Context: an optimization exercise on an open-source flow, tuned for small area, a short achievable clock period and few clock cycles. The choices shown serve that exercise and are no tape-out recipe.
RTL that was checked went through simulation tests only; none was proved equivalent to the original.
Some runs may be left out. An edit can pass the tests and still lose a function that they never use.
Function not checked in runs 3 to 15: the RTL went through the layout flow alone.
The clock cells of run 16 come from the design's own scripts or RTL, not from TritonCTS.
The clock port is modelled as an ideal driver, which makes a skipped or thinned clock tree look cheaper than it is; a real chip needs a root buffer or a tree.

==> run_1/closeup.png <==
Region (53, 80) to (83, 110) um. Cells in grey, sequential cells in the stronger grey; small squares are vias.
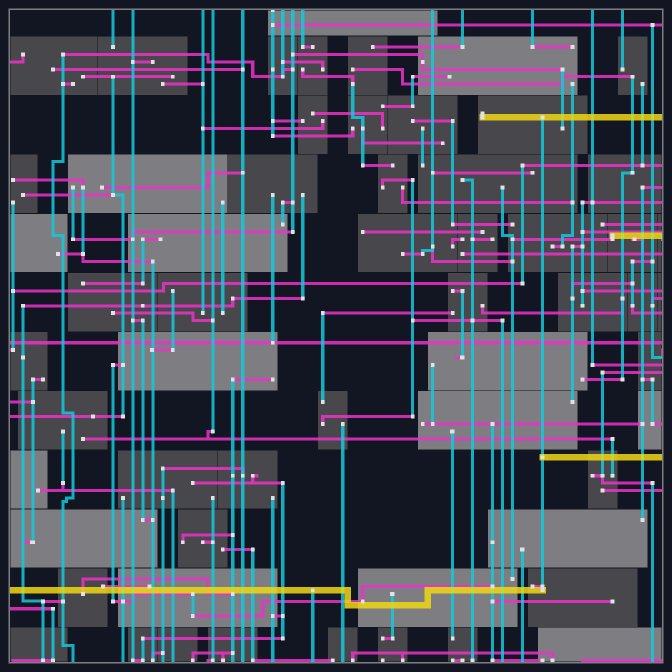
==> run_1/layers.png <==
(3 px per um)
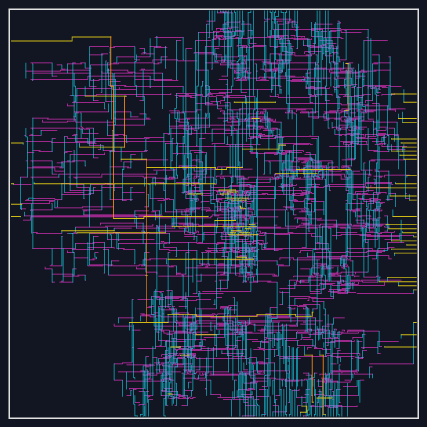
==> run_1/congestion_map.png <==
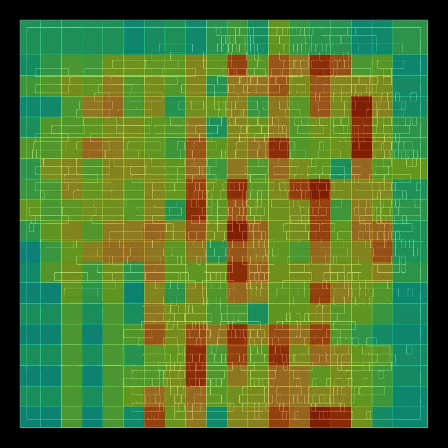
[flow/run.sh]
#!/bin/bash
# Own layout flow: the standard ORFS flow (standard.sh, unchanged
# synthesis) with the make settings listed in flow/knobs.txt (one per line):
# smaller port buffers and clock buffers, and timing repair aimed past the
# clock period. Each tool's full output goes to its ORFS log under orfs/logs/;
# make's own output goes to flow_make.log in the work folder.
set -euo pipefail
args=()
while IFS= read -r line; do
  [[ -z "$line" || "$line" == \#* ]] && continue
  args+=("$line")
done < flow/knobs.txt
bash standard.sh "${args[@]}" finish > flow_make.log 2>&1
[flow/knobs.txt]
BUFFER_PORTS_ARGS=-buffer_cell sky130_fd_sc_hd__buf_1
SETUP_SLACK_MARGIN=7.8
CTS_ARGS=-sink_clustering_enable -repair_clock_nets -dont_use_dummy_load -buf_list sky130_fd_sc_hd__clkbuf_8 -sink_clustering_size 40 -sink_clustering_max_diameter 100
[standard.sh]
#!/bin/bash
# synth_recipe.tcl (not shown) runs the flow's synth.tcl, then flattens the netlist and writes it again
# the make line also repeats each setting of config.mk as NAME=value (left out here)
make -C /OpenROAD-flow-scripts/flow DESIGN_CONFIG=/design/flow/config.mk WORK_HOME=/design/flow/orfs CLKGATE_MAP_FILE= SYNTH_SCRIPT=/design/flow/synth_recipe.tcl "${@:-finish}"
[config.mk]
export PLATFORM = sky130hd
export DESIGN_NAME = linear_layer_with_mem
export DESIGN_NICKNAME = linear_layer_with_mem
export VERILOG_FILES = /design/flow/design.v
export SDC_FILE = /design/flow/constraint.sdc
export NUM_CORES = 8
export LEC_CHECK = 0
export CAP_MARGIN = 20
export CORE_MARGIN = 2
export CORE_UTILIZATION = 40
export SLEW_MARGIN = 20
[constraint.sdc]
create_clock -name core_clock -period 11.0 [get_ports {clk}]
set_input_delay 2.2000 -clock core_clock [delete_from_list [all_inputs] [get_ports {clk}]]
set_output_delay 2.2000 -clock core_clock [all_outputs]
set_load 0.01 [all_outputs]
[design.v]
module linear_layer_with_mem #(
    parameter DATA_WIDTH    = 8,
    parameter W_WIDTH       = 8,
    parameter ACC_WIDTH     = 32,
    parameter ADDR_WIDTH    = 8,
    parameter DATABUS_WIDTH = 32,
    parameter N = 8,
    parameter M = 8
)(
    input  wire clk,
    input  wire rst,
    input  wire start,
    input  wire [ADDR_WIDTH-1:0] activ_base,
    input  wire [ADDR_WIDTH-1:0] weight_base,
    input  wire [ADDR_WIDTH-1:0] bias_base,
    input  wire [ADDR_WIDTH-1:0] output_base,
    output reg mem_w,
    output reg mem_sel,
    output reg done,
    output reg out_valid,
    output wire [ADDR_WIDTH-1:0]    address_bus,
    input  wire [DATABUS_WIDTH-1:0] data_bus_in,
    output wire [DATABUS_WIDTH-1:0] data_bus_out,
    input  wire                     ready
);
    localparam PH_IDLE = 3'b100, PH_ACT = 3'b000, PH_BIAS = 3'b001,
               PH_WGT = 3'b010, PH_OUT = 3'b011, PH_DONE = 3'b111;
    reg [2:0] phase;
    reg [2:0] i, j;        
    reg [1:0] k;           
    reg       busy;        
    reg       rdy_q, rdy_qq;    
    reg       ov1;
    reg [7:0]  act [0:7];
    reg [8:0]  wq;         
    reg [15:0] bl;         
    reg        pneg;       
    reg        psgn;       
    reg [31:0] r;
    reg [7:0]  address;
    assign address_bus  = address;
    assign data_bus_out = r;
    wire xfer = mem_sel & ready;
    wire [15:0] bl_n;
    wire        pneg_n, psgn_n;
    llwm_pp u_pp (.a(act[0]), .trip(wq[2:0]), .k(k), .en(busy),
                  .bl(bl_n), .pneg(pneg_n), .psgn(psgn_n));
    wire [15:0] lsum;
    wire        c16;
    llwm_add16 u_add (.a(r[15:0]), .b(bl), .ci(pneg), .s(lsum), .co(c16));
    wire [15:0] hi1, hi0;
    llwm_hi u_hi (.h(r[31:16]), .sgn(psgn), .o1(hi1), .o0(hi0));
    wire [31:0] sum = {c16 ? hi1 : hi0, lsum};
    wire [7:0] addr_n;
    llwm_addr u_addr (.phase(phase), .i(i), .j(j), .rdy_q(rdy_q), .rdy_qq(rdy_qq),
                      .address(address),
                      .activ_base(activ_base), .weight_base(weight_base),
                      .bias_base(bias_base), .output_base(output_base),
                      .o(addr_n));
    always @(posedge clk or posedge rst) begin
        if (rst) begin
            phase <= PH_IDLE;
            i <= 0; j <= 0; k <= 0;
            busy <= 0; rdy_q <= 0; rdy_qq <= 0;
            mem_sel <= 0; mem_w <= 0;
            done <= 0; out_valid <= 0; ov1 <= 0;
        end else begin
            rdy_q <= xfer;
            rdy_qq <= rdy_q;
            ov1 <= xfer & mem_w;
            out_valid <= (xfer & mem_w) | ov1;
            mem_w <= (phase == PH_OUT);
            if (busy) begin
                k <= k + 2'd1;
                if (k == 2'd3) busy <= 0;
            end
            case (phase)
                PH_IDLE: if (start) begin
                    phase <= PH_ACT;
                    mem_sel <= 1;
                end
                PH_DONE: ;
                default: begin
                    mem_sel <= ~xfer & ~((rdy_q | rdy_qq) & (phase == PH_OUT));
                    if (xfer) begin
                        case (phase)
                            PH_ACT: begin
                                j <= j + 3'd1;
                                if (j == 3'd7) phase <= PH_BIAS;
                            end
                            PH_BIAS: phase <= PH_WGT;
                            PH_WGT: begin
                                busy <= 1;
                                j <= j + 3'd1;
                                if (j == 3'd7) phase <= PH_OUT;
                            end
                            default: begin
                                i <= i + 3'd1;
                                if (i == 3'd7) begin
                                    phase <= PH_DONE;
                                    done <= 1;
                                end else
                                    phase <= PH_BIAS;
                            end
                        endcase
                    end
                end
            endcase
        end
    end
    wire rot = busy & (k == 2'd3);
    integer n;
    always @(posedge clk) begin
        address <= addr_n;
        wq <= busy ? {2'b00, wq[8:2]} : {data_bus_in[7:0], 1'b0};
        bl <= bl_n;
        pneg <= pneg_n;
        psgn <= psgn_n;
        if (phase == PH_ACT)
            act[7] <= data_bus_in[7:0];
        else if (rot)
            act[7] <= act[0];
        if ((rdy_q && phase == PH_ACT) || rot)
            for (n = 0; n < 7; n = n + 1) act[n] <= act[n+1];
        r <= (phase == PH_BIAS) ? data_bus_in : sum;
    end
endmodule
module llwm_pp (
    input  wire [7:0]  a,
    input  wire [2:0]  trip,
    input  wire [1:0]  k,
    input  wire        en,
    output wire [15:0] bl,
    output wire        pneg,
    output wire        psgn
);
    wire s_neg = trip[2] & ~(trip[1] & trip[0]);
    wire s_one = trip[1] ^ trip[0];
    wire s_two = (trip[2] & ~trip[1] & ~trip[0]) | (~trip[2] & trip[1] & trip[0]);
    wire [9:0] ppx = (({10{s_one}} & {{2{a[7]}}, a}) |
                      ({10{s_two}} & {a[7], a, 1'b0})) ^ {10{s_neg}};
    reg  [15:0] b;
    always @* begin
        case (k)
            2'd0: b = {{6{ppx[9]}}, ppx};
            2'd1: b = {{4{ppx[9]}}, ppx, {2{s_neg}}};
            2'd2: b = {{2{ppx[9]}}, ppx, {4{s_neg}}};
            default: b = {ppx, {6{s_neg}}};
        endcase
    end
    assign bl   = en ? b : 16'd0;
    assign pneg = en & s_neg;
    assign psgn = en & ppx[9];
endmodule
module llwm_addr (
    input  wire [2:0] phase,
    input  wire [2:0] i,
    input  wire [2:0] j,
    input  wire       rdy_q,
    input  wire       rdy_qq,
    input  wire [7:0] address,
    input  wire [7:0] activ_base,
    input  wire [7:0] weight_base,
    input  wire [7:0] bias_base,
    input  wire [7:0] output_base,
    output wire [7:0] o
);
    reg [7:0] nbase;
    always @* begin
        case (phase[1:0])
            2'd0: nbase = activ_base;
            2'd1: nbase = bias_base;
            2'd2: nbase = weight_base;
            default: nbase = output_base;
        endcase
    end
    wire [5:0] off = {i & {3{phase[1] & ~phase[0]}}, j | (i & {3{phase[0]}})};
    wire [5:0] offg = off & {6{rdy_qq}};
    assign o = (phase[2] | rdy_q) ? nbase : address + {2'd0, offg};
endmodule
module llwm_add16 (
    input  wire [15:0] a,
    input  wire [15:0] b,
    input  wire        ci,
    output wire [15:0] s,
    output wire        co
);
    wire [15:0] g0 = a & b;
    wire [15:0] p0 = a ^ b;
    reg  [15:0] G, P;
    integer lv, n;
    always @* begin
        G = g0; P = p0;
        for (lv = 0; lv < 4; lv = lv + 1)
            for (n = 0; n < 16; n = n + 1)
                if ((n % (2 << lv)) == (2 << lv) - 1) begin
                    G[n] = G[n] | (P[n] & G[n - (1 << lv)]);
                    P[n] = P[n] & P[n - (1 << lv)];
                end
        for (lv = 2; lv >= 0; lv = lv - 1)
            for (n = 0; n < 16; n = n + 1)
                if ((n % (2 << lv)) == (1 << lv) - 1 && n >= (2 << lv)) begin
                    G[n] = G[n] | (P[n] & G[n - (1 << lv)]);
                    P[n] = P[n] & P[n - (1 << lv)];
                end
    end
    wire [16:0] c = {G | (P & {16{ci}}), ci};
    assign s  = p0 ^ c[15:0];
    assign co = c[16];
endmodule
module llwm_hi (
    input  wire [15:0] h,
    input  wire        sgn,
    output wire [15:0] o1,
    output wire [15:0] o0
);
    wire [15:0] all1, all0;
    assign all1[0] = 1'b1;
    assign all0[0] = 1'b1;
    genvar gi;
    generate for (gi = 1; gi < 16; gi = gi + 1) begin : pre
        assign all1[gi] = &h[gi-1:0];
        assign all0[gi] = ~|h[gi-1:0];
    end endgenerate
    assign o1 = h ^ ({16{~sgn}} & all1);
    assign o0 = h ^ ({16{sgn}} & all0);
endmodule
==> results list, run 1 <==
- Achievable frequency: about 0.32 GHz
- Synth Area in XOR/XNOR: 4.92%
* Post-Place Setup Slack: 7490 ps
- Relative to the synthesized area, the layout overhead comes to 15.9%.
- The critical path is of the reg -> out type.
* Terminating pin of the worst hold path: act[0][4]
- Post-CTS Setup Inserts: 3
- Number of placement rows: 48
* Clock tree cell share of total cell area: under 10%
- The clock passes through at most 2 buffers.
- Cell with the largest stage delay on the worst path: dfxtp_1
- Mean post-synth cell area: about 11 um^2
- The core region is 17100 um^2.
- Synthesized-area fraction occupied by ao, oa, aoi and oai cells: 12.7%
- CP required: just under 9000 ps
- The most used flip-flop cell after synthesis is dfxtp_1.
- Counting the fill cells in the layout gives around 1600.
- Post-route clock period utilization: between 20% and 30%
- Maximum capacitance violations: 0
- Stages on worst setup path: 1
- Adder and majority cell fraction of the synthesized area: under 10%
- Crit path setup slack, layout: around 7800 ps
- Once the floorplan was initialized, standard cells occupied between 40% and 50% of the core.
* Result of the run: complete, no violations
- Of the post-synthesis cell area, the part taken by muxes is about 7.1%.
- Fraction of synthesized cell area taken by the top area cell type: between 20 and 30%
- Diode count: 0
- STA classifies the critical path startpoint as a register.
- Number of nets in the layout: approximately 840
- The final number of max-transition violations is 0.
- Sort of element at the end of the critical path: output port
* Met1 layer usage reported by global route: between 20% and 30%
- Across all hold checks on the routed design, the worst slack comes to 418 ps.
- After synthesis, the most frequently instantiated cells are 66 x dfxtp_1, 66 x nand2_1, 64 x edfxtp_1.
- Registers represent a cell area share of a little under half.
- PortBufs: about 110
* TNS Setup: 0 ps
- Number of multi-input combinational cells: around 430
- The highest layer touched by signal routing is met4.
- Die outline area: ~18000 um^2
- Number of hold-slack violations in the final timing report: 0
* Number of synthesized register bits: between 100 and 150
- Net count after synthesis: roughly 720
- Count of buffering cells on the critical path with inverters included: 1
- Yosys mapped the design onto 64 distinct sky130hd cell types.
- The die is around 140 um tall.
* CTS Buf Count: 17
- Clock tree from TritonCTS: yes
- End-of-flow core utilization: between 40% and 50%
- Post-synthesis instance area: 6950 um^2
* Detail Route met2 WL: approximately 7.3 mm
* Number of sequential storage elements: ~150
Testbench counts for the RTL of run 1, summed over its fixed seeds: cycles 85,824.
Notes on closeup.png above:
- M2: cyan
- M1: magenta
- M3: yellow
- most frequent: dfxtp_1 (11), mux2_2 (7), nor2_1 (6)
- cells with their middle in the window: 50
- sequential cells in the window: 11
- netlist names of flops here include: `wq` (5), `bl` (4), `r` (2)

Notes on layers.png above:
- M1: magenta (wire length 6910 um)
- M4: orange (wire length 184 um)
- M3: yellow (wire length 734 um)
- M2: cyan (wire length 7320 um)
Via Count: 5001
total track usage: 16.6%

Notes on congestion_map.png above:
post-detailed-route wirelength per cell: 15.7 um
global routing met2 resource utilization: 27.1%

## Run 2: what changed since run 1
==> flow/knobs.txt (replaced) <==
BUFFER_PORTS_ARGS=-buffer_cell sky130_fd_sc_hd__buf_1
SETUP_SLACK_MARGIN=7.6
CTS_ARGS=-sink_clustering_enable -repair_clock_nets -dont_use_dummy_load -buf_list sky130_fd_sc_hd__clkbuf_8 -sink_clustering_size 40 -sink_clustering_max_diameter 100
==> results list, run 2 <==
- Met1 layer usage reported by global route: 21.6% (-0.024 points)
* Clock tree from TritonCTS: yes
- CP required: 8800 ps (about the same)
- Relative to the synthesized area, the layout overhead comes to 12.6%.
* Number of inserted filler cells in the final layout: 1619 (-0.31%)
- The routing usage on met2 came to 26.6% (-0.53 points).
* Diode count: 0 (unchanged)
* Post-Place Setup Slack: 7490 ps (unchanged)
- The post-synthesis xor/xnor area fraction was 4.92% (unchanged).
- Number of hold-slack violations in the final timing report: 0 (unchanged)
* Fin Hold WS: 416 ps (-2.13 ps)
- The post-layout worst setup margin was 7660 ps (-189 ps).
* Worst setup path class: reg -> out
* Kind of start point of the critical path: register
- Number of placement rows: 48 (unchanged)
- The setup total negative slack came to 0 ps (unchanged).
* Achievable frequency: 0.300 GHz (-5.7%)
- Result of the run: complete, no violations
- The number of clock buffers inserted by TritonCTS was 17 (unchanged).
- Count of buffering cells on the critical path with inverters included: 1 (unchanged)
- Number of sequential storage elements: 149 (unchanged)
* Leading post-synthesis cells by instance count: 66 x dfxtp_1, 66 x nand2_1, 64 x edfxtp_1
- Stages on worst setup path: 1 (unchanged)
- Max-slew violations: 0 (unchanged)
- Detail Route met2 WL: 7.05 mm (-3.7%)
* Unique masters post-synth: 64 (unchanged)
- The post-layout net count is 828 (-1.8%).
- Post-route clock period utilization: 30.4% (+1.7 points)
- Fraction of synthesized cell area taken by the top area cell type: 27.7% (unchanged)
- The netlist area before placement is 6950 um^2 (unchanged).
- The worst setup path is captured at an output port.
- Number of synthesized register bits: 149 (unchanged)
* Clock Tree Buf Depth: 2 (unchanged)
- PortBufs: 111 (unchanged)
- The die footprint was 18400 um^2 (unchanged).
- For hold timing, the worst endpoint is act[0][4].
- Mean post-synth cell area: 11.2 um^2 (unchanged)
==> run_2/util_map.png <==
(3 px per um) 14 x 14 tiles, from black (low) to pale yellow (high), 0 to 100% covered.
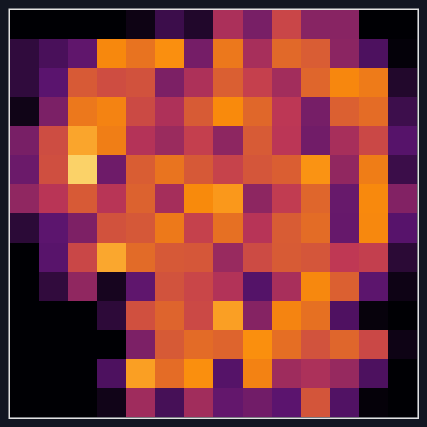
- fullest tile: 90%
- tiles over 75% full: 5.1%
- densest ninth of the die: middle
- emptiest ninth of the die: bottom left

==> run_2/layers.png <==
(3 px per um)
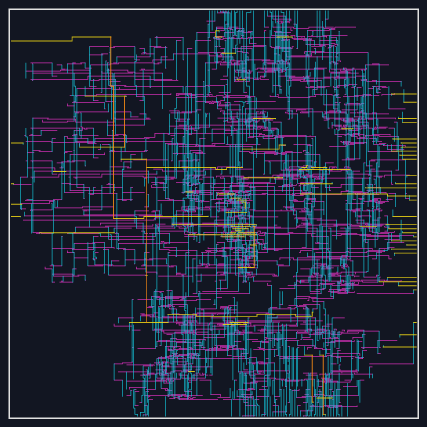
- M1: magenta (wire length 6750 um)
- M2: cyan (wire length 7050 um)
- M4: orange (wire length 182 um)
- M3: yellow (wire length 708 um)
post-detailed-route wirelength per cell: 15.5 um
total track usage: 16.4%

## Run 3: what changed since run 2
--- a/design.v
+++ b/design.v
@@ -24,6 +24,6 @@
     input  wire                     ready
 );
-    localparam PH_IDLE = 3'b100, PH_ACT = 3'b000, PH_BIAS = 3'b001,
-               PH_WGT = 3'b010, PH_OUT = 3'b011, PH_DONE = 3'b111;
+    localparam PH_IDLE = 3'd0, PH_ACT = 3'd1, PH_BIAS = 3'd2, PH_WGT = 3'd3,
+               PH_OUT = 3'd4, PH_DONE = 3'd5;
     reg [2:0] phase;
     reg [2:0] i, j;        
@@ -166,16 +166,14 @@
     output wire [7:0] o
 );
-    reg [7:0] nbase;
+    reg [7:0] nbase, noff;
     always @* begin
-        case (phase[1:0])
-            2'd0: nbase = activ_base;
-            2'd1: nbase = bias_base;
-            2'd2: nbase = weight_base;
-            default: nbase = output_base;
+        case (phase)
+            3'd2:    begin nbase = bias_base;   noff = {5'd0, i}; end
+            3'd3:    begin nbase = weight_base; noff = {2'd0, i, j}; end
+            3'd4:    begin nbase = output_base; noff = {5'd0, i}; end
+            default: begin nbase = activ_base;  noff = {5'd0, j}; end
         endcase
     end
-    wire [5:0] off = {i & {3{phase[1] & ~phase[0]}}, j | (i & {3{phase[0]}})};
-    wire [5:0] offg = off & {6{rdy_qq}};
-    assign o = (phase[2] | rdy_q) ? nbase : address + {2'd0, offg};
+    assign o = (phase == 3'd0 || rdy_q) ? nbase : address + (rdy_qq ? noff : 8'd0);
 endmodule
 module llwm_add16 (
@@ -188,22 +186,18 @@
     wire [15:0] g0 = a & b;
     wire [15:0] p0 = a ^ b;
-    reg  [15:0] G, P;
+    reg  [15:0] G [0:4];
+    reg  [15:0] P [0:4];
     integer lv, n;
     always @* begin
-        G = g0; P = p0;
-        for (lv = 0; lv < 4; lv = lv + 1)
-            for (n = 0; n < 16; n = n + 1)
-                if ((n % (2 << lv)) == (2 << lv) - 1) begin
-                    G[n] = G[n] | (P[n] & G[n - (1 << lv)]);
-                    P[n] = P[n] & P[n - (1 << lv)];
-                end
-        for (lv = 2; lv >= 0; lv = lv - 1)
-            for (n = 0; n < 16; n = n + 1)
-                if ((n % (2 << lv)) == (1 << lv) - 1 && n >= (2 << lv)) begin
-                    G[n] = G[n] | (P[n] & G[n - (1 << lv)]);
-                    P[n] = P[n] & P[n - (1 << lv)];
-                end
-    end
-    wire [16:0] c = {G | (P & {16{ci}}), ci};
+        G[0] = g0; P[0] = p0;
+        for (lv = 0; lv < 4; lv = lv + 1) begin
+            G[lv+1] = G[lv]; P[lv+1] = P[lv];
+            for (n = (1 << lv); n < 16; n = n + 1) begin
+                G[lv+1][n] = G[lv][n] | (P[lv][n] & G[lv][n - (1 << lv)]);
+                P[lv+1][n] = P[lv][n] & P[lv][n - (1 << lv)];
+            end
+        end
+    end
+    wire [16:0] c = {G[4] | (P[4] & {16{ci}}), ci};
     assign s  = p0 ^ c[15:0];
     assign co = c[16];
--- a/config.mk
+++ b/config.mk
@@ -10,2 +10,4 @@
 export CORE_UTILIZATION = 40
 export SLEW_MARGIN = 20
+export SYNTH_HIERARCHICAL = 1
+export SYNTH_MINIMUM_KEEP_SIZE = 0
==> results list, run 3 <==
- The flow ran to the end and the layout has no timing, DRC or antenna violations.
* TNS Setup: 0 ps (unchanged)
- TritonCTS built the clock tree.
- The number of cell rows is 51 (+6.3%).
- The data required time at the worst endpoint is 8800 ps (about the same).
* PortBufs: 111 (unchanged)
- Die outline area: 21200 um^2 (+15%)
* Number of hold-slack violations in the final timing report: 0 (unchanged)
- Leading post-synthesis cells by instance count: 67 x dfxtp_1, 64 x edfxtp_1, 48 x nor2_1
- The routing usage on met2 was 24.8% (-1.8 points).
- Crit path setup slack, layout: 7670 ps (+8.58 ps)
* Fraction of synthesized cell area taken by the top area cell type: 24.0% (-3.7 points)
- Kind of start point of the critical path: register
- Growth of design area from synthesis to finish: 9.72%
- Synth Area in XOR/XNOR: 5.58% (+0.66 points)
- CTS Buf Count: 17 (unchanged)
- The worst setup path is captured at an output port.
* Count of buffering cells on the critical path with inverters included: 1 (unchanged)
- Max-slew violations: 0 (unchanged)
- The number of different library cells in the post-synthesis netlist was 83 (+30%).
- More flip-flops sit in one register than any other, and that register is act.
- The all-layer global routing usage came to 16.0% (-0.43 points).
- Worst setup path class: reg -> out
- Post-Place Setup Slack: 7650 ps (+159 ps)
* Terminating pin of the worst hold path: act[3][3]
- Clock Tree Buf Depth: 2 (unchanged)
- Achievable frequency: 0.300 GHz (+0.26%)
- Mean post-synth cell area: 11.0 um^2 (-1.5%)
* Number of sequential storage elements: 150 (+0.67%)
- Post-synthesis instance area: 8010 um^2 (+15%)
- The final worst hold slack is 408 ps (-8.27 ps).
* Number of synthesized register bits: 150 (+0.67%)
* Number of nets in the layout: 923 (+11%)
==> run_3/layers.png <==
(3 px per um)
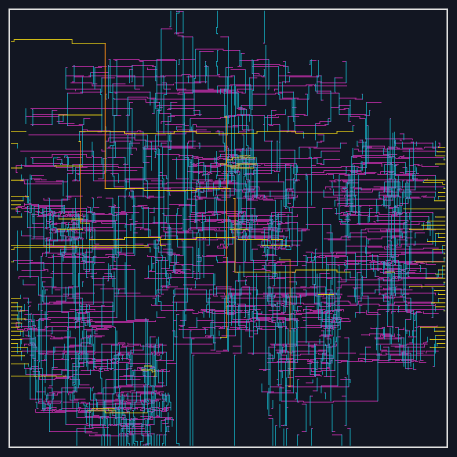
- M4: orange (wire length 216 um)
- M2: cyan (wire length 7700 um)
- M1: magenta (wire length 8080 um)
- M3: yellow (wire length 792 um)

==> run_3/closeup.png <==
Region (58, 87) to (88, 117) um. Cells in grey, sequential cells in the stronger grey; small squares are vias.
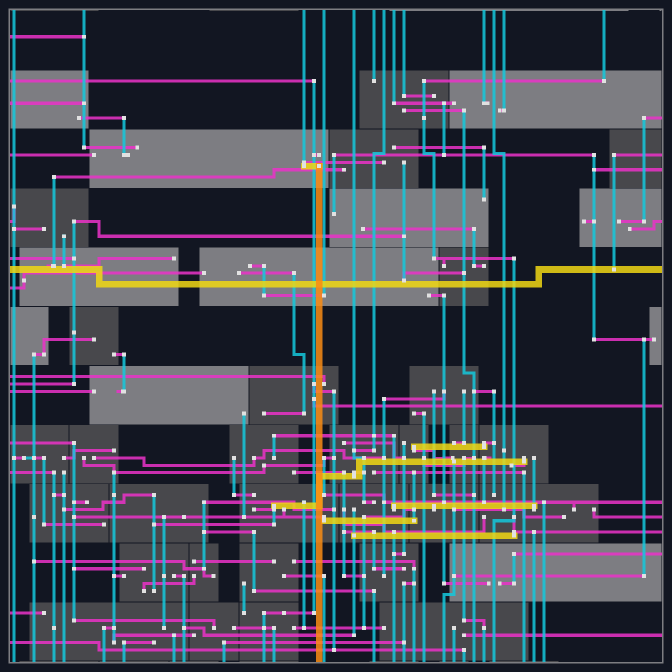
- M1: magenta
- M3: yellow
- M4: orange
- M2: cyan
- most frequent: mux2_2 (4), edfxtp_1 (4)
- netlist names of flops here include: `act` (4), `wq` (3)
- sequential cells in the window: 7
- cells with their middle in the window: 34

## Run 4: what changed since run 3
==> flow/knobs.txt (replaced) <==
BUFFER_PORTS_ARGS=-buffer_cell sky130_fd_sc_hd__buf_1
SETUP_SLACK_MARGIN=7.8
CTS_ARGS=-sink_clustering_enable -repair_clock_nets -dont_use_dummy_load -buf_list sky130_fd_sc_hd__clkbuf_8 -sink_clustering_size 40 -sink_clustering_max_diameter 100
==> results list, run 4 <==
- Tap insertion was completed with roughly 270 tapcells.
- CTS Buf Count: 17 (unchanged)
- The path with the worst hold slack has its endpoint at act[3][3].
- CP required: 8800 ps (about the same)
- Summing all non-filler instances in the final layout gives an area of approximately 9000 um^2.
* HPWL reported at the end of detailed placement: 12.0 mm
- Unique masters post-synth: 83 (unchanged)
- Stages on worst setup path: 1
- Post-Place Setup Slack: 7650 ps (unchanged)
- The worst setup path is launched from a register.
* Leading post-synthesis cells by instance count: 67 x dfxtp_1, 64 x edfxtp_1, 48 x nor2_1
* Die outline area: 21200 um^2 (unchanged)
- Along the worst hold path, the cell count comes to 0.
- In the final layout, flip-flops and latches occupy approximately 3800 um^2.
* Largest register FFs: between 60 and 70
* Register with the most flip-flops: act
* Result of the run: complete, no violations
- Counting the clock-network buffers in the layout gives 17.
- Counting flops with a built-in enable in the synthesized netlist gives 64.
- Mean post-synth cell area: 11.0 um^2 (unchanged)
- The routing usage on met2 came to 25.0% (+0.24 points).
- Most area-hungry cell type in the Yosys netlist: edfxtp_1
- Adder and majority cell fraction of the synthesized area: just over 5%
- Clock tree cell share of total cell area: between 2 and 3%
- The final sequential cell count was 150 (unchanged).
* PortBufs: 111 (unchanged)
- Achievable frequency: 0.316 GHz (+5.2%)
- Count of buffering cells on the critical path with inverters included: 1 (unchanged)
- The final worst hold slack was 408 ps (+0.00100 ps).
- H-tree level count: 4
* Post-synthesis instance area: 8010 um^2 (unchanged)
* Number of hold-slack violations in the final timing report: 0 (unchanged)
* Root cell of the clock tree: clkbuf_8
* Growth of design area from synthesis to finish: 12.7%
* Reg2reg start: r[0]
- Crit path setup slack, layout: 7830 ps (+163 ps)
- For the pin with the worst max-slew slack, the measured transition is between 900 and 1000 ps.
* Share of cells above drive strength 1: approximately a fifth
- Worst setup path class: reg -> out
* Simple-gate portion of the synthesized area: ~14%
* Library cell with the highest instance count after synthesis: dfxtp_1
- The smallest clock period supported by the final layout is computed as between 3000 and 4000 ps.
- Number of nets in the layout: 939 (+1.7%)
- Fraction of synthesized cell area taken by the top area cell type: 24.0% (unchanged)
- Synth Area in XOR/XNOR: 5.58% (unchanged)
* Worst Hold Launch: act[4][3]
* Clock tree from TritonCTS: yes
- Number of synthesized register bits: 150 (unchanged)
* Count of cells resized by post-cts repair: 57
- The final number of max-transition violations came to 0 (unchanged).
- STA classifies the critical path endpoint as an output port.
- The number of cell rows was 51 (unchanged).
- TNS Setup: 0 ps (unchanged)
- The top cell types in the final layout, fill and taps aside, are 74 x buf_1, 64 x edfxtp_1, 48 x nor2_1.
- Clock Tree Buf Depth: 2 (unchanged)
==> run_4/closeup.png <==
Region (58, 87) to (88, 117) um. Cells in grey, sequential cells in the stronger grey; small squares are vias.
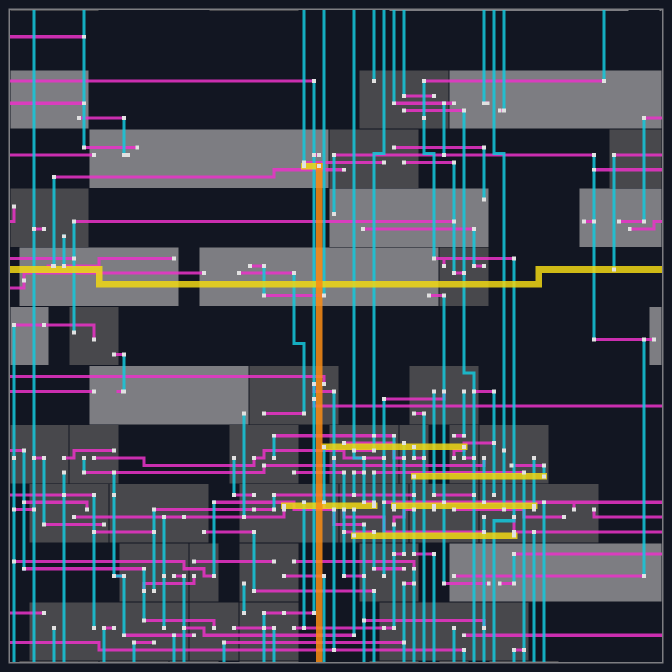
- M2: cyan
- M1: magenta
- M3: yellow
- M4: orange
- cells with their middle in the window: 34
- netlist names of flops here include: `act` (4), `wq` (3)
- most frequent: mux2_2 (4), edfxtp_1 (4)
- sequential cells in the window: 7

==> run_4/layers.png <==
(3 px per um)
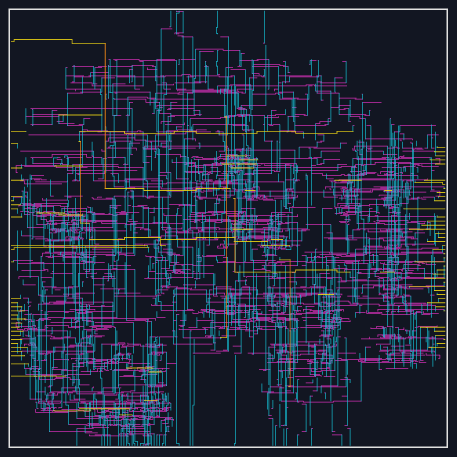
- M3: yellow (wire length 819 um)
- M1: magenta (wire length 8050 um)
- M4: orange (wire length 216 um)
- M2: cyan (wire length 7830 um)
total track usage: 16.1%
post-detailed-route wirelength per cell: 15.4 um
Via Count: 5774
final routed wirelength across all metal layers: 16.9 mm

## Run 5: what changed since run 4
==> flow/knobs.txt (replaced) <==
BUFFER_PORTS_ARGS=-buffer_cell sky130_fd_sc_hd__buf_1
SETUP_SLACK_MARGIN=7.8
CTS_ARGS=-sink_clustering_enable -repair_clock_nets -dont_use_dummy_load -buf_list sky130_fd_sc_hd__clkbuf_16 -sink_clustering_size 100 -sink_clustering_max_diameter 300
==> results list, run 5 <==
* Result of the run: complete, no violations
* Largest register FFs: 64 (unchanged)
- The setup total negative slack came to 0 ps (unchanged).
- The H-tree depth is 4 (unchanged).
* Adder and majority cell fraction of the synthesized area: 5.19% (unchanged)
* Synth Area in XOR/XNOR: 5.58% (unchanged)
- Register with the most flip-flops: act
* Final min period: 3180 ps (+14.8 ps)
- Number of synthesized register bits: 150 (unchanged)
- Fraction of synthesized cell area taken by the top area cell type: 24.0% (unchanged)
* Post-Place Setup Slack: 7650 ps (unchanged)
- The flip-flop and latch area is 3790 um^2 (-0.46%).
* Worst setup path class: reg -> out
* Worst hold path stage count: 0 (unchanged)
* Count of cells resized by post-cts repair: 30 (-47%)
- The path with the worst hold slack has its endpoint at act[3][3].
* Most area-hungry cell type in the Yosys netlist: edfxtp_1
* Sort of element at the end of the critical path: output port
- The simple-gate share of the synthesized area is 14.1% (unchanged).
* Growth of design area from synthesis to finish: 13.0%
* Number of nets in the layout: 924 (-1.6%)
* Post-route design area: 9050 um^2 (+0.32%)
- Post-synth EDFFs: 64 (unchanged)
* Post-synthesis instance area: 8010 um^2 (unchanged)
- Global routing met2 resource utilization: 25.0% (unchanged)
* Library cell with the highest instance count after synthesis: dfxtp_1
* Number of placement rows: 51 (unchanged)
==> run_5/layers.png <==
(3 px per um)
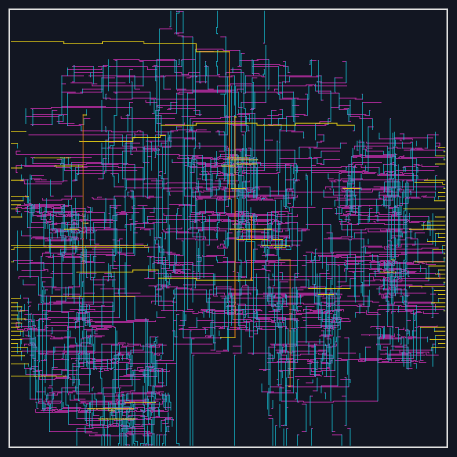
- M1: magenta (wire length 8140 um)
- M4: orange (wire length 238 um)
- M3: yellow (wire length 811 um)
- M2: cyan (wire length 7640 um)
post-detailed-route wirelength per cell: 15.5 um
Via Count: 5674
final routed wirelength across all metal layers: 16.8 mm
total track usage: 16.1%

==> run_5/util_map.png <==
(2 px per um) 15 x 15 tiles, from black (low) to pale yellow (high), 0 to 100% covered.
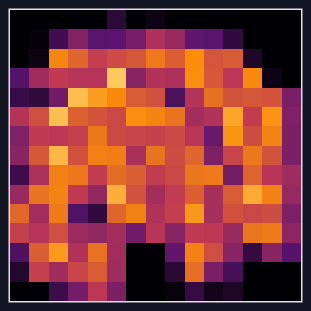
- mean over tiles: 41%
- fullest tile: 88%
- nearly empty tiles: 16%
- emptiest ninth of the die: top right
core box area: 19500 um^2
initial core utilization: 41.0%
end-of-flow core utilization: 46.4%

==> run 6: a larger rewrite; changed files in full <==
removed: flow/run.sh
removed: flow/knobs.txt
removed: standard.sh
==> design.v <==
module linear_layer_with_mem #(
    parameter DATA_WIDTH    = 8,
    parameter W_WIDTH       = 8,
    parameter ACC_WIDTH     = 32,
    parameter ADDR_WIDTH    = 8,
    parameter DATABUS_WIDTH = 32,
    parameter N = 8,
    parameter M = 8
)(
    input  wire clk,
    input  wire rst,
    input  wire start,
    input  wire [ADDR_WIDTH-1:0] activ_base,
    input  wire [ADDR_WIDTH-1:0] weight_base,
    input  wire [ADDR_WIDTH-1:0] bias_base,
    input  wire [ADDR_WIDTH-1:0] output_base,
    output reg mem_w,
    output reg mem_sel,
    output reg done,
    output reg out_valid,
    output wire [ADDR_WIDTH-1:0]    address_bus,
    input  wire [DATABUS_WIDTH-1:0] data_bus_in,
    output wire [DATABUS_WIDTH-1:0] data_bus_out,
    input  wire                     ready
);
    localparam PH_IDLE = 3'd0, PH_ACT = 3'd1, PH_BIAS = 3'd2, PH_WGT = 3'd3,
               PH_OUT = 3'd4, PH_DONE = 3'd5;
    reg [2:0] phase;
    reg [2:0] i, j;        
    reg [1:0] k;           
    reg       busy;        
    reg       rdy_q, rdy_qq;    
    reg       ov1;
    reg [7:0]  act [0:7];
    reg [6:0]  wq;         
    reg [15:0] bl;         
    reg        pneg;       
    reg        psgn;       
    reg [31:0] r;
    reg [7:0]  address;
    assign address_bus  = address;
    assign data_bus_out = r;
    wire xfer = mem_sel & ready;
    wire [7:0] a = act[0];
    wire w0 = data_bus_in[0];
    wire w1 = data_bus_in[1];
    wire [9:0] ppx_new = (({10{w0}} & {{2{a[7]}}, a}) |
                          ({10{w1 & ~w0}} & {a[7], a, 1'b0})) ^ {10{w1}};
    wire [2:0] trip = wq[2:0];
    wire s_neg = trip[2] & ~(trip[1] & trip[0]);
    wire s_one = trip[1] ^ trip[0];
    wire s_two = (trip[2] & ~trip[1] & ~trip[0]) | (~trip[2] & trip[1] & trip[0]);
    wire [9:0] ppx_s = (({10{s_one}} & {{2{a[7]}}, a}) |
                        ({10{s_two}} & {a[7], a, 1'b0})) ^ {10{s_neg}};
    reg  [15:0] bl_s;
    always @* begin
        case (k)
            2'd0: bl_s = {{4{ppx_s[9]}}, ppx_s, {2{s_neg}}};
            2'd1: bl_s = {{2{ppx_s[9]}}, ppx_s, {4{s_neg}}};
            default: bl_s = {ppx_s, {6{s_neg}}};
        endcase
    end
    wire new_w   = xfer & (phase == PH_WGT);
    wire more    = busy & (k != 2'd3);
    wire [15:0] bl_n   = new_w ? {{6{ppx_new[9]}}, ppx_new} : more ? bl_s : 16'd0;
    wire        pneg_n = new_w ? w1 : more & s_neg;
    wire        psgn_n = new_w ? ppx_new[9] : more & ppx_s[9];
    wire [15:0] lsum;
    wire        c16;
    llwm_add16 u_add (.a(r[15:0]), .b(bl), .ci(pneg), .s(lsum), .co(c16));
    wire [15:0] hi1, hi0;
    llwm_hi u_hi (.h(r[31:16]), .sgn(psgn), .o1(hi1), .o0(hi0));
    wire [31:0] sum = {c16 ? hi1 : hi0, lsum};
    reg [7:0] nbase, noff;
    always @* begin
        case (phase)
            PH_BIAS: begin nbase = bias_base;   noff = {5'd0, i}; end
            PH_WGT:  begin nbase = weight_base; noff = {2'd0, i, j}; end
            PH_OUT:  begin nbase = output_base; noff = {5'd0, i}; end
            default: begin nbase = activ_base;  noff = {5'd0, j}; end
        endcase
    end
    always @(posedge clk or posedge rst) begin
        if (rst) begin
            phase <= PH_IDLE;
            i <= 0; j <= 0; k <= 0;
            busy <= 0; rdy_q <= 0; rdy_qq <= 0;
            mem_sel <= 0; mem_w <= 0;
            done <= 0; out_valid <= 0; ov1 <= 0;
        end else begin
            rdy_q <= xfer;
            rdy_qq <= rdy_q;
            ov1 <= xfer & mem_w;
            out_valid <= (xfer & mem_w) | ov1;
            mem_w <= (phase == PH_OUT);
            if (busy) begin
                k <= k + 2'd1;
                if (k == 2'd3) busy <= 0;
            end
            case (phase)
                PH_IDLE: if (start) begin
                    phase <= PH_ACT;
                    mem_sel <= 1;
                end
                PH_DONE: ;
                default: begin
                    mem_sel <= ~xfer;
                    if (xfer) begin
                        case (phase)
                            PH_ACT: begin
                                j <= j + 3'd1;
                                if (j == 3'd7) phase <= PH_BIAS;
                            end
                            PH_BIAS: phase <= PH_WGT;
                            PH_WGT: begin
                                busy <= 1;
                                j <= j + 3'd1;
                                if (j == 3'd7) phase <= PH_OUT;
                            end
                            default: begin
                                i <= i + 3'd1;
                                if (i == 3'd7) begin
                                    phase <= PH_DONE;
                                    done <= 1;
                                end else
                                    phase <= PH_BIAS;
                            end
                        endcase
                    end
                end
            endcase
        end
    end
    wire rot = busy & (k == 2'd3);
    integer n;
    always @(posedge clk) begin
        if (phase == PH_IDLE)
            address <= activ_base;
        else if (rdy_q)
            address <= nbase;
        else
            address <= address + (rdy_qq ? noff : 8'd0);
        wq <= busy ? {2'b00, wq[6:2]} : data_bus_in[7:1];
        bl <= bl_n;
        pneg <= pneg_n;
        psgn <= psgn_n;
        if (phase == PH_ACT)
            act[7] <= data_bus_in[7:0];
        else if (rot)
            act[7] <= act[0];
        if ((rdy_q && phase == PH_ACT) || rot)
            for (n = 0; n < 7; n = n + 1) act[n] <= act[n+1];
        r <= (phase == PH_BIAS) ? data_bus_in : sum;
    end
endmodule
module llwm_add16 (
    input  wire [15:0] a,
    input  wire [15:0] b,
    input  wire        ci,
    output wire [15:0] s,
    output wire        co
);
    wire [15:0] g0 = a & b;
    wire [15:0] p0 = a ^ b;
    reg  [15:0] G [0:4];
    reg  [15:0] P [0:4];
    integer lv, n;
    always @* begin
        G[0] = g0; P[0] = p0;
        for (lv = 0; lv < 4; lv = lv + 1) begin
            G[lv+1] = G[lv]; P[lv+1] = P[lv];
            for (n = (1 << lv); n < 16; n = n + 1) begin
                G[lv+1][n] = G[lv][n] | (P[lv][n] & G[lv][n - (1 << lv)]);
                P[lv+1][n] = P[lv][n] & P[lv][n - (1 << lv)];
            end
        end
    end
    wire [16:0] c = {G[4] | (P[4] & {16{ci}}), ci};
    assign s  = p0 ^ c[15:0];
    assign co = c[16];
endmodule
module llwm_hi (
    input  wire [15:0] h,
    input  wire        sgn,
    output wire [15:0] o1,
    output wire [15:0] o0
);
    wire [15:0] all1, all0;
    assign all1[0] = 1'b1;
    assign all0[0] = 1'b1;
    genvar gi;
    generate for (gi = 1; gi < 16; gi = gi + 1) begin : pre
        assign all1[gi] = &h[gi-1:0];
        assign all0[gi] = ~|h[gi-1:0];
    end endgenerate
    assign o1 = h ^ ({16{~sgn}} & all1);
    assign o0 = h ^ ({16{sgn}} & all0);
endmodule
==> run.sh <==
#!/bin/bash
# synth_recipe.tcl (not shown) runs the flow's synth.tcl, then flattens the netlist and writes it again
# the make line also repeats each setting of config.mk as NAME=value (left out here)
make -C /OpenROAD-flow-scripts/flow DESIGN_CONFIG=/design/flow/config.mk WORK_HOME=/design/flow/orfs CLKGATE_MAP_FILE= SYNTH_SCRIPT=/design/flow/synth_recipe.tcl finish
==> results list, run 6 <==
- Clock-pin slew reported for the worst setup and hold paths after clock tree synthesis: roughly 70 ps
- The number of cells traversed by the worst hold path came to 0 (unchanged).
* Post-route design area: 9710 um^2 (+7.3%)
* Result of the run: complete, no violations
- Worst setup path class: in -> reg
* Top FF cell, synth: edfxtp_1
* Most area-hungry cell type in the Yosys netlist: edfxtp_1
* PortBufs: roughly 110
- Number of synthesized register bits: 146 (-2.7%)
* Total track usage: 18.9% (+2.8 points)
- Number of nets in the layout: 925 (+0.11%)
- Number of well-tap cells placed: 265
- Synth Area in XOR/XNOR: 5.95% (+0.37 points)
* Number of placement rows: 51 (unchanged)
* Fraction of synthesis flops using an asynchronous set or reset pin: about an eighth
- Sort of element at the end of the critical path: register
* Adder and majority cell fraction of the synthesized area: 5.64% (+0.46 points)
- Largest registers: act: 64 flops, r: 32 flops, bl: 14 flops
- Among all cell types in the netlist, the one instantiated most often is nand2_1.
- Number of multi-input combinational cells: 526
- Post-route ant nets: 0
- Via Count: 5957 (+5.0%)
- Final RePlAce weighted congestion: between 0.8 and 0.9
- Summing the areas of all compound-gate instances in the mapped netlist gives approximately 16% of the synthesized area.
- TNS Setup: 0 ps (unchanged)
* Count of cells resized by post-cts repair: 0 (-100%)
- H-tree level count: 4 (unchanged)
- The netlist area before placement was 7800 um^2 (-2.6%).
* Reg-to-reg slack, setup: approximately 7300 ps
* Post-CTS Setup Inserts: 0
- The floorplan step set the die height to 144 um.
- The simple-gate share of the synthesized area came to 13.9% (-0.19 points).
- Largest register FFs: 64 (unchanged)
* Max_slew headroom: about a third
* Die outline area: 20600 um^2
- The routing usage on met2 is 29.5% (+4.5 points).
- Compared with the post-synthesis result, the final layout area differs by 24.4%.
- The longest clock path from root to sink contains 2 buffers.
- Post-synth EDFFs: 64 (unchanged)
- The average instance in the mapped netlist occupies approximately 11 um^2.
- The final critical path time including I/O delays and setup is 4080 ps (+895 ps).
- After detailed routing, the number of remaining DRC violations is 0.
- The worst hold path terminates at act[2][3].
* Ratio of routed vias to standard cells: 5.41
- The total wirelength of the detailed-routed design is 19.1 mm (+14%).
- Number of hold-slack violations in the final timing report: 0
- Post-detailed-route wirelength per cell: 17.4 um (+12%)
- The Yosys step of the flow raised 11 warnings.
* Sequential cell area: 3660 um^2 (-3.5%)
- Register with the most flip-flops: act
* Post-Place Setup Slack: 6550 ps (-1110 ps)
* Fraction of synthesized cell area taken by the top area cell type: 24.6% (+0.63 points)
* Detail Route met2 WL: roughly 9 mm
- The final number of max-transition violations was 0.
==> run_6/closeup.png <==
Region (57, 86) to (87, 116) um. Cells in grey, sequential cells in the stronger grey; small squares are vias.
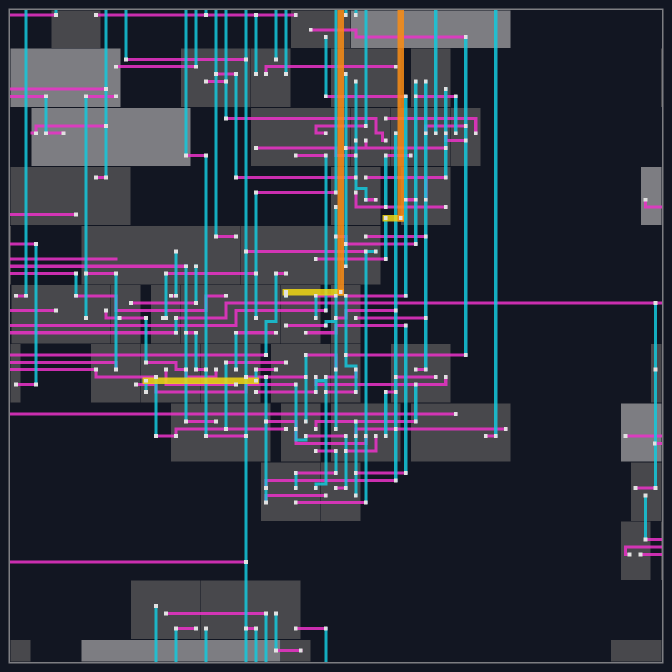
- M1: magenta
- M3: yellow
- M4: orange
- M2: cyan
- sequential cells in the window: 3
- cells with their middle in the window: 41
- netlist names of flops here include: `address` (3)
- most frequent: ha_1 (7), o21ai_0 (5)

==> run_6/util_map.png <==
(2 px per um) 14 x 14 tiles, from black (low) to pale yellow (high), 0 to 100% covered.
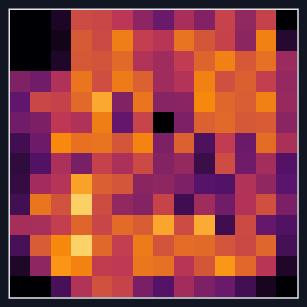
- tiles over 75% full: 4.1%
- mean over tiles: 45%
- nearly empty tiles: 5.6%
end-of-flow core utilization: 50.2%
initial core utilization: 40.4%
core box area: 19300 um^2

## Run 7: what changed since run 6
==> flow/run.sh (new file) <==
#!/bin/bash
# Own layout flow: the standard ORFS flow (standard.sh, unchanged synthesis),
# with small port buffers and timing repair aimed past the clock period.
# Each tool's full output goes to the ORFS logs under orfs/logs/; make's own
# output goes to flow_make.log in the work folder.
set -euo pipefail
MARGIN=$(cat flow/margin.txt 2>/dev/null || echo 7.4)
bash standard.sh \
  "BUFFER_PORTS_ARGS=-buffer_cell sky130_fd_sc_hd__buf_2" \
  "SETUP_SLACK_MARGIN=$MARGIN" \
  finish > flow_make.log 2>&1
==> flow/margin.txt (new file) <==
7.4
==> standard.sh (new file) <==
#!/bin/bash
# synth_recipe.tcl (not shown) runs the flow's synth.tcl, then flattens the netlist and writes it again
# the make line also repeats each setting of config.mk as NAME=value (left out here)
make -C /OpenROAD-flow-scripts/flow DESIGN_CONFIG=/design/flow/config.mk WORK_HOME=/design/flow/orfs CLKGATE_MAP_FILE= SYNTH_SCRIPT=/design/flow/synth_recipe.tcl "${@:-finish}"
removed: run.sh
==> results list, run 7 <==
* Highest routed layer: met4
- The clock-pin slew on the worst setup and hold paths came to 60 ps (about the same).
- Synthesized-area fraction occupied by ao, oa, aoi and oai cells: 15.5% (unchanged)
* End-of-flow core utilization: 47.5% (-2.7 points)
- The setup slack of the worst register-to-register path came to 7710 ps (+420 ps).
- The yosys synthesis warning count is 11 (unchanged).
- The number of gates given a new drive strength after cts came to 0 (unchanged).
- Number of nets in the layout: 926 (+0.11%)
- Adder and majority cell fraction of the synthesized area: 5.64% (unchanged)
- Simple-gate portion of the synthesized area: 13.9% (unchanged)
- Library cell with the highest instance count after synthesis: nand2_1
- Post-route ant nets: 0 (unchanged)
- Final min period: 3410 ps (-671 ps)
- Max-slew violations: 0 (unchanged)
- Global routing met2 resource utilization: 25.6% (-3.9 points)
- The fraction of post-synthesis cell area in the top cell type by area was 24.6% (unchanged).
* H-tree level count: 4 (unchanged)
* Number of placement rows: 51 (unchanged)
- The all-layer global routing usage was 16.9% (-2.0 points).
- Ratio of routed vias to standard cells: 5.31 (-1.8%)
- Number of well-tap cells placed: 265 (unchanged)
* Worst setup path class: reg -> out
- Post-CTS Setup Inserts: 0 (unchanged)
- Core box area: 19300 um^2 (unchanged)
* Top FF cell, synth: edfxtp_1
* Post-Place Setup Slack: 7020 ps (+477 ps)
- The total non-filler cell area in the finished layout came to 9190 um^2 (-5.4%).
* Sequential cell area: 3660 um^2 (about the same)
* Max_slew headroom: 49.4% (+18 points)
- STA classifies the critical path endpoint as an output port.
- Growth of design area from synthesis to finish: 17.7%
- Largest register FFs: 64 (unchanged)
* Detail Route met2 WL: 7.85 mm (-12%)
- The clock tree buffer depth was 2 (unchanged).
- The number of cells traversed by the worst hold path came to 0 (unchanged).
* Register with the most flip-flops: act
* Terminating pin of the worst hold path: act[3][5]
* Post-synth EDFFs: 64 (unchanged)
- The number of remaining DRC errors is 0 (unchanged).
- Initial core utilization: 40.4% (unchanged)
- The via count of the routed design came to 5857 (-1.7%).
- PortBufs: 111 (unchanged)
* Number of multi-input combinational cells: 526 (unchanged)
- The setup total negative slack came to 0 ps (unchanged).
* Floorplan die height: 144 um (unchanged)
- Number of synthesized register bits: 146 (unchanged)
- The run finished with no timing, DRC or antenna violations.
==> run_7/closeup.png <==
Region (57, 86) to (87, 116) um. Cells in grey, sequential cells in the stronger grey; small squares are vias.
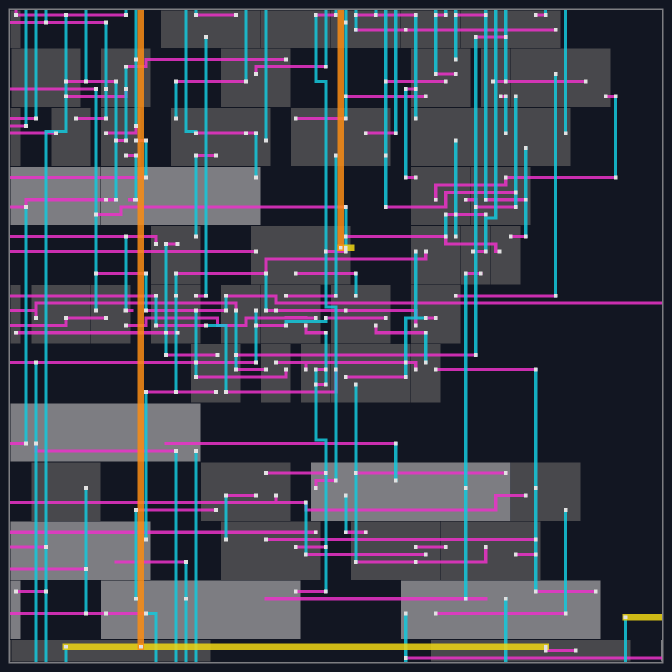
- M3: yellow
- M1: magenta
- M2: cyan
- M4: orange
- sequential cells in the window: 7
- most frequent: ha_1 (8), dfrtp_1 (5)
- netlist names of flops here include: `j` (3), `address` (2)
- cells with their middle in the window: 48

==> run_7/clock_wires.png <==
(4 px per um)
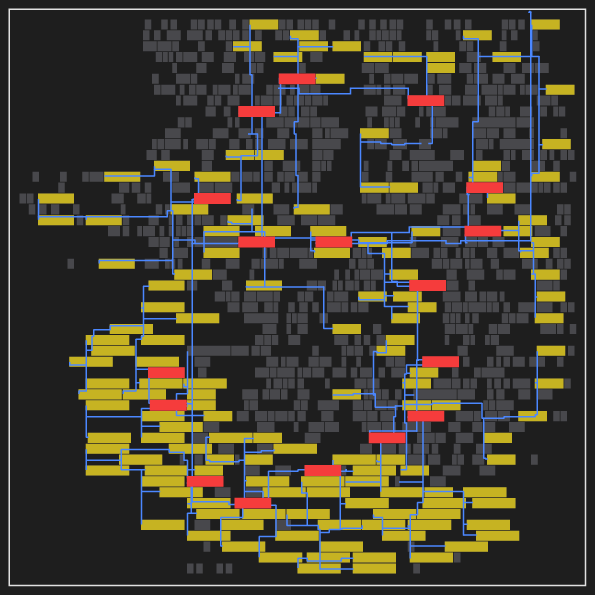
- clock-net drivers: red (count 17)
- clock wires: blue (length 1870 um)
- flip-flops: yellow (count 146)
- flops lie: spread over the die
- routed clock nets: 18
final clock skew: 15.1 ps
worst-skew pair later-pin latency: 430 ps

## Run 8: what changed since run 7
==> flow/run.sh (replaced) <==
#!/bin/bash
# Own layout flow: the standard ORFS flow (standard.sh, unchanged
# synthesis) with the make settings listed in flow/knobs.txt (one per line):
# smaller port buffers and clock buffers, and timing repair aimed past the
# clock period. Each tool's full output goes to its ORFS log under orfs/logs/;
# make's own output goes to flow_make.log in the work folder.
set -euo pipefail
args=()
while IFS= read -r line; do
  [[ -z "$line" || "$line" == \#* ]] && continue
  args+=("$line")
done < flow/knobs.txt
bash standard.sh "${args[@]}" finish > flow_make.log 2>&1
==> flow/knobs.txt (new file) <==
BUFFER_PORTS_ARGS=-buffer_cell sky130_fd_sc_hd__buf_2
SETUP_SLACK_MARGIN=8.0
removed: flow/margin.txt
==> results list, run 8 <==
- Synthesized-area fraction occupied by ao, oa, aoi and oai cells: 15.5% (unchanged)
- In the post-synthesis netlist, the cell with the most instances is nand2_1.
* Largest register FFs: 64 (unchanged)
* Worst setup path class: reg -> out
* Fin cells: 1149
* Terminating pin of the worst hold path: act[5][5]
- The setup slack of the worst register-to-register path came to 8130 ps (+420 ps).
- Worst-skew pair later-pin latency: 430 ps (about the same)
- The path class of the tightest hold or removal check is reg -> reg.
- The maximum clock skew at final layout is 15.3 ps (+0.279 ps).
* Number of well-tap cells placed: 265 (unchanged)
* Mean post-synth cell area: 10.7 um^2
* PortBufs: 111 (unchanged)
- Worst hold path stage count: 0 (unchanged)
* Fraction of synthesized cell area taken by the top area cell type: 24.6% (unchanged)
- The post-route core utilization is 51.5% (+4.0 points).
- The sum of met2 wire segment lengths after detailed routing came to 8.25 mm (+5.0%).
- Clock Tree Buf Depth: 2 (unchanged)
- The synthesis-stage register bit count is 146 (unchanged).
- The area growth from synthesis to layout is 27.5%.
* Sequential cell area: 3750 um^2 (+2.4%)
- Initial core utilization: 40.4% (unchanged)
* Register with the most flip-flops: act
- Final min period: 3160 ps (-246 ps)
- Via Count: 5992 (+2.3%)
* TNS Setup: 0 ps (unchanged)
* Post-route design area: 9950 um^2 (+8.3%)
- Cells with a size suffix above 1 make up a little over a third of the layout.
- The H-tree depth was 4 (unchanged).
* Global routing met2 resource utilization: 26.2% (+0.60 points)
- The post-layout net count is 973 (+5.1%).
- The simple-gate share of the synthesized area is 13.9% (unchanged).
- The number of cell rows was 51 (unchanged).
- The yosys synthesis warning count came to 11 (unchanged).
- The highest metal layer carrying signal wires in the routed design is met4.
* Max-slew violations: 0 (unchanged)
* Most frequent cells in the layout: 69 x nand2_1, 67 x buf_2, 64 x edfxtp_1
- Number of multi-input combinational cells: 526 (unchanged)
* Post-route ant nets: 0 (unchanged)
- The run finished with no timing, DRC or antenna violations.
- Adder and majority cell fraction of the synthesized area: 5.64% (unchanged)
* Post-CTS Setup Inserts: 39 (+39)
- The area of the placeable core was 19300 um^2 (unchanged).
- The worst-case headroom to the max-slew limit is 31.2% (-18 points).
- Count of cells resized by post-cts repair: 106 (+106)
* Post-synth EDFFs: 64 (unchanged)
- met2 is the most crowded layer.
- Clock-pin slew reported for the worst setup and hold paths after clock tree synthesis: 70 ps (about the same)
* Top FF cell, synth: edfxtp_1
* CTS Buf Count: 17
* Sort of element at the end of the critical path: output port
==> run_8/congestion_map.png <==
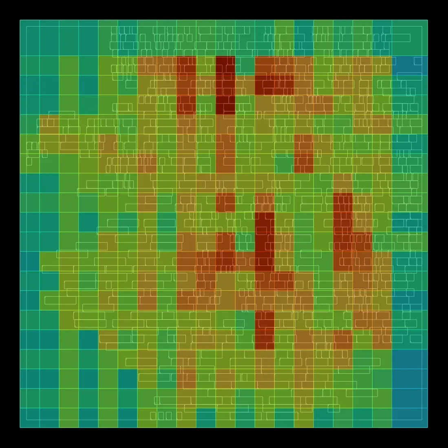
met1 layer usage reported by global route: 24.8%
total track usage: 17.5%

==> run_8/clock_wires.png <==
(4 px per um)
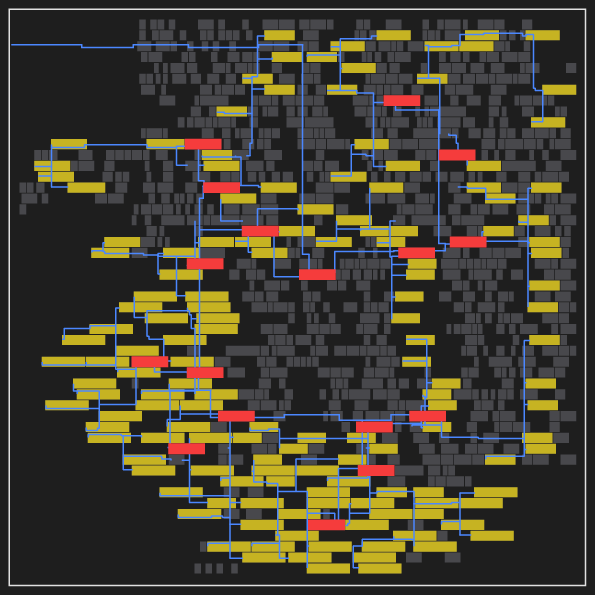
- clock wires: blue (length 1860 um)
- clock-net drivers: red (count 17)
- flip-flops: yellow (count 146)
- routed clock nets: 18
- flops lie: spread over the die

## Run 9: what changed since run 8
==> flow/knobs.txt (replaced) <==
BUFFER_PORTS_ARGS=-buffer_cell sky130_fd_sc_hd__buf_1
SETUP_SLACK_MARGIN=7.8
CTS_ARGS=-sink_clustering_enable -repair_clock_nets -dont_use_dummy_load -buf_list sky130_fd_sc_hd__clkbuf_8 -sink_clustering_size 40 -sink_clustering_max_diameter 100
==> results list, run 9 <==
* Top FF cell, synth: edfxtp_1
- Sort of element at the end of the critical path: output port
- Routed wire length on met3: 960 um
- The yosys synthesis warning count is 11 (unchanged).
- Sequential cell area: 3730 um^2 (-0.43%)
- The final number of max-transition violations was 0 (unchanged).
- The sum of met2 wire segment lengths after detailed routing was 7.59 mm (-8.0%).
- The number of clock buffers inserted by TritonCTS is 17 (unchanged).
- Largest register FFs: 64 (unchanged)
- Final clock skew: 30.3 ps (+15.0 ps)
- Worst setup path class: reg -> out
* Met1 layer usage reported by global route: 23.6% (-1.3 points)
- Register with the most flip-flops: act
- Growth of design area from synthesis to finish: 15.4%
- Count of buffering cells on the critical path with inverters included: 1
- The number of tap instances was 265 (unchanged).
- Count of cells resized by post-cts repair: 56 (-47%)
- Clock Tree Buf Depth: 2 (unchanged)
* Number of multi-input combinational cells: 526 (unchanged)
- The all-layer global routing usage is 16.4% (-1.1 points).
* Share of cells above drive strength 1: 20.3% (-15 points)
- The clock-pin slew on the worst setup and hold paths is 90 ps (+20 ps).
* Unique masters post-synth: 81
- Fraction of synthesized cell area taken by the top area cell type: 24.6% (unchanged)
- Reg2reg end: address[6]
* Post-route ant nets: 0 (unchanged)
- Worst hold path stage count: 0 (unchanged)
* TNS Setup: 0 ps (unchanged)
- The number of cell rows is 51 (unchanged).
* H-tree level count: 4 (unchanged)
* Initial core utilization: 40.4% (unchanged)
* Post-CTS Setup Inserts: 6 (-85%)
- Adder and majority cell fraction of the synthesized area: 5.64% (unchanged)
- The post-route core utilization was 46.6% (-4.9 points).
- Max_slew headroom: 30.6% (-0.61 points)
* Worst-skew pair later-pin latency: 440 ps (about the same)
- The area fraction in compound gates after synthesis is 15.5% (unchanged).
- Hold/Removal Path Class: reg -> reg
- The simple-gate share of the synthesized area is 13.9% (unchanged).
- The run finished with no timing, DRC or antenna violations.
- The area of the placeable core was 19300 um^2 (unchanged).
* Library cell with the highest instance count after synthesis: nand2_1
- Synth Area in XOR/XNOR: about 6%
- Final min period: 3170 ps (+11.9 ps)
- Busiest metal layer after global routing: met2
- The count of flip-flops with a built-in enable after synthesis came to 64 (unchanged).
* Most frequent cells in the layout: 79 x buf_1, 71 x nand2_1, 64 x edfxtp_1
- The via count of the routed design came to 5818 (-2.9%).
- PortBufs: 111 (unchanged)
==> run_9/layers.png <==
(3 px per um)
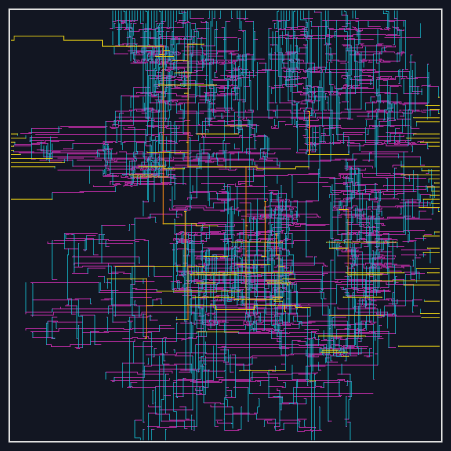
- M1: magenta (wire length 8470 um)
- M2: cyan (wire length 7590 um)
- M4: orange (wire length 280 um)
- M3: yellow (wire length 960 um)

==> run_9/closeup.png <==
Region (57, 86) to (87, 116) um. Cells in grey, sequential cells in the stronger grey; small squares are vias.
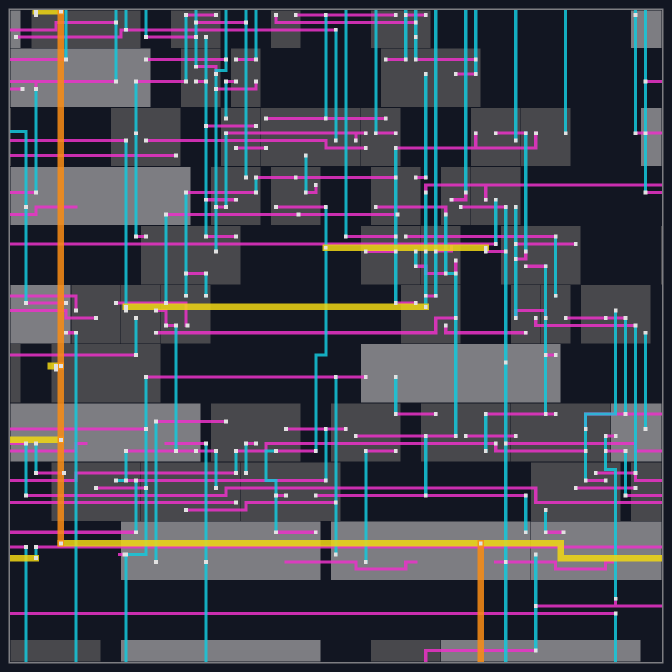
- M3: yellow
- M1: magenta
- M4: orange
- M2: cyan
- netlist names of flops here include: `i` (3), `j` (2)
- cells with their middle in the window: 45
- most frequent: ha_1 (6), dfrtp_1 (6), mux2_2 (4)
- sequential cells in the window: 7

## Run 10: what changed since run 9
==> flow/knobs.txt (replaced) <==
BUFFER_PORTS_ARGS=-buffer_cell sky130_fd_sc_hd__buf_1
SETUP_SLACK_MARGIN=7.6
CTS_ARGS=-sink_clustering_enable -repair_clock_nets -dont_use_dummy_load -buf_list sky130_fd_sc_hd__clkbuf_8 -sink_clustering_size 40 -sink_clustering_max_diameter 100
==> results list, run 10 <==
- PortBufs: 111 (unchanged)
- Core box area: 19300 um^2 (unchanged)
- In this run the most used layer during global routing was met2.
* Sort of element at the end of the critical path: output port
- Library cell with the highest instance count after synthesis: nand2_1
- The simple-gate share of the synthesized area is 13.9% (unchanged).
* Post-CTS Hold Buffers: 0
* Number of multi-input combinational cells: 526 (unchanged)
* Die outline area: approximately 21000 um^2
* Routed wire length on met3: 800 um (-17%)
- Largest register FFs: 64 (unchanged)
- The clock-pin slew on the worst setup and hold paths is 90 ps (about the same).
- The setup total negative slack was 0 ps (unchanged).
- In this run the critical register-to-register path is captured at address[6].
* Synth Area in XOR/XNOR: 5.95% (unchanged)
* Cells along the critical path: buf_1
- The fraction of post-synthesis cell area in the top cell type by area is 24.6% (unchanged).
* Result of the run: complete, no violations
* Pin slew with the least headroom to its limit: around 1100 ps
* Worst setup path class: reg -> out
* Mean post-synth cell area: ~11 um^2
* Count of buffering cells on the critical path with inverters included: 1 (unchanged)
- The all-layer global routing usage came to 16.6% (+0.26 points).
- Number of detailed-routing iterations run before antenna repair: 7
* Count of cells resized by post-cts repair: 6 (-89%)
* Initial core utilization: 40.4% (unchanged)
* H-tree level count: 4 (unchanged)
* CTS Buf Count: 17 (unchanged)
- Register with the most flip-flops: act
- The share of cells above drive strength 1 is 12.1% (-8.3 points).
* Max-slew violations: 0 (unchanged)
* Unrepaired setup endpoints after global routing: true
- The routing usage on met1 is 24.0% (+0.43 points).
* Growth of design area from synthesis to finish: 11.2%
* Post-synth EDFFs: 64 (unchanged)
* Post-CTS Setup Inserts: 0 (-6)
- Area taken by multi-input logic gates: 3920 um^2
- Number of well-tap cells placed: 265 (unchanged)
- Detail Route met2 WL: 7.77 mm (+2.3%)
- Hold/Removal Path Class: reg -> reg
- Post-route ant nets: 0 (unchanged)
- Top FF cell, synth: edfxtp_1
- The worst-case headroom to the max-slew limit is 25.3% (-5.3 points).
- Number of sequential storage elements: about 150
* Total number of yosys warnings: 11 (unchanged)
* Worst hold path stage count: 0 (unchanged)
- The final critical path time including I/O delays and setup is 3330 ps (+154 ps).
- Post-Synthesis Cells: around 730
- Unique masters post-synth: 81 (unchanged)
- The top cell types in the final layout, fill and taps aside, are 110 x buf_1, 71 x nand2_1, 64 x edfxtp_1.
- Number of placement rows: 51 (unchanged)
==> run_10/util_map.png <==
(2 px per um) 14 x 14 tiles, from black (low) to pale yellow (high), 0 to 100% covered.
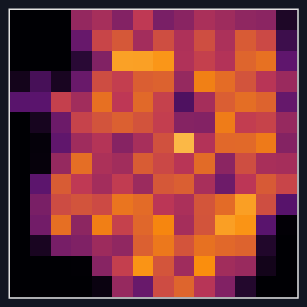
- tiles over 75% full: 4.6%
- fullest tile: 85%
- mean over tiles: 40%
- nearly empty tiles: 16%
end-of-flow core utilization: 44.9%

==> run_10/clock_wires.png <==
(4 px per um)
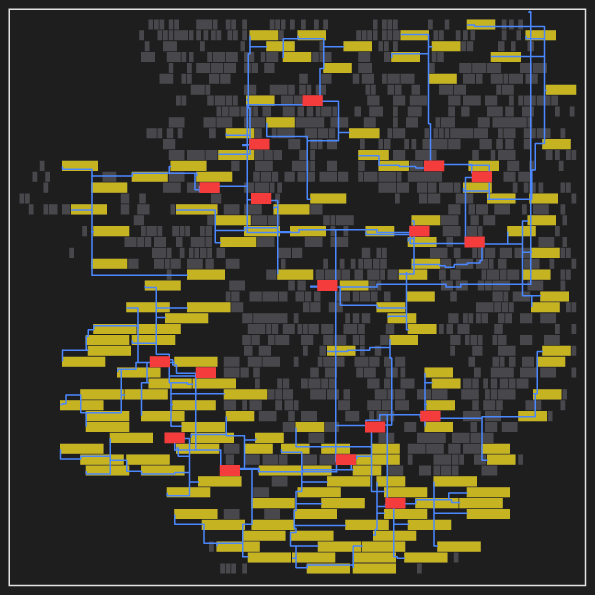
- clock-net drivers: red (count 17)
- flip-flops: yellow (count 146)
- clock wires: blue (length 1870 um)
- flops lie: spread over the die
final clock skew: 28.7 ps
worst-skew pair later-pin latency: 460 ps

## Run 11: what changed since run 10
==> flow/knobs.txt (replaced) <==
BUFFER_PORTS_ARGS=-buffer_cell sky130_fd_sc_hd__buf_1
SETUP_SLACK_MARGIN=7.9
CTS_ARGS=-sink_clustering_enable -repair_clock_nets -dont_use_dummy_load -buf_list sky130_fd_sc_hd__clkbuf_8 -sink_clustering_size 40 -sink_clustering_max_diameter 100
==> results list, run 11 <==
- Worst-skew pair later-pin latency: 450 ps (about the same)
- The fraction of post-synthesis cell area in the top cell type by area is 24.6% (unchanged).
- The final number of max-transition violations came to 0 (unchanged).
- The flow ran to the end and the layout has no timing, DRC or antenna violations.
- The final critical path time including I/O delays and setup was 3170 ps (-157 ps).
- The worst-case headroom to the max-slew limit is 31.1% (+5.7 points).
- Core box area: 19300 um^2 (unchanged)
- Simple-gate portion of the synthesized area: 13.9% (unchanged)
* Busiest metal layer after global routing: met2
* PortBufs: 111 (unchanged)
- Mean post-synth cell area: 10.7 um^2 (unchanged)
- Number of multi-input combinational cells: 526 (unchanged)
- Worst setup path class: reg -> out
- Routed wire length on met3: 661 um (-17%)
* Die outline area: 20600 um^2 (unchanged)
- Detail Route met2 WL: 8.07 mm (+3.8%)
- Total track usage: 17.6% (+1.0 points)
- CTS Buf Count: 17 (unchanged)
- Unrepaired setup endpoints after global routing: true
- Compared with the post-synthesis result, the final layout area differs by 22.0%.
* Post-CTS Hold Buffers: 0 (unchanged)
- Register with the most flip-flops: act
- Pin slew with the least headroom to its limit: 1030 ps (-93.5 ps)
==> run_11/layers.png <==
(3 px per um)
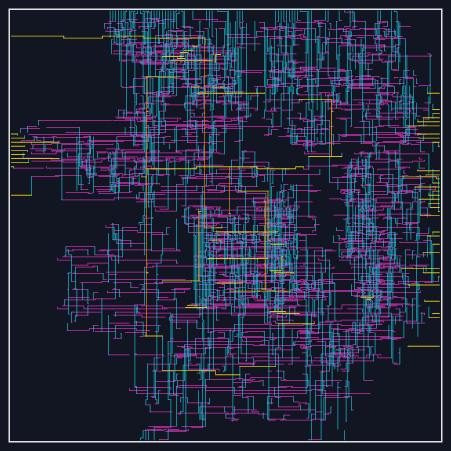
- M3: yellow (wire length 661 um)
- M1: magenta (wire length 8800 um)
- M4: orange (wire length 253 um)
- M2: cyan (wire length 8070 um)
Via Count: 5949
post-detailed-route wirelength per cell: 15.6 um

==> run_11/congestion_map.png <==
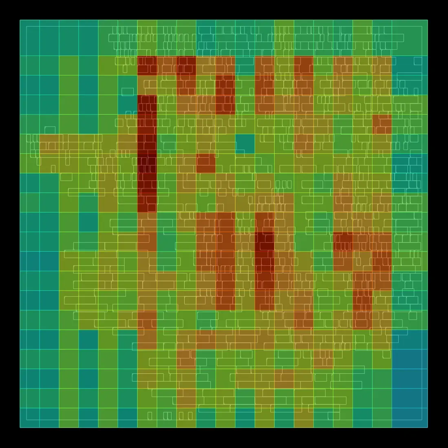
end-of-flow core utilization: 49.2%
met1 layer usage reported by global route: 24.9%
global routing met2 resource utilization: 27.0%

## Run 12: what changed since run 11
==> flow/knobs.txt (replaced) <==
BUFFER_PORTS_ARGS=-buffer_cell sky130_fd_sc_hd__buf_1
SETUP_SLACK_MARGIN=7.8
CTS_ARGS=-sink_clustering_enable -repair_clock_nets -dont_use_dummy_load -buf_list sky130_fd_sc_hd__clkbuf_8 -sink_clustering_size 40 -sink_clustering_max_diameter 100
--- a/config.mk
+++ b/config.mk
@@ -8,5 +8,5 @@
 export CAP_MARGIN = 20
 export CORE_MARGIN = 2
-export CORE_UTILIZATION = 40
+export CORE_UTILIZATION = 65
 export SLEW_MARGIN = 20
 export SYNTH_HIERARCHICAL = 1
==> results list, run 12 <==
* Worst-skew pair later-pin latency: 440 ps (about the same)
- The fraction of post-synthesis cell area in the top cell type by area came to 24.6% (unchanged).
- The critical path in this run is classified as reg -> out.
* Post-detailed-route wirelength per cell: 17.6 um (+13%)
- The worst hold path terminates at act[4][2].
* Max-slew violations: 0 (unchanged)
- Leaving out fill and tap cells, the most frequent cell in the layout is buf_1.
- Total track usage: 27.2% (+9.5 points)
- After global routing, the most crowded layer is met2.
* Global routing met2 resource utilization: 42.8% (+16 points)
* CTS Buf Count: 17 (unchanged)
- Number of multi-input combinational cells: 528 (+0.38%)
* Met1 layer usage reported by global route: 39.1% (+14 points)
- Max_slew headroom: 34.4% (+3.3 points)
- Crit path setup slack, layout: a little under 8000 ps
* Final min period: 3160 ps (-4.79 ps)
- Synthesized-area fraction occupied by ao, oa, aoi and oai cells: 15.5%
- The number of buffer cells added on primary ports came to 111 (unchanged).
- The floorplan has 40 rows.
* Growth of design area from synthesis to finish: 12.4%
* Detail Route met2 WL: 8.06 mm (about the same)
- Register with the most flip-flops: act
- After synthesis the cells add up to a little under 8000 um^2.
* Die outline area: 12900 um^2 (-38%)
* Final RePlAce weighted congestion: roughly 0.93
- Pin placement for this block handled approximately 110 I/O pins.
* Reg2reg start: phase[1]
- In this run, distinct cell masters in the synthesized netlist total 81.
* Unrepaired setup endpoints after global routing: false
* Simple-gate portion of the synthesized area: 13.9% (unchanged)
- Ratio of routed vias to standard cells: around 6
- The via count of the routed design was 6059 (+1.8%).
- Post-CTS Hold Buffers: 0 (unchanged)
- Sorting the synthesized cells by area gives the leading types as edfxtp_1 25%, dfxtp_1 16%, dfrtp_1 6.1%, ha_1 5.1%, mux2_2 4.9%.
- The measured slew at the worst slew-check pin was 977 ps (-49.3 ps).
* Result of the run: complete, no violations
- Buffers, non-clock: roughly 130
- After detailed routing, the number of remaining DRC violations is 0.
==> run_12/closeup.png <==
Region (42, 65) to (72, 95) um. Cells in grey, sequential cells in the stronger grey; small squares are vias.
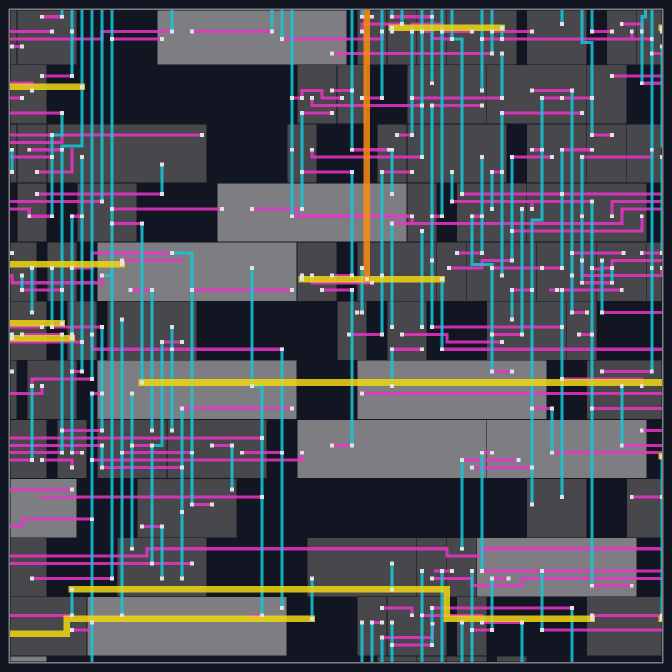
- M3: yellow
- M2: cyan
- M4: orange
- M1: magenta
- netlist names of flops here include: `r` (4), `j` (3)
- most frequent: nand2_1 (12), inv_1 (6)
- sequential cells in the window: 9
- cells with their middle in the window: 65

==> run_12/util_map.png <==
(3 px per um) 11 x 11 tiles, from black (low) to pale yellow (high), 0 to 100% covered.
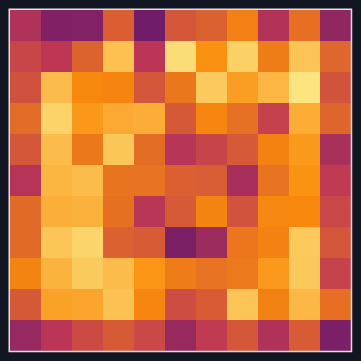
- mean over tiles: 67%
- tiles over 75% full: 31%
- fullest tile: 94%
end-of-flow core utilization: 73.9%
core box area: 11900 um^2
initial core utilization: 65.8%

## Run 13: what changed since run 12
--- a/config.mk
+++ b/config.mk
@@ -9,4 +9,5 @@
 export CORE_MARGIN = 2
 export CORE_UTILIZATION = 65
+export PLACE_DENSITY = 0.8
 export SLEW_MARGIN = 20
 export SYNTH_HIERARCHICAL = 1
==> results list, run 13 <==
* Result of the run: complete, no violations
- Worst-skew pair later-pin latency: 450 ps (about the same)
- Unique masters post-synth: 81 (unchanged)
- The final number of max-transition violations came to 0 (unchanged).
* Final min period: 3180 ps (+18.1 ps)
- The die footprint was 12900 um^2 (unchanged).
* Terminating pin of the worst hold path: act[0][2]
- act holds more flip-flops than any other register.
- Worst hold path stage count: 0
- The via count of the routed design was 6042 (-0.28%).
- Reg2reg end: address[6]
- Growth of design area from synthesis to finish: 12.5%
- Cell with the largest stage delay on the worst path: dfrtp_1
* Worst setup path class: reg -> out
* Total track usage: 26.7% (-0.44 points)
* Sequential portion of the cell area: a little over two fifths
- Across the placement rows, the number of tap cells is 147.
- Data on the critical path is required at its endpoint by 8800 ps.
- The number of cell rows is 40 (unchanged).
* Crit path setup slack, layout: 7820 ps (-18.1 ps)
* Sequential cell area: ~3700 um^2
* Buffers, non-clock: 132 (+0.76%)
* Residual DRC count: 0 (unchanged)
- The worst-case headroom to the max-slew limit came to 30.5% (-3.9 points).
- Unrepaired setup endpoints after global routing: true
- Leaving out fill and tap cells, the most frequent cell in the layout is buf_1.
* Reg2reg start: phase[2]
- The routed via count divided by cell count is 6.12 (-0.38%).
- Cells along the critical path: clkbuf_2
- Core box area: 11900 um^2 (unchanged)
- The measured slew at the worst slew-check pin was 1030 ps (+57.7 ps).
- The routing usage on met2 was 42.7% (-0.12 points).
* Final global-route overflow total: 0
* Top cells by area in the synthesized netlist: edfxtp_1 25%, dfxtp_1 16%, dfrtp_1 6.1%, ha_1 5.1%, mux2_2 4.9%
* CTS Buf Count: 17 (unchanged)
* Post-detailed-route wirelength per cell: 17.3 um (-1.7%)
* Simple-gate portion of the synthesized area: 13.9% (unchanged)
- The starting utilization of the core area is 65.8% (unchanged).
- Number of multi-input combinational cells: 528 (unchanged)
- Library cell with the highest instance count after synthesis: nand2_1
- The routing usage on met1 is 36.9% (-2.1 points).
- The top-level port count was 112 (unchanged).
- The hold buffer count at cts was 0 (unchanged).
- The netlist area before placement was 7800 um^2 (unchanged).
- Mean post-synth cell area: ~11 um^2
* Busiest metal layer after global routing: met2
* Most frequent cells in the layout: 83 x buf_1, 71 x nand2_1, 64 x edfxtp_1
* Synthesized-area fraction occupied by ao, oa, aoi and oai cells: 15.5% (unchanged)
* Detail Route met2 WL: 7.99 mm (-0.97%)
* Fraction of synthesized cell area taken by the top area cell type: 24.6% (unchanged)
==> run_13/util_map.png <==
(3 px per um) 11 x 11 tiles, from black (low) to pale yellow (high), 0 to 100% covered.
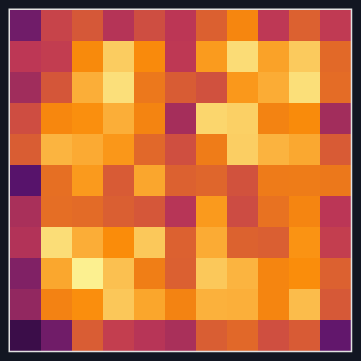
- tiles over 75% full: 33%
- mean over tiles: 67%
- fullest tile: 97%
end-of-flow core utilization: 74.0%

==> run_13/layers.png <==
(4 px per um)
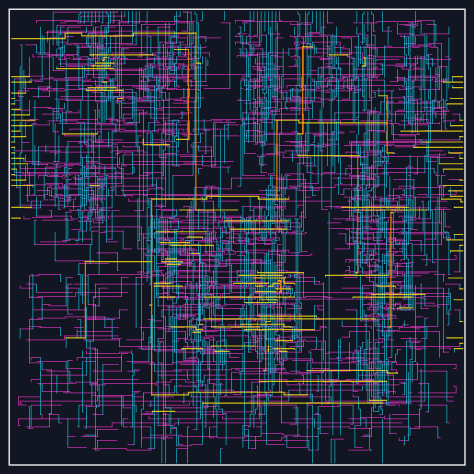
- M4: orange (wire length 280 um)
- M3: yellow (wire length 1010 um)
- M2: cyan (wire length 7990 um)
- M1: magenta (wire length 7810 um)

## Run 14: what changed since run 13
==> design.v (replaced) <==
module linear_layer_with_mem #(
    parameter DATA_WIDTH    = 8,
    parameter W_WIDTH       = 8,
    parameter ACC_WIDTH     = 32,
    parameter ADDR_WIDTH    = 8,
    parameter DATABUS_WIDTH = 32,
    parameter N = 8,
    parameter M = 8
)(
    input  wire clk,
    input  wire rst,
    input  wire start,
    input  wire [ADDR_WIDTH-1:0] activ_base,
    input  wire [ADDR_WIDTH-1:0] weight_base,
    input  wire [ADDR_WIDTH-1:0] bias_base,
    input  wire [ADDR_WIDTH-1:0] output_base,
    output reg mem_w,
    output reg mem_sel,
    output reg done,
    output reg out_valid,
    output wire [ADDR_WIDTH-1:0]    address_bus,
    input  wire [DATABUS_WIDTH-1:0] data_bus_in,
    output wire [DATABUS_WIDTH-1:0] data_bus_out,
    input  wire                     ready
);
    integer i, j;
    (* mem2reg *) reg signed [DATA_WIDTH-1:0] activations [0:N-1];
    (* mem2reg *) reg signed [W_WIDTH-1:0]    weights     [0:M-1][0:N-1];
    (* mem2reg *) reg signed [ACC_WIDTH-1:0]  bias        [0:M-1];
    reg signed [ACC_WIDTH-1:0]  acc;
    typedef enum logic [2:0] {
        IDLE,
        LOAD_ACTIV,
        LOAD_WEIGHTS,
        LOAD_BIAS,
        COMPUTE,
        WRITE_OUT,
        NEXT,
        FINISH
    } state_t;
    (* fsm_encoding = "none" *) state_t state;
    reg [ADDR_WIDTH-1:0] address;
    assign address_bus = address;
    reg [DATABUS_WIDTH-1:0] data;
    assign data_bus_out = data;
    reg stall;  
    always @(posedge clk or posedge rst) begin
        if (rst) begin
            state <= IDLE;
            i <= 0; j <= 0;
            mem_w <= 0; mem_sel <= 0;
            done <= 0; out_valid <= 0;
            acc <= 0;
            address <= 0; data <= 0;
            stall <= 0;
        end else begin
            if (stall) begin
                mem_sel <= 0;
                mem_w   <= 0;
                stall   <= 0;
            end else begin
                case(state)
                IDLE: begin
                    done <= 0;
                    out_valid <= 0;
                    mem_sel <= 0;
                    mem_w   <= 0;
                    if (start) begin
                        i <= 0;
                        address <= activ_base;
                        state <= LOAD_ACTIV;
                    end
                end
                LOAD_ACTIV: begin
                    mem_sel <= 1;
                    mem_w   <= 0;
                    if (ready) begin
                        activations[i] <= data_bus_in[DATA_WIDTH-1:0];
                        i <= i + 1;
                        address <= address + 1;
                        mem_sel <= 0;
                        stall <= 1;  
                        if (i == N-1) begin
                            i <= 0; j <= 0;
                            address <= weight_base;
                            state <= LOAD_WEIGHTS;
                        end
                    end
                end
                LOAD_WEIGHTS: begin
                    mem_sel <= 1;
                    mem_w   <= 0;
                    if (ready) begin
                        weights[i][j] <= data_bus_in[W_WIDTH-1:0];
                        j <= j + 1;
                        address <= address + 1;
                        mem_sel <= 0;
                        stall <= 1;
                        if (i == M-1 && j == N-1) begin
                            i <= 0; j <= 0;
                            address <= bias_base;
                            state <= LOAD_BIAS;
                        end else if (j == N-1) begin
                            j <= 0; i <= i + 1;
                        end
                    end
                end
                LOAD_BIAS: begin
                    mem_sel <= 1;
                    mem_w   <= 0;
                    if (ready) begin
                        bias[i] <= data_bus_in[ACC_WIDTH-1:0];
                        i <= i + 1;
                        address <= address + 1;
                        mem_sel <= 0;
                        stall <= 1;
                        if (i == M-1) begin
                            i <= 0; j <= 0;
                            acc <= bias[0];
                            state <= COMPUTE;
                        end
                    end
                end
                COMPUTE: begin
                    acc <= acc + activations[j] * weights[i][j];
                    if (j == N-1) begin
                        data <= acc + activations[j] * weights[i][j];
                        address <= output_base + i;
                        state <= WRITE_OUT;
                        j <= 0;
                    end else begin
                        j <= j + 1;
                    end
                end
                WRITE_OUT: begin
                    mem_sel <= 1;
                    mem_w   <= 1;
                    if (ready) begin
                        mem_sel <= 0;
                        mem_w   <= 0;
                        stall   <= 1;
                        out_valid <= 1;
                        state <= NEXT;
                    end
                end
                NEXT: begin
                    out_valid <= 0;
                    if (i == M-1) begin
                        state <= FINISH;
                    end else begin
                        i <= i + 1;
                        acc <= bias[i+1];
                        state <= COMPUTE;
                    end
                end
                FINISH: begin
                    done <= 1;
                end
                endcase
            end
        end
    end
endmodule
==> run.sh (new file) <==
#!/bin/bash
# synth_recipe.tcl (not shown) runs the flow's synth.tcl, then flattens the netlist and writes it again
# the make line also repeats each setting of config.mk as NAME=value (left out here)
make -C /OpenROAD-flow-scripts/flow DESIGN_CONFIG=/design/flow/config.mk WORK_HOME=/design/flow/orfs CLKGATE_MAP_FILE= SYNTH_SCRIPT=/design/flow/synth_recipe.tcl finish
--- a/config.mk
+++ b/config.mk
@@ -8,7 +8,4 @@
 export CAP_MARGIN = 20
 export CORE_MARGIN = 2
-export CORE_UTILIZATION = 65
-export PLACE_DENSITY = 0.8
+export CORE_UTILIZATION = 40
 export SLEW_MARGIN = 20
-export SYNTH_HIERARCHICAL = 1
-export SYNTH_MINIMUM_KEEP_SIZE = 0
removed: flow/run.sh
removed: flow/knobs.txt
removed: standard.sh
==> results list, run 14 <==
- The measured slew at the worst slew-check pin came to 1160 ps (+127 ps).
* Mean post-synth cell area: 13.8 um^2 (+29%)
- CTS Buf Count: 97 (+80)
* Initial core utilization: 40.4% (-25 points)
- The number of remaining DRC errors was 0 (unchanged).
- Fraction of synthesized cell area taken by the top area cell type: 55.8% (+31 points)
* Max-slew violations: 0 (unchanged)
- Ratio of routed vias to standard cells: 6.04 (-1.3%)
* Number of top-level pins: 112 (unchanged)
- Worst setup path class: reg -> reg
- Compared with the post-synthesis result, the final layout area differs by 14.6%.
- Result of the run: complete, no violations
* Die outline area: 115000 um^2 (+790%)
- Ranked by flip-flop count, first place goes to weights.
- The netlist area before placement was 44800 um^2 (+470%).
* Core box area: 111000 um^2 (+830%)
* Most frequent cells in the layout: 832 x edfxtp_1, 205 x nand2_1, 188 x nor2_1
* Number of well-tap cells placed: 1488 (+910%)
- Number of placement rows: 122 (+200%)
- The post-route core utilization was 46.3% (-28 points).
- The routing usage on met1 was 33.4% (-3.5 points).
- The path with the worst hold slack has its endpoint at acc[5].
- Post-CTS Hold Buffers: 0 (unchanged)
- The layout multi-input combinational cell count came to 1925 (+260%).
* Max_slew headroom: 22.6% (-7.9 points)
- Unique masters post-synth: 95 (+17%)
- The simple-gate share of the synthesized area is 8.29% (-5.6 points).
* Detail Route met2 WL: 60.9 mm (+660%)
* Final min period: 10480 ps (+7300 ps)
- In the post-synthesis netlist, the biggest area contributors are edfxtp_1 56%, dfrtp_1 8.1%, fa_1 6.2%, ha_1 2.5%, a222oi_1 2.2%.
* Sequential cell area: 28600 um^2 (+670%)
- The clock insertion delay at the later pin of the skew report was 700 ps (+250 ps).
- The endpoint identified for the worst register-to-register timing path is data[22].
- Sequential portion of the cell area: 55.8% (+13 points)
- The leftover overflow at the end of global routing was 0 (unchanged).
==> run_14/congestion_map.png <==
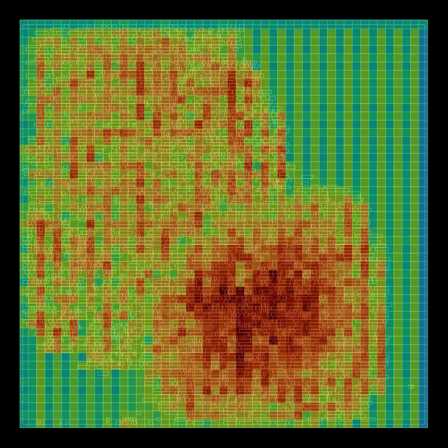
met3 track utilization from global routing: 6.15%
global routing met2 resource utilization: 35.4%
total track usage: 23.8%

==> run_14/closeup.png <==
Region (154, 222) to (184, 252) um. Cells in grey, sequential cells in the stronger grey; small squares are vias.
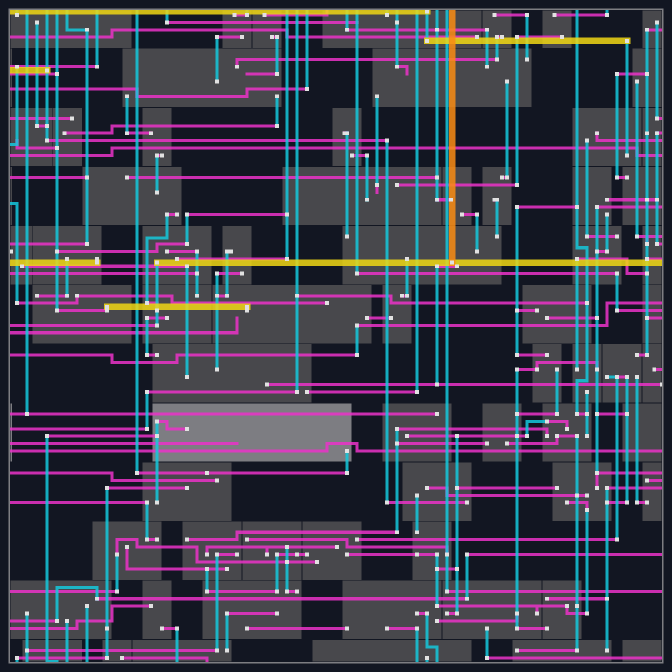
- M4: orange
- M1: magenta
- M3: yellow
- M2: cyan
- sequential cells in the window: 1
- most frequent: inv_1 (14), fa_1 (9), ha_1 (5)
- cells with their middle in the window: 52
- netlist names of flops here include: `data` (1)

## Run 15: what changed since run 14
==> design.v (replaced) <==
module linear_layer_with_mem #(
    parameter DATA_WIDTH    = 8,
    parameter W_WIDTH       = 8,
    parameter ACC_WIDTH     = 32,
    parameter ADDR_WIDTH    = 8,
    parameter DATABUS_WIDTH = 32,
    parameter N = 8,
    parameter M = 8
)(
    input  wire clk,
    input  wire rst,
    input  wire start,
    input  wire [ADDR_WIDTH-1:0] activ_base,
    input  wire [ADDR_WIDTH-1:0] weight_base,
    input  wire [ADDR_WIDTH-1:0] bias_base,
    input  wire [ADDR_WIDTH-1:0] output_base,
    output reg mem_w,
    output reg mem_sel,
    output reg done,
    output reg out_valid,
    output wire [ADDR_WIDTH-1:0]    address_bus,
    input  wire [DATABUS_WIDTH-1:0] data_bus_in,
    output wire [DATABUS_WIDTH-1:0] data_bus_out,
    input  wire                     ready
);
    localparam PH_IDLE = 3'd0, PH_ACT = 3'd1, PH_BIAS = 3'd2, PH_WGT = 3'd3,
               PH_OUT = 3'd4, PH_DONE = 3'd5;
    reg [2:0] phase;
    reg [2:0] i, j;
    reg [1:0] k;           
    reg       busy;        
    reg       ov1;
    reg [7:0]  act [0:7];  
    reg [8:0]  wq;         
    reg [31:0] r;          
    reg [7:0]  address;
    assign address_bus  = address;
    assign data_bus_out = r;
    wire xfer = mem_sel & ready;
    wire [7:0] a  = act[0];
    wire       neg = wq[2] & ~(wq[1] & wq[0]);
    wire       one = wq[1] ^ wq[0];
    wire       two = (wq[2] & ~wq[1] & ~wq[0]) | (~wq[2] & wq[1] & wq[0]);
    wire [9:0] mag = one ? {{2{a[7]}}, a} : two ? {a[7], a, 1'b0} : 10'd0;
    wire [9:0] pp  = neg ? -mag : mag;
    wire [31:0] pps = {{22{pp[9]}}, pp} << {k, 1'b0};
    reg [7:0] nbase, noff;
    reg [2:0] nphase;
    always @* begin
        nphase = phase;
        case (phase)
            PH_ACT:  nphase = (j == 3'd7) ? PH_BIAS : PH_ACT;
            PH_BIAS: nphase = PH_WGT;
            PH_WGT:  nphase = (j == 3'd7) ? PH_OUT : PH_WGT;
            PH_OUT:  nphase = (i == 3'd7) ? PH_DONE : PH_BIAS;
            default: nphase = phase;
        endcase
    end
    wire [2:0] j1 = j + 3'd1;
    wire [2:0] i_n = (phase == PH_OUT) ? i + 3'd1 : i;
    wire [2:0] j_n = (phase == PH_ACT || phase == PH_WGT) ? j1 : j;
    always @* begin
        case (nphase)
            PH_ACT:  begin nbase = activ_base;  noff = {5'd0, j_n}; end
            PH_BIAS: begin nbase = bias_base;   noff = {5'd0, i_n}; end
            PH_WGT:  begin nbase = weight_base; noff = {2'd0, i_n, j_n}; end
            default: begin nbase = output_base; noff = {5'd0, i_n}; end
        endcase
    end
    integer n;
    always @(posedge clk or posedge rst) begin
        if (rst) begin
            phase <= PH_IDLE;
            i <= 0; j <= 0; k <= 0;
            busy <= 0;
            mem_sel <= 0; mem_w <= 0;
            done <= 0; out_valid <= 0; ov1 <= 0;
        end else begin
            ov1 <= xfer & mem_w;
            out_valid <= (xfer & mem_w) | ov1;
            if (busy) begin
                k <= k + 2'd1;
                if (k == 2'd3) busy <= 0;
            end
            case (phase)
                PH_IDLE: if (start) begin
                    phase <= PH_ACT;
                    mem_sel <= 1;
                end
                PH_DONE: ;
                default: begin
                    if (xfer) begin
                        mem_sel <= 0;
                        phase <= nphase;
                        i <= i_n;
                        j <= j_n;
                        mem_w <= (nphase == PH_OUT);
                        if (nphase == PH_DONE) done <= 1;
                        if (phase == PH_WGT) begin
                            busy <= 1;
                            k <= 0;
                        end
                    end else begin
                        mem_sel <= 1;
                    end
                end
            endcase
        end
    end
    always @(posedge clk) begin
        if (phase == PH_IDLE)
            address <= activ_base;
        else if (xfer)
            address <= nbase + noff;
        if (xfer && phase == PH_ACT) begin
            for (n = 0; n < 7; n = n + 1) act[n] <= act[n+1];
            act[7] <= data_bus_in[7:0];
        end else if (busy && k == 2'd3) begin
            for (n = 0; n < 7; n = n + 1) act[n] <= act[n+1];
            act[7] <= act[0];
        end
        if (xfer && phase == PH_WGT)
            wq <= {data_bus_in[7:0], 1'b0};
        else if (busy)
            wq <= {2'b00, wq[8:2]};
        if (xfer && phase == PH_BIAS)
            r <= data_bus_in;
        else if (busy)
            r <= r + pps;
    end
endmodule
==> results list, run 15 <==
- Fraction of synthesized cell area taken by the top area cell type: 42.4% (-13 points)
- The number of remaining DRC errors is 0 (unchanged).
- Simple-gate portion of the synthesized area: 14.6% (+6.3 points)
- Crit-path leading delay family: compound AO/OA/AOI/OAI gates
- The netlist area before placement was 7920 um^2 (-82%).
- Register with the most flip-flops: act
- The routing usage on met2 was 32.0% (-3.4 points).
* TNS Setup: 0 ps
- The met3 track utilization from global routing is 3.92% (-2.2 points).
* Final min period: 5240 ps (-5240 ps)
* Via count of the first global-routing pass: just over 6000
* Busiest metal layer after global routing: met2
- Worst setup path class: reg -> reg
- Floorplan die height: ~140 um
- The flow ran to the end and the layout has no timing, DRC or antenna violations.
* Synth Area in XOR/XNOR: under 10%
- Met1 layer usage reported by global route: 24.8% (-8.6 points)
- Sequential cell area: 3810 um^2 (-87%)
* Reg2reg end: r[26]
- Most frequent cells in the layout: 112 x edfxtp_1, 111 x clkdlybuf4s50_1, 70 x nand2_1, 70 x a21oi_1, 68 x nor2_1
- The sum of met2 wire segment lengths after detailed routing is 9.54 mm (-84%).
- Die outline area: 21000 um^2 (-82%)
- The all-layer global routing usage is 19.1% (-4.7 points).
* Final global-route overflow total: 0 (unchanged)
* Mean post-synth cell area: 10.3 um^2 (-25%)
- Clock tree cell share of total cell area: approximately 6%
- Number of multi-input combinational cells: 583 (-70%)
* Placed Area: 9290 um^2
- Unique masters post-synth: 67 (-29%)
* Number of top-level pins: 112 (unchanged)
* CTS Buf Count: 17 (-82%)
* Worst hold path stage count: 0
* Pin slew with the least headroom to its limit: 1010 ps (-152 ps)
- Sequential portion of the cell area: 38.5% (-17 points)
- Root cell of the clock tree: clkbuf_16
* Post-CTS Hold Buffers: 0 (unchanged)
- Startpoint of the worst setup timing path: wq[1]
* Max_slew headroom: 32.7% (+10 points)
- The clock insertion delay at the later pin of the skew report is 430 ps (-270 ps).
- Growth of design area from synthesis to finish: 24.9%
- The number of tap instances was 265 (-82%).
* Count of cells resized by post-cts repair: 0
- Sorting the synthesized cells by area gives the leading types as edfxtp_1 42%, ha_1 6.9%, dfrtp_1 5.4%, a21oi_1 4.4%, nand2_1 3.3%.
- Highest routed layer: met4
* Placed cell count: ~1100
- The path with the worst hold slack has its endpoint at act[5][1].
- The routed via count divided by cell count was 5.42 (-10%).
==> run_15/util_map.png <==
(2 px per um) 14 x 14 tiles, from black (low) to pale yellow (high), 0 to 100% covered.
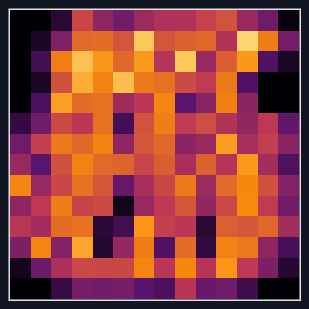
- densest ninth of the die: top middle
- tiles over 75% full: 7.7%
- fullest tile: 91%
- mean over tiles: 46%
end-of-flow core utilization: 50.9%
core box area: 19500 um^2
initial core utilization: 40.7%

==> run_15/closeup.png <==
Region (57, 86) to (87, 116) um. Cells in grey, sequential cells in the stronger grey; small squares are vias.
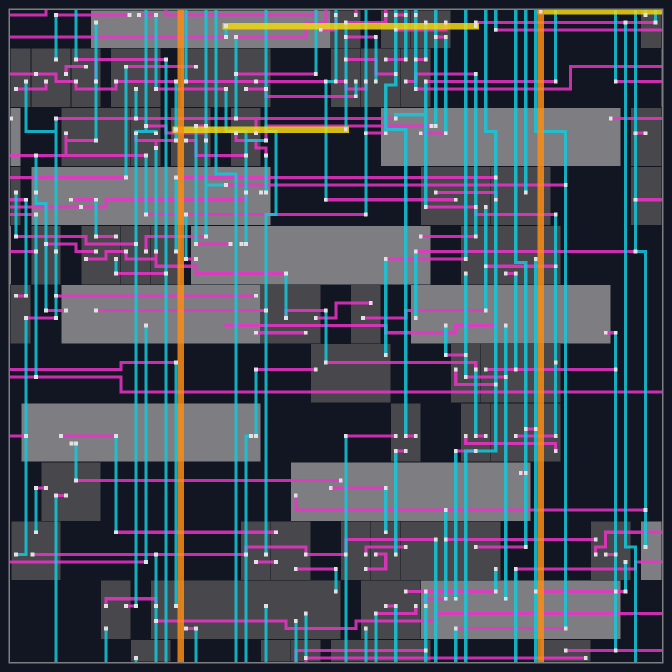
- M4: orange
- M1: magenta
- M3: yellow
- M2: cyan
- netlist names of flops here include: `wq` (4), `k` (2), `r` (2)
- cells with their middle in the window: 53
- sequential cells in the window: 9
- most frequent: nand2_1 (15), nor2_1 (6), edfxtp_1 (6)

## Run 16: large edit since run 15, in outline
design.v: 131 -> 227 lines; modules unchanged: 0
  linear_layer_with_mem: edited, 131 -> 127 lines
  llwm_pp: new, 27 lines
  llwm_addr: new, 26 lines
  llwm_add16: new, 30 lines
  llwm_hi: new, 17 lines
==> module linear_layer_with_mem as of run 16 <==
module linear_layer_with_mem #(
    parameter DATA_WIDTH    = 8,
    parameter W_WIDTH       = 8,
    parameter ACC_WIDTH     = 32,
    parameter ADDR_WIDTH    = 8,
    parameter DATABUS_WIDTH = 32,
    parameter N = 8,
    parameter M = 8
)(
    input  wire clk,
    input  wire rst,
    input  wire start,
    input  wire [ADDR_WIDTH-1:0] activ_base,
    input  wire [ADDR_WIDTH-1:0] weight_base,
    input  wire [ADDR_WIDTH-1:0] bias_base,
    input  wire [ADDR_WIDTH-1:0] output_base,
    output reg mem_w,
    output reg mem_sel,
    output reg done,
    output reg out_valid,
    output wire [ADDR_WIDTH-1:0]    address_bus,
    input  wire [DATABUS_WIDTH-1:0] data_bus_in,
    output wire [DATABUS_WIDTH-1:0] data_bus_out,
    input  wire                     ready
);
    localparam PH_IDLE = 3'b100, PH_ACT = 3'b000, PH_BIAS = 3'b001,
               PH_WGT = 3'b010, PH_OUT = 3'b011, PH_DONE = 3'b111;
    reg [2:0] phase;
    reg [2:0] i, j;        
    reg [1:0] k;           
    reg       busy;        
    reg       rdy_q, rdy_qq;    
    reg       ov1;
    reg [7:0]  act [0:7];
    reg [8:0]  wq;         
    reg [15:0] bl;         
    reg        pneg;       
    reg        psgn;       
    reg [31:0] r;
    reg [7:0]  address;
    assign address_bus  = address;
    assign data_bus_out = r;
    wire xfer = mem_sel & ready;
    wire [15:0] bl_n;
    wire        pneg_n, psgn_n;
    llwm_pp u_pp (.a(act[0]), .trip(wq[2:0]), .k(k), .en(busy),
                  .bl(bl_n), .pneg(pneg_n), .psgn(psgn_n));
    wire [15:0] lsum;
    wire        c16;
    llwm_add16 u_add (.a(r[15:0]), .b(bl), .ci(pneg), .s(lsum), .co(c16));
    wire [15:0] hi1, hi0;
    llwm_hi u_hi (.h(r[31:16]), .sgn(psgn), .o1(hi1), .o0(hi0));
    wire [31:0] sum = {c16 ? hi1 : hi0, lsum};
    wire [7:0] addr_n;
    llwm_addr u_addr (.phase(phase), .i(i), .j(j), .rdy_q(rdy_q), .rdy_qq(rdy_qq),
                      .address(address),
                      .activ_base(activ_base), .weight_base(weight_base),
                      .bias_base(bias_base), .output_base(output_base),
                      .o(addr_n));
    always @(posedge clk or posedge rst) begin
        if (rst) begin
            phase <= PH_IDLE;
            i <= 0; j <= 0; k <= 0;
            busy <= 0; rdy_q <= 0; rdy_qq <= 0;
            mem_sel <= 0; mem_w <= 0;
            done <= 0; out_valid <= 0; ov1 <= 0;
        end else begin
            rdy_q <= xfer;
            rdy_qq <= rdy_q;
            ov1 <= xfer & mem_w;
            out_valid <= (xfer & mem_w) | ov1;
            mem_w <= (phase == PH_OUT);
            if (busy) begin
                k <= k + 2'd1;
                if (k == 2'd3) busy <= 0;
            end
            case (phase)
                PH_IDLE: if (start) begin
                    phase <= PH_ACT;
                    mem_sel <= 1;
                end
                PH_DONE: ;
                default: begin
                    mem_sel <= ~xfer & ~((rdy_q | rdy_qq) & (phase == PH_OUT));
                    if (xfer) begin
                        case (phase)
                            PH_ACT: begin
                                j <= j + 3'd1;
                                if (j == 3'd7) phase <= PH_BIAS;
                            end
                            PH_BIAS: phase <= PH_WGT;
                            PH_WGT: begin
                                busy <= 1;
                                j <= j + 3'd1;
                                if (j == 3'd7) phase <= PH_OUT;
                            end
                            default: begin
                                i <= i + 3'd1;
                                if (i == 3'd7) begin
                                    phase <= PH_DONE;
                                    done <= 1;
                                end else
                                    phase <= PH_BIAS;
                            end
                        endcase
                    end
                end
            endcase
        end
    end
    wire rot = busy & (k == 2'd3);
    integer n;
    always @(posedge clk) begin
        address <= addr_n;
        wq <= busy ? {2'b00, wq[8:2]} : {data_bus_in[7:0], 1'b0};
        bl <= bl_n;
        pneg <= pneg_n;
        psgn <= psgn_n;
        if (phase == PH_ACT)
            act[7] <= data_bus_in[7:0];
        else if (rot)
            act[7] <= act[0];
        if ((rdy_q && phase == PH_ACT) || rot)
            for (n = 0; n < 7; n = n + 1) act[n] <= act[n+1];
        r <= (phase == PH_BIAS) ? data_bus_in : sum;
    end
endmodule
==> module llwm_add16 as of run 16 <==
module llwm_add16 (
    input  wire [15:0] a,
    input  wire [15:0] b,
    input  wire        ci,
    output wire [15:0] s,
    output wire        co
);
    wire [15:0] g0 = a & b;
    wire [15:0] p0 = a ^ b;
    reg  [15:0] G, P;
    integer lv, n;
    always @* begin
        G = g0; P = p0;
        for (lv = 0; lv < 4; lv = lv + 1)
            for (n = 0; n < 16; n = n + 1)
                if ((n % (2 << lv)) == (2 << lv) - 1) begin
                    G[n] = G[n] | (P[n] & G[n - (1 << lv)]);
                    P[n] = P[n] & P[n - (1 << lv)];
                end
        for (lv = 2; lv >= 0; lv = lv - 1)
            for (n = 0; n < 16; n = n + 1)
                if ((n % (2 << lv)) == (1 << lv) - 1 && n >= (2 << lv)) begin
                    G[n] = G[n] | (P[n] & G[n - (1 << lv)]);
                    P[n] = P[n] & P[n - (1 << lv)];
                end
    end
    wire [16:0] c = {G | (P & {16{ci}}), ci};
    assign s  = p0 ^ c[15:0];
    assign co = c[16];
endmodule
==> module llwm_hi as of run 16 <==
module llwm_hi (
    input  wire [15:0] h,
    input  wire        sgn,
    output wire [15:0] o1,
    output wire [15:0] o0
);
    wire [15:0] all1, all0;
    assign all1[0] = 1'b1;
    assign all0[0] = 1'b1;
    genvar gi;
    generate for (gi = 1; gi < 16; gi = gi + 1) begin : pre
        assign all1[gi] = &h[gi-1:0];
        assign all0[gi] = ~|h[gi-1:0];
    end endgenerate
    assign o1 = h ^ ({16{~sgn}} & all1);
    assign o0 = h ^ ({16{sgn}} & all0);
endmodule
==> flow/run.sh (new file) <==
#!/bin/bash
# Own layout flow: the standard ORFS flow (standard.sh; the synthesis is
# the standard one, run first on its own), with
#  - the make settings listed in flow/knobs.txt (one per line): small port
#    buffers and timing repair aimed past the clock period;
#  - the clock tree built by flow/mycts.tcl instead of TritonCTS: the clock
#    port drives a few clkbuf_16 cells, each driving the flip-flops of one
#    region, all with the same number of buffers on the clock path. Only that
#    call in a copy of ORFS's cts.tcl is changed.
# Each tool's full output goes to its ORFS log under orfs/logs/; make's own
# output goes to flow_make_*.log in the work folder.
set -euo pipefail
args=()
while IFS= read -r line; do
  [[ -z "$line" || "$line" == \#* ]] && continue
  args+=("$line")
done < flow/knobs.txt
bash standard.sh "${args[@]}" synth > flow_make_synth.log 2>&1
rm -rf myscripts
cp -r "$FLOW_HOME/scripts" myscripts
python3 - <<'PY'
p = 'myscripts/cts.tcl'
s = open(p).read()
old = 'log_cmd clock_tree_synthesis {*}$cts_args'
assert s.count(old) == 1
s = s.replace(old, 'source $::env(MYCTS_TCL)\nmy_cts_auto')
open(p, 'w').write(s)
PY
bash standard.sh "${args[@]}" "SCRIPTS_DIR=$PWD/myscripts" "MYCTS_TCL=$PWD/flow/mycts.tcl" finish > flow_make_finish.log 2>&1
==> flow/knobs.txt (new file) <==
BUFFER_PORTS_ARGS=-buffer_cell sky130_fd_sc_hd__buf_1
SETUP_SLACK_MARGIN=7.8
MYCTS_NR=4
MYCTS_NL=8
MYCTS_ROOT=sky130_fd_sc_hd__clkbuf_8
MYCTS_LEAF=sky130_fd_sc_hd__clkbuf_16
==> flow/mycts.tcl (new file) <==
# Clock tree built by hand: the clock port drives NR root buffers; each root
# drives its share of NL leaf buffers; each leaf drives the flip-flops of
# one region. Regions come from a size-balanced k-means on the flip-flop
# positions. With NR = 0 the port drives the leaf buffers directly.
proc mycts_kmeans {pts k} {
  set n [llength $pts]
  set cap [expr {int(ceil(double($n) / $k))}]
  set cent {}
  set xs [lsort -real -index 0 $pts]
  for {set c 0} {$c < $k} {incr c} { lappend cent [lindex $xs [expr {int(($c + 0.5) * $n / $k)}]] }
  for {set iter 0} {$iter < 40} {incr iter} {
    # balanced assignment: points in order of their best-distance advantage
    set cand {}
    set idx 0
    foreach p $pts {
      set ds {}
      for {set c 0} {$c < $k} {incr c} {
        set q [lindex $cent $c]
        lappend ds [list $c [expr {abs([lindex $p 0]-[lindex $q 0]) + abs([lindex $p 1]-[lindex $q 1])}]]
      }
      set ds [lsort -real -index 1 $ds]
      set gap [expr {$k > 1 ? [lindex $ds 1 1] - [lindex $ds 0 1] : 0}]
      lappend cand [list $idx $gap $ds]
      incr idx
    }
    set cand [lsort -real -decreasing -index 1 $cand]
    set cnt [lrepeat $k 0]
    set asg [lrepeat $n 0]
    foreach cd $cand {
      foreach d [lindex $cd 2] {
        set c [lindex $d 0]
        if {[lindex $cnt $c] < $cap} {
          lset asg [lindex $cd 0] $c
          lset cnt $c [expr {[lindex $cnt $c] + 1}]
          break
        }
      }
    }
    set newc {}
    for {set c 0} {$c < $k} {incr c} {
      set xl {}; set yl {}
      foreach p $pts a $asg { if {$a == $c} { lappend xl [lindex $p 0]; lappend yl [lindex $p 1] } }
      if {[llength $xl] > 0} {
        set xl [lsort -real $xl]; set yl [lsort -real $yl]
        set m [expr {[llength $xl] / 2}]
        lappend newc [list [lindex $xl $m] [lindex $yl $m]]
      } else { lappend newc [lindex $cent $c] }
    }
    set cent $newc
  }
  return [list $asg $cent]
}

proc mycts_inst_center {inst} {
  set b [$inst getBBox]
  return [list [expr {([$b xMin]+[$b xMax])/2.0}] [expr {([$b yMin]+[$b yMax])/2.0}]]
}

proc mycts_add_buf {block master name innet x y} {
  set inst [odb::dbInst_create $block $master $name]
  set net [odb::dbNet_create $block "${name}_net"]
  $net setSigType CLOCK
  [$inst findITerm A] connect $innet
  [$inst findITerm X] connect $net
  # place with the cell centred on (x, y)
  set w [[$inst getMaster] getWidth]
  set h [[$inst getMaster] getHeight]
  $inst setLocation [expr {int($x - $w/2)}] [expr {int($y - $h/2)}]
  $inst setPlacementStatus PLACED
  return [list $inst $net]
}

proc my_cts {nr nl root_master leaf_master {clkname clk}} {
  set db [ord::get_db]
  set block [ord::get_db_block]
  set rm [$db findMaster $root_master]
  set lm [$db findMaster $leaf_master]
  set clknet [$block findNet $clkname]
  set sinks {}
  set pts {}
  foreach it [$clknet getITerms] {
    set inst [$it getInst]
    if {[[$inst getMaster] isSequential]} {
      lappend sinks $it
      lappend pts [mycts_inst_center $inst]
    }
  }
  lassign [mycts_kmeans $pts $nl] asg cent
  # roots
  set rootnets {}
  set rasg {}
  if {$nr > 0} {
    lassign [mycts_kmeans $cent $nr] rasg rcent
    for {set r 0} {$r < $nr} {incr r} {
      set q [lindex $rcent $r]
      lassign [mycts_add_buf $block $rm "mycts_root_$r" $clknet [lindex $q 0] [lindex $q 1]] inst net
      lappend rootnets $net
    }
  }
  for {set c 0} {$c < $nl} {incr c} {
    set q [lindex $cent $c]
    set innet $clknet
    if {$nr > 0} { set innet [lindex $rootnets [lindex $rasg $c]] }
    lassign [mycts_add_buf $block $lm "mycts_leaf_$c" $innet [lindex $q 0] [lindex $q 1]] inst net
    set cnt 0
    foreach it $sinks a $asg { if {$a == $c} { $it disconnect; $it connect $net; incr cnt } }
    puts "mycts: leaf $c at $q drives $cnt flip-flops"
  }
}

# Called from the patched cts.tcl in place of clock_tree_synthesis.
proc my_cts_auto {} {
  my_cts $::env(MYCTS_NR) $::env(MYCTS_NL) $::env(MYCTS_ROOT) $::env(MYCTS_LEAF)
}
==> standard.sh (new file) <==
#!/bin/bash
# synth_recipe.tcl (not shown) runs the flow's synth.tcl, then flattens the netlist and writes it again
# the make line also repeats each setting of config.mk as NAME=value (left out here)
make -C /OpenROAD-flow-scripts/flow DESIGN_CONFIG=/design/flow/config.mk WORK_HOME=/design/flow/orfs CLKGATE_MAP_FILE= SYNTH_SCRIPT=/design/flow/synth_recipe.tcl "${@:-finish}"
--- a/config.mk
+++ b/config.mk
@@ -8,4 +8,4 @@
 export CAP_MARGIN = 20
 export CORE_MARGIN = 2
-export CORE_UTILIZATION = 40
+export CORE_UTILIZATION = 65
 export SLEW_MARGIN = 20
removed: run.sh
==> results list, run 16 <==
- In the layout the commonest cells are 111 x buf_1, 65 x nand2_1, 65 x dfxtp_1.
- The number of different library cells in the post-synthesis netlist is 64 (-4.5%).
- The hold buffer count at cts came to 0 (unchanged).
- Final global-route overflow total: 0 (unchanged)
* Number of top-level pins: 112 (unchanged)
- Ratio of routed vias to standard cells: 5.78 (+6.6%)
- Floorplan die height: 107 um (-26%)
- Diode count: 0
* Crit-path leading delay family: flip-flops
* Mean post-synth cell area: 11.2 um^2 (+8.3%)
- The all-layer global routing usage came to 24.1% (+5.0 points).
- Placed Area: 7470 um^2 (-20%)
- The number of cells traversed by the worst hold path is 0 (unchanged).
* Via count of the first global-routing pass: 4685 (-23%)
* Met1 layer usage reported by global route: 33.8% (+9.0 points)
* Simple-gate portion of the synthesized area: 13.1% (-1.5 points)
- Global routing met2 resource utilization: 40.9% (+8.9 points)
- Max_slew headroom: 40.9% (+8.2 points)
* Number of well-tap cells placed: 136 (-49%)
- The met3 track utilization from global routing came to 2.72% (-1.2 points).
- Summing over every cut layer, the via total after detailed routing is between 4000 and 5000.
- The post-route core utilization came to 75.1% (+24 points).
- After synthesis, the largest family of logic cells by area is simple AND/OR/NAND/NOR gates.
- Final min period: 3140 ps (-2100 ps)
* TNS Setup: 0 ps (unchanged)
- Worst setup path class: reg -> out
* Fraction of synthesized cell area taken by the top area cell type: 27.7% (-15 points)
* Worst-skew pair later-pin latency: 300 ps (-130 ps)
- In this run the most used layer during global routing was met2.
* Initial core utilization: 67.0% (+26 points)
- Routed signal wires occupy layers up through met4.
* Synth Area in XOR/XNOR: 4.92% (+0.61 points)
* Sequential portion of the cell area: 47.8% (+9.3 points)
- The die footprint was 11500 um^2 (-45%).
- The flow ran to the end and the layout has no timing, DRC or antenna violations.
* Reg2reg end: r[20]
- Post-synthesis instance area: 6950 um^2 (-12%)
- Final RePlAce weighted congestion: around 0.86
- Sequential cell area: 3720 um^2 (-2.3%)
- Number of multi-input combinational cells: 425 (-27%)
* Core box area: 10400 um^2 (-47%)
- act holds more flip-flops than any other register.
- Top cells by area in the synthesized netlist: edfxtp_1 28%, dfxtp_1 19%, dfrtp_1 6.5%, ha_1 5.6%, nand2_1 3.6%
Testbench counts for the RTL of run 16, summed over its fixed seeds: cycles 85,824.
==> run_16/closeup.png <==
Region (39, 60) to (69, 90) um. Cells in grey, sequential cells in the stronger grey; small squares are vias.
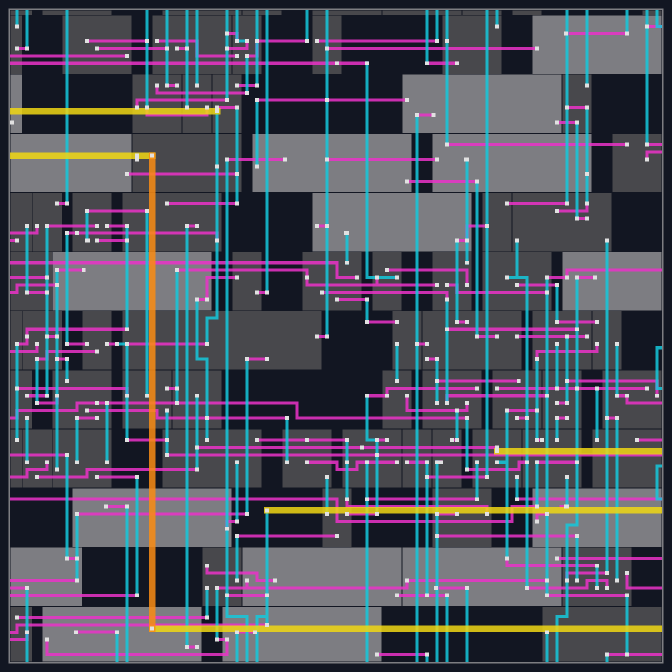
- M4: orange
- M1: magenta
- M3: yellow
- M2: cyan
- cells with their middle in the window: 68
- sequential cells in the window: 14
- most frequent: dfxtp_1 (14), buf_1 (7), nor2_1 (6)
- netlist names of flops here include: `r` (7), `bl` (6)

==> run_16/util_map.png <==
(3 px per um) 11 x 11 tiles, from black (low) to pale yellow (high), 0 to 100% covered.
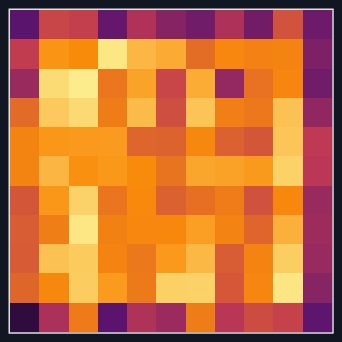
- tiles over 75% full: 32%
- mean over tiles: 66%
- fullest tile: 96%


==> screenshots <==
Routing congestion.
(a)
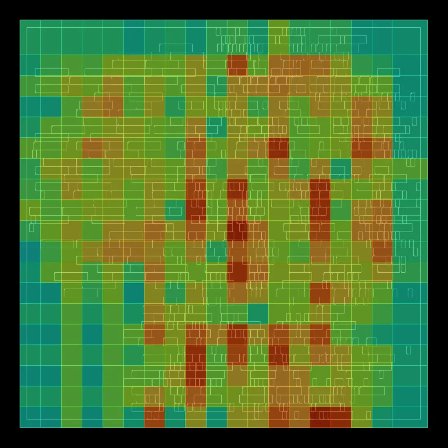
(b)
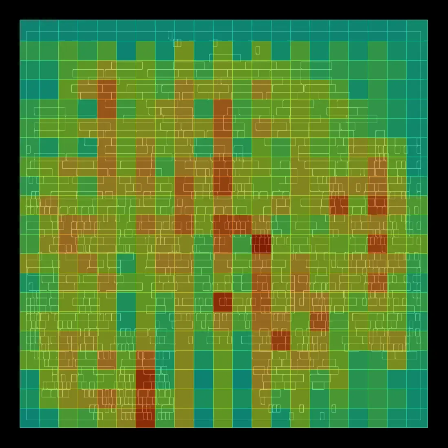
(c)
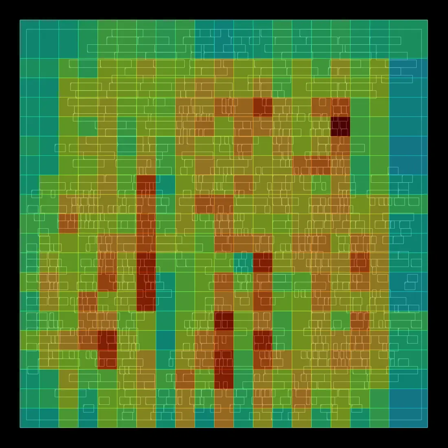
(d)
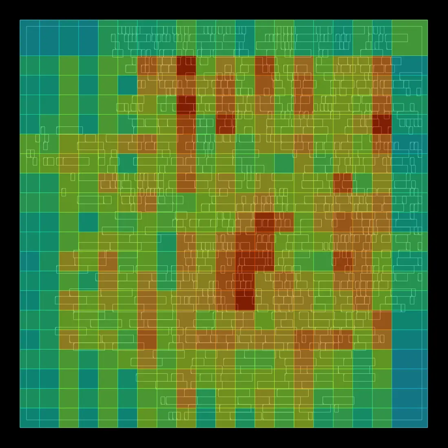
(e)
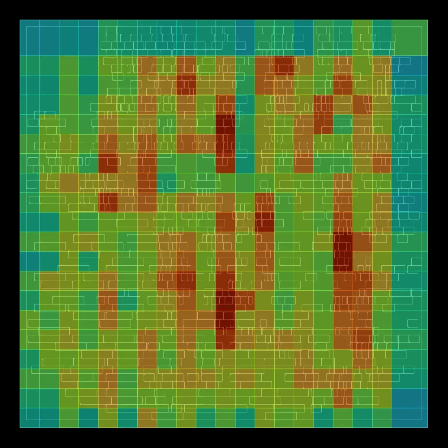
(f)
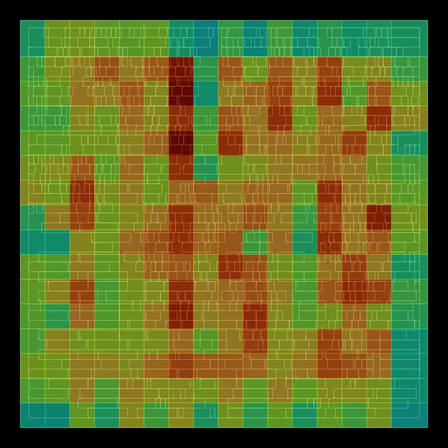
Run 3 is (b).
Run 2 is (a).
Run 13 is (f).
Run 15 is (c).
Run 6 is (e).
Run 10 is (d).


==> notes/layouts.md <==
Pictures saved along the way, in no particular order.

Routing congestion.
panel A
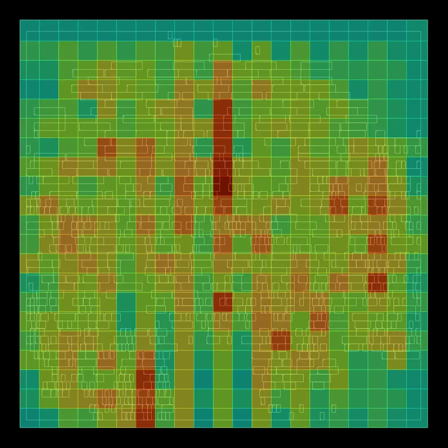
panel B
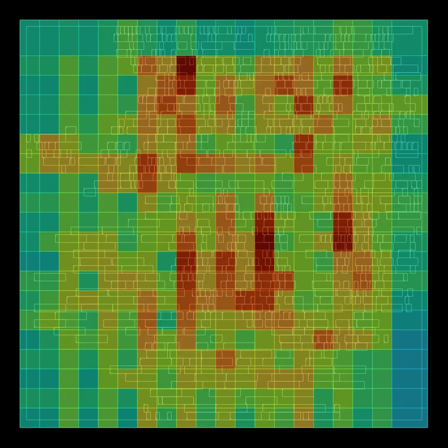
panel C
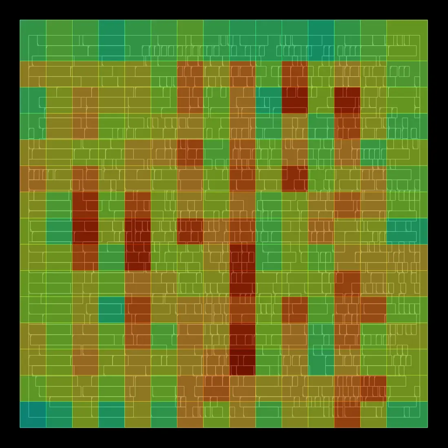
panel D
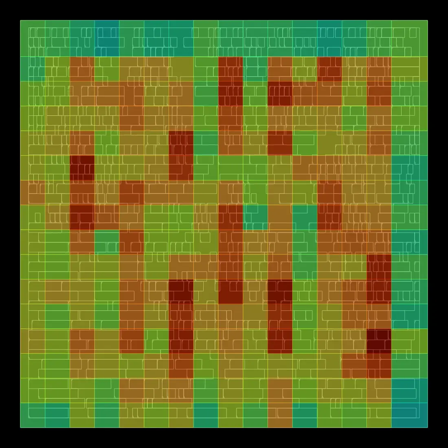
run 16: panel C
run 5: panel A
run 12: panel D
run 9: panel B

afterwards: timing with drivers on the ports:
The flow's constraints put no driver on any port. The routed layouts listed below were extracted and timed again, unchanged, in two steps.
Step 1 assumes that a clkbuf_16 drives the clock port and a buf_2 every other input.
Step 2 moves the port delays by t, midway between the first and last clock arrival at a register: inputs arrive t later, outputs are due t later. That takes back most of the time a late clock gives input paths.
Three values: no drivers, after step 1, after step 2; two values: the first two.
run	t, ns	setup slack, ns	worst hold slack (ns)	worst setup path after step 2	clock arrival spread, ns
run 1	0.475	7.850 / 7.811 / 7.601	0.418 / 0.418 / 0.418	input to register	0.033 / 0.034
run 2	0.475	7.661 / 7.622 / 7.483	0.416 / 0.416 / 0.416	input to register	0.033 / 0.033
run 3	0.472	7.670 / 7.630 / 7.632	0.408 / 0.408 / 0.408	input to register	0.032 / 0.032
run 4	0.472	7.833 / 7.794 / 7.621	0.408 / 0.408 / 0.408	input to register	0.032 / 0.031
run 5	0.452	7.818 / 7.776 / 7.631	0.410 / 0.410 / 0.410	input to register	0.022 / 0.022
run 6	0.468	6.923 / 6.925 / 6.457	0.412 / 0.412 / 0.412	input to register	0.013 / 0.013
run 7	0.463	7.594 / 7.551 / 7.162	0.416 / 0.416 / 0.416	input to register	0.016 / 0.015
run 8	0.463	7.840 / 7.794 / 7.603	0.416 / 0.416 / 0.416	input to register	0.015 / 0.016
run 9	0.474	7.828 / 7.786 / 7.387	0.398 / 0.398 / 0.398	input to register	0.041 / 0.040
run 10	0.483	7.674 / 7.633 / 7.258	0.406 / 0.406 / 0.406	input to register	0.035 / 0.035
run 11	0.477	7.831 / 7.790 / 7.528	0.402 / 0.402 / 0.402	input to register	0.036 / 0.036
run 12	0.452	7.836 / 7.809 / 7.413	0.414 / 0.414 / 0.414	input to register	0.030 / 0.030
run 13	0.473	7.818 / 7.782 / 7.397	0.415 / 0.415 / 0.415	input to register	0.029 / 0.028
run 14	0.745	0.518 / 0.518 / 0.518	0.482 / 0.482 / 0.482	register to register	0.056 / 0.056
run 15	0.469	5.756 / 5.756 / 5.756	0.413 / 0.413 / 0.413	register to register	0.010 / 0.010
run 16	0.356	7.859 / 7.788 / 7.730	0.407 / 0.407 / 0.407	input to register	0.024 / 0.024
After both steps setup and hold are still met in every run listed. For run 6, which loses most, drivers alone change the setup slack by +0.002 ns; drivers and shift together by -0.466 ns.
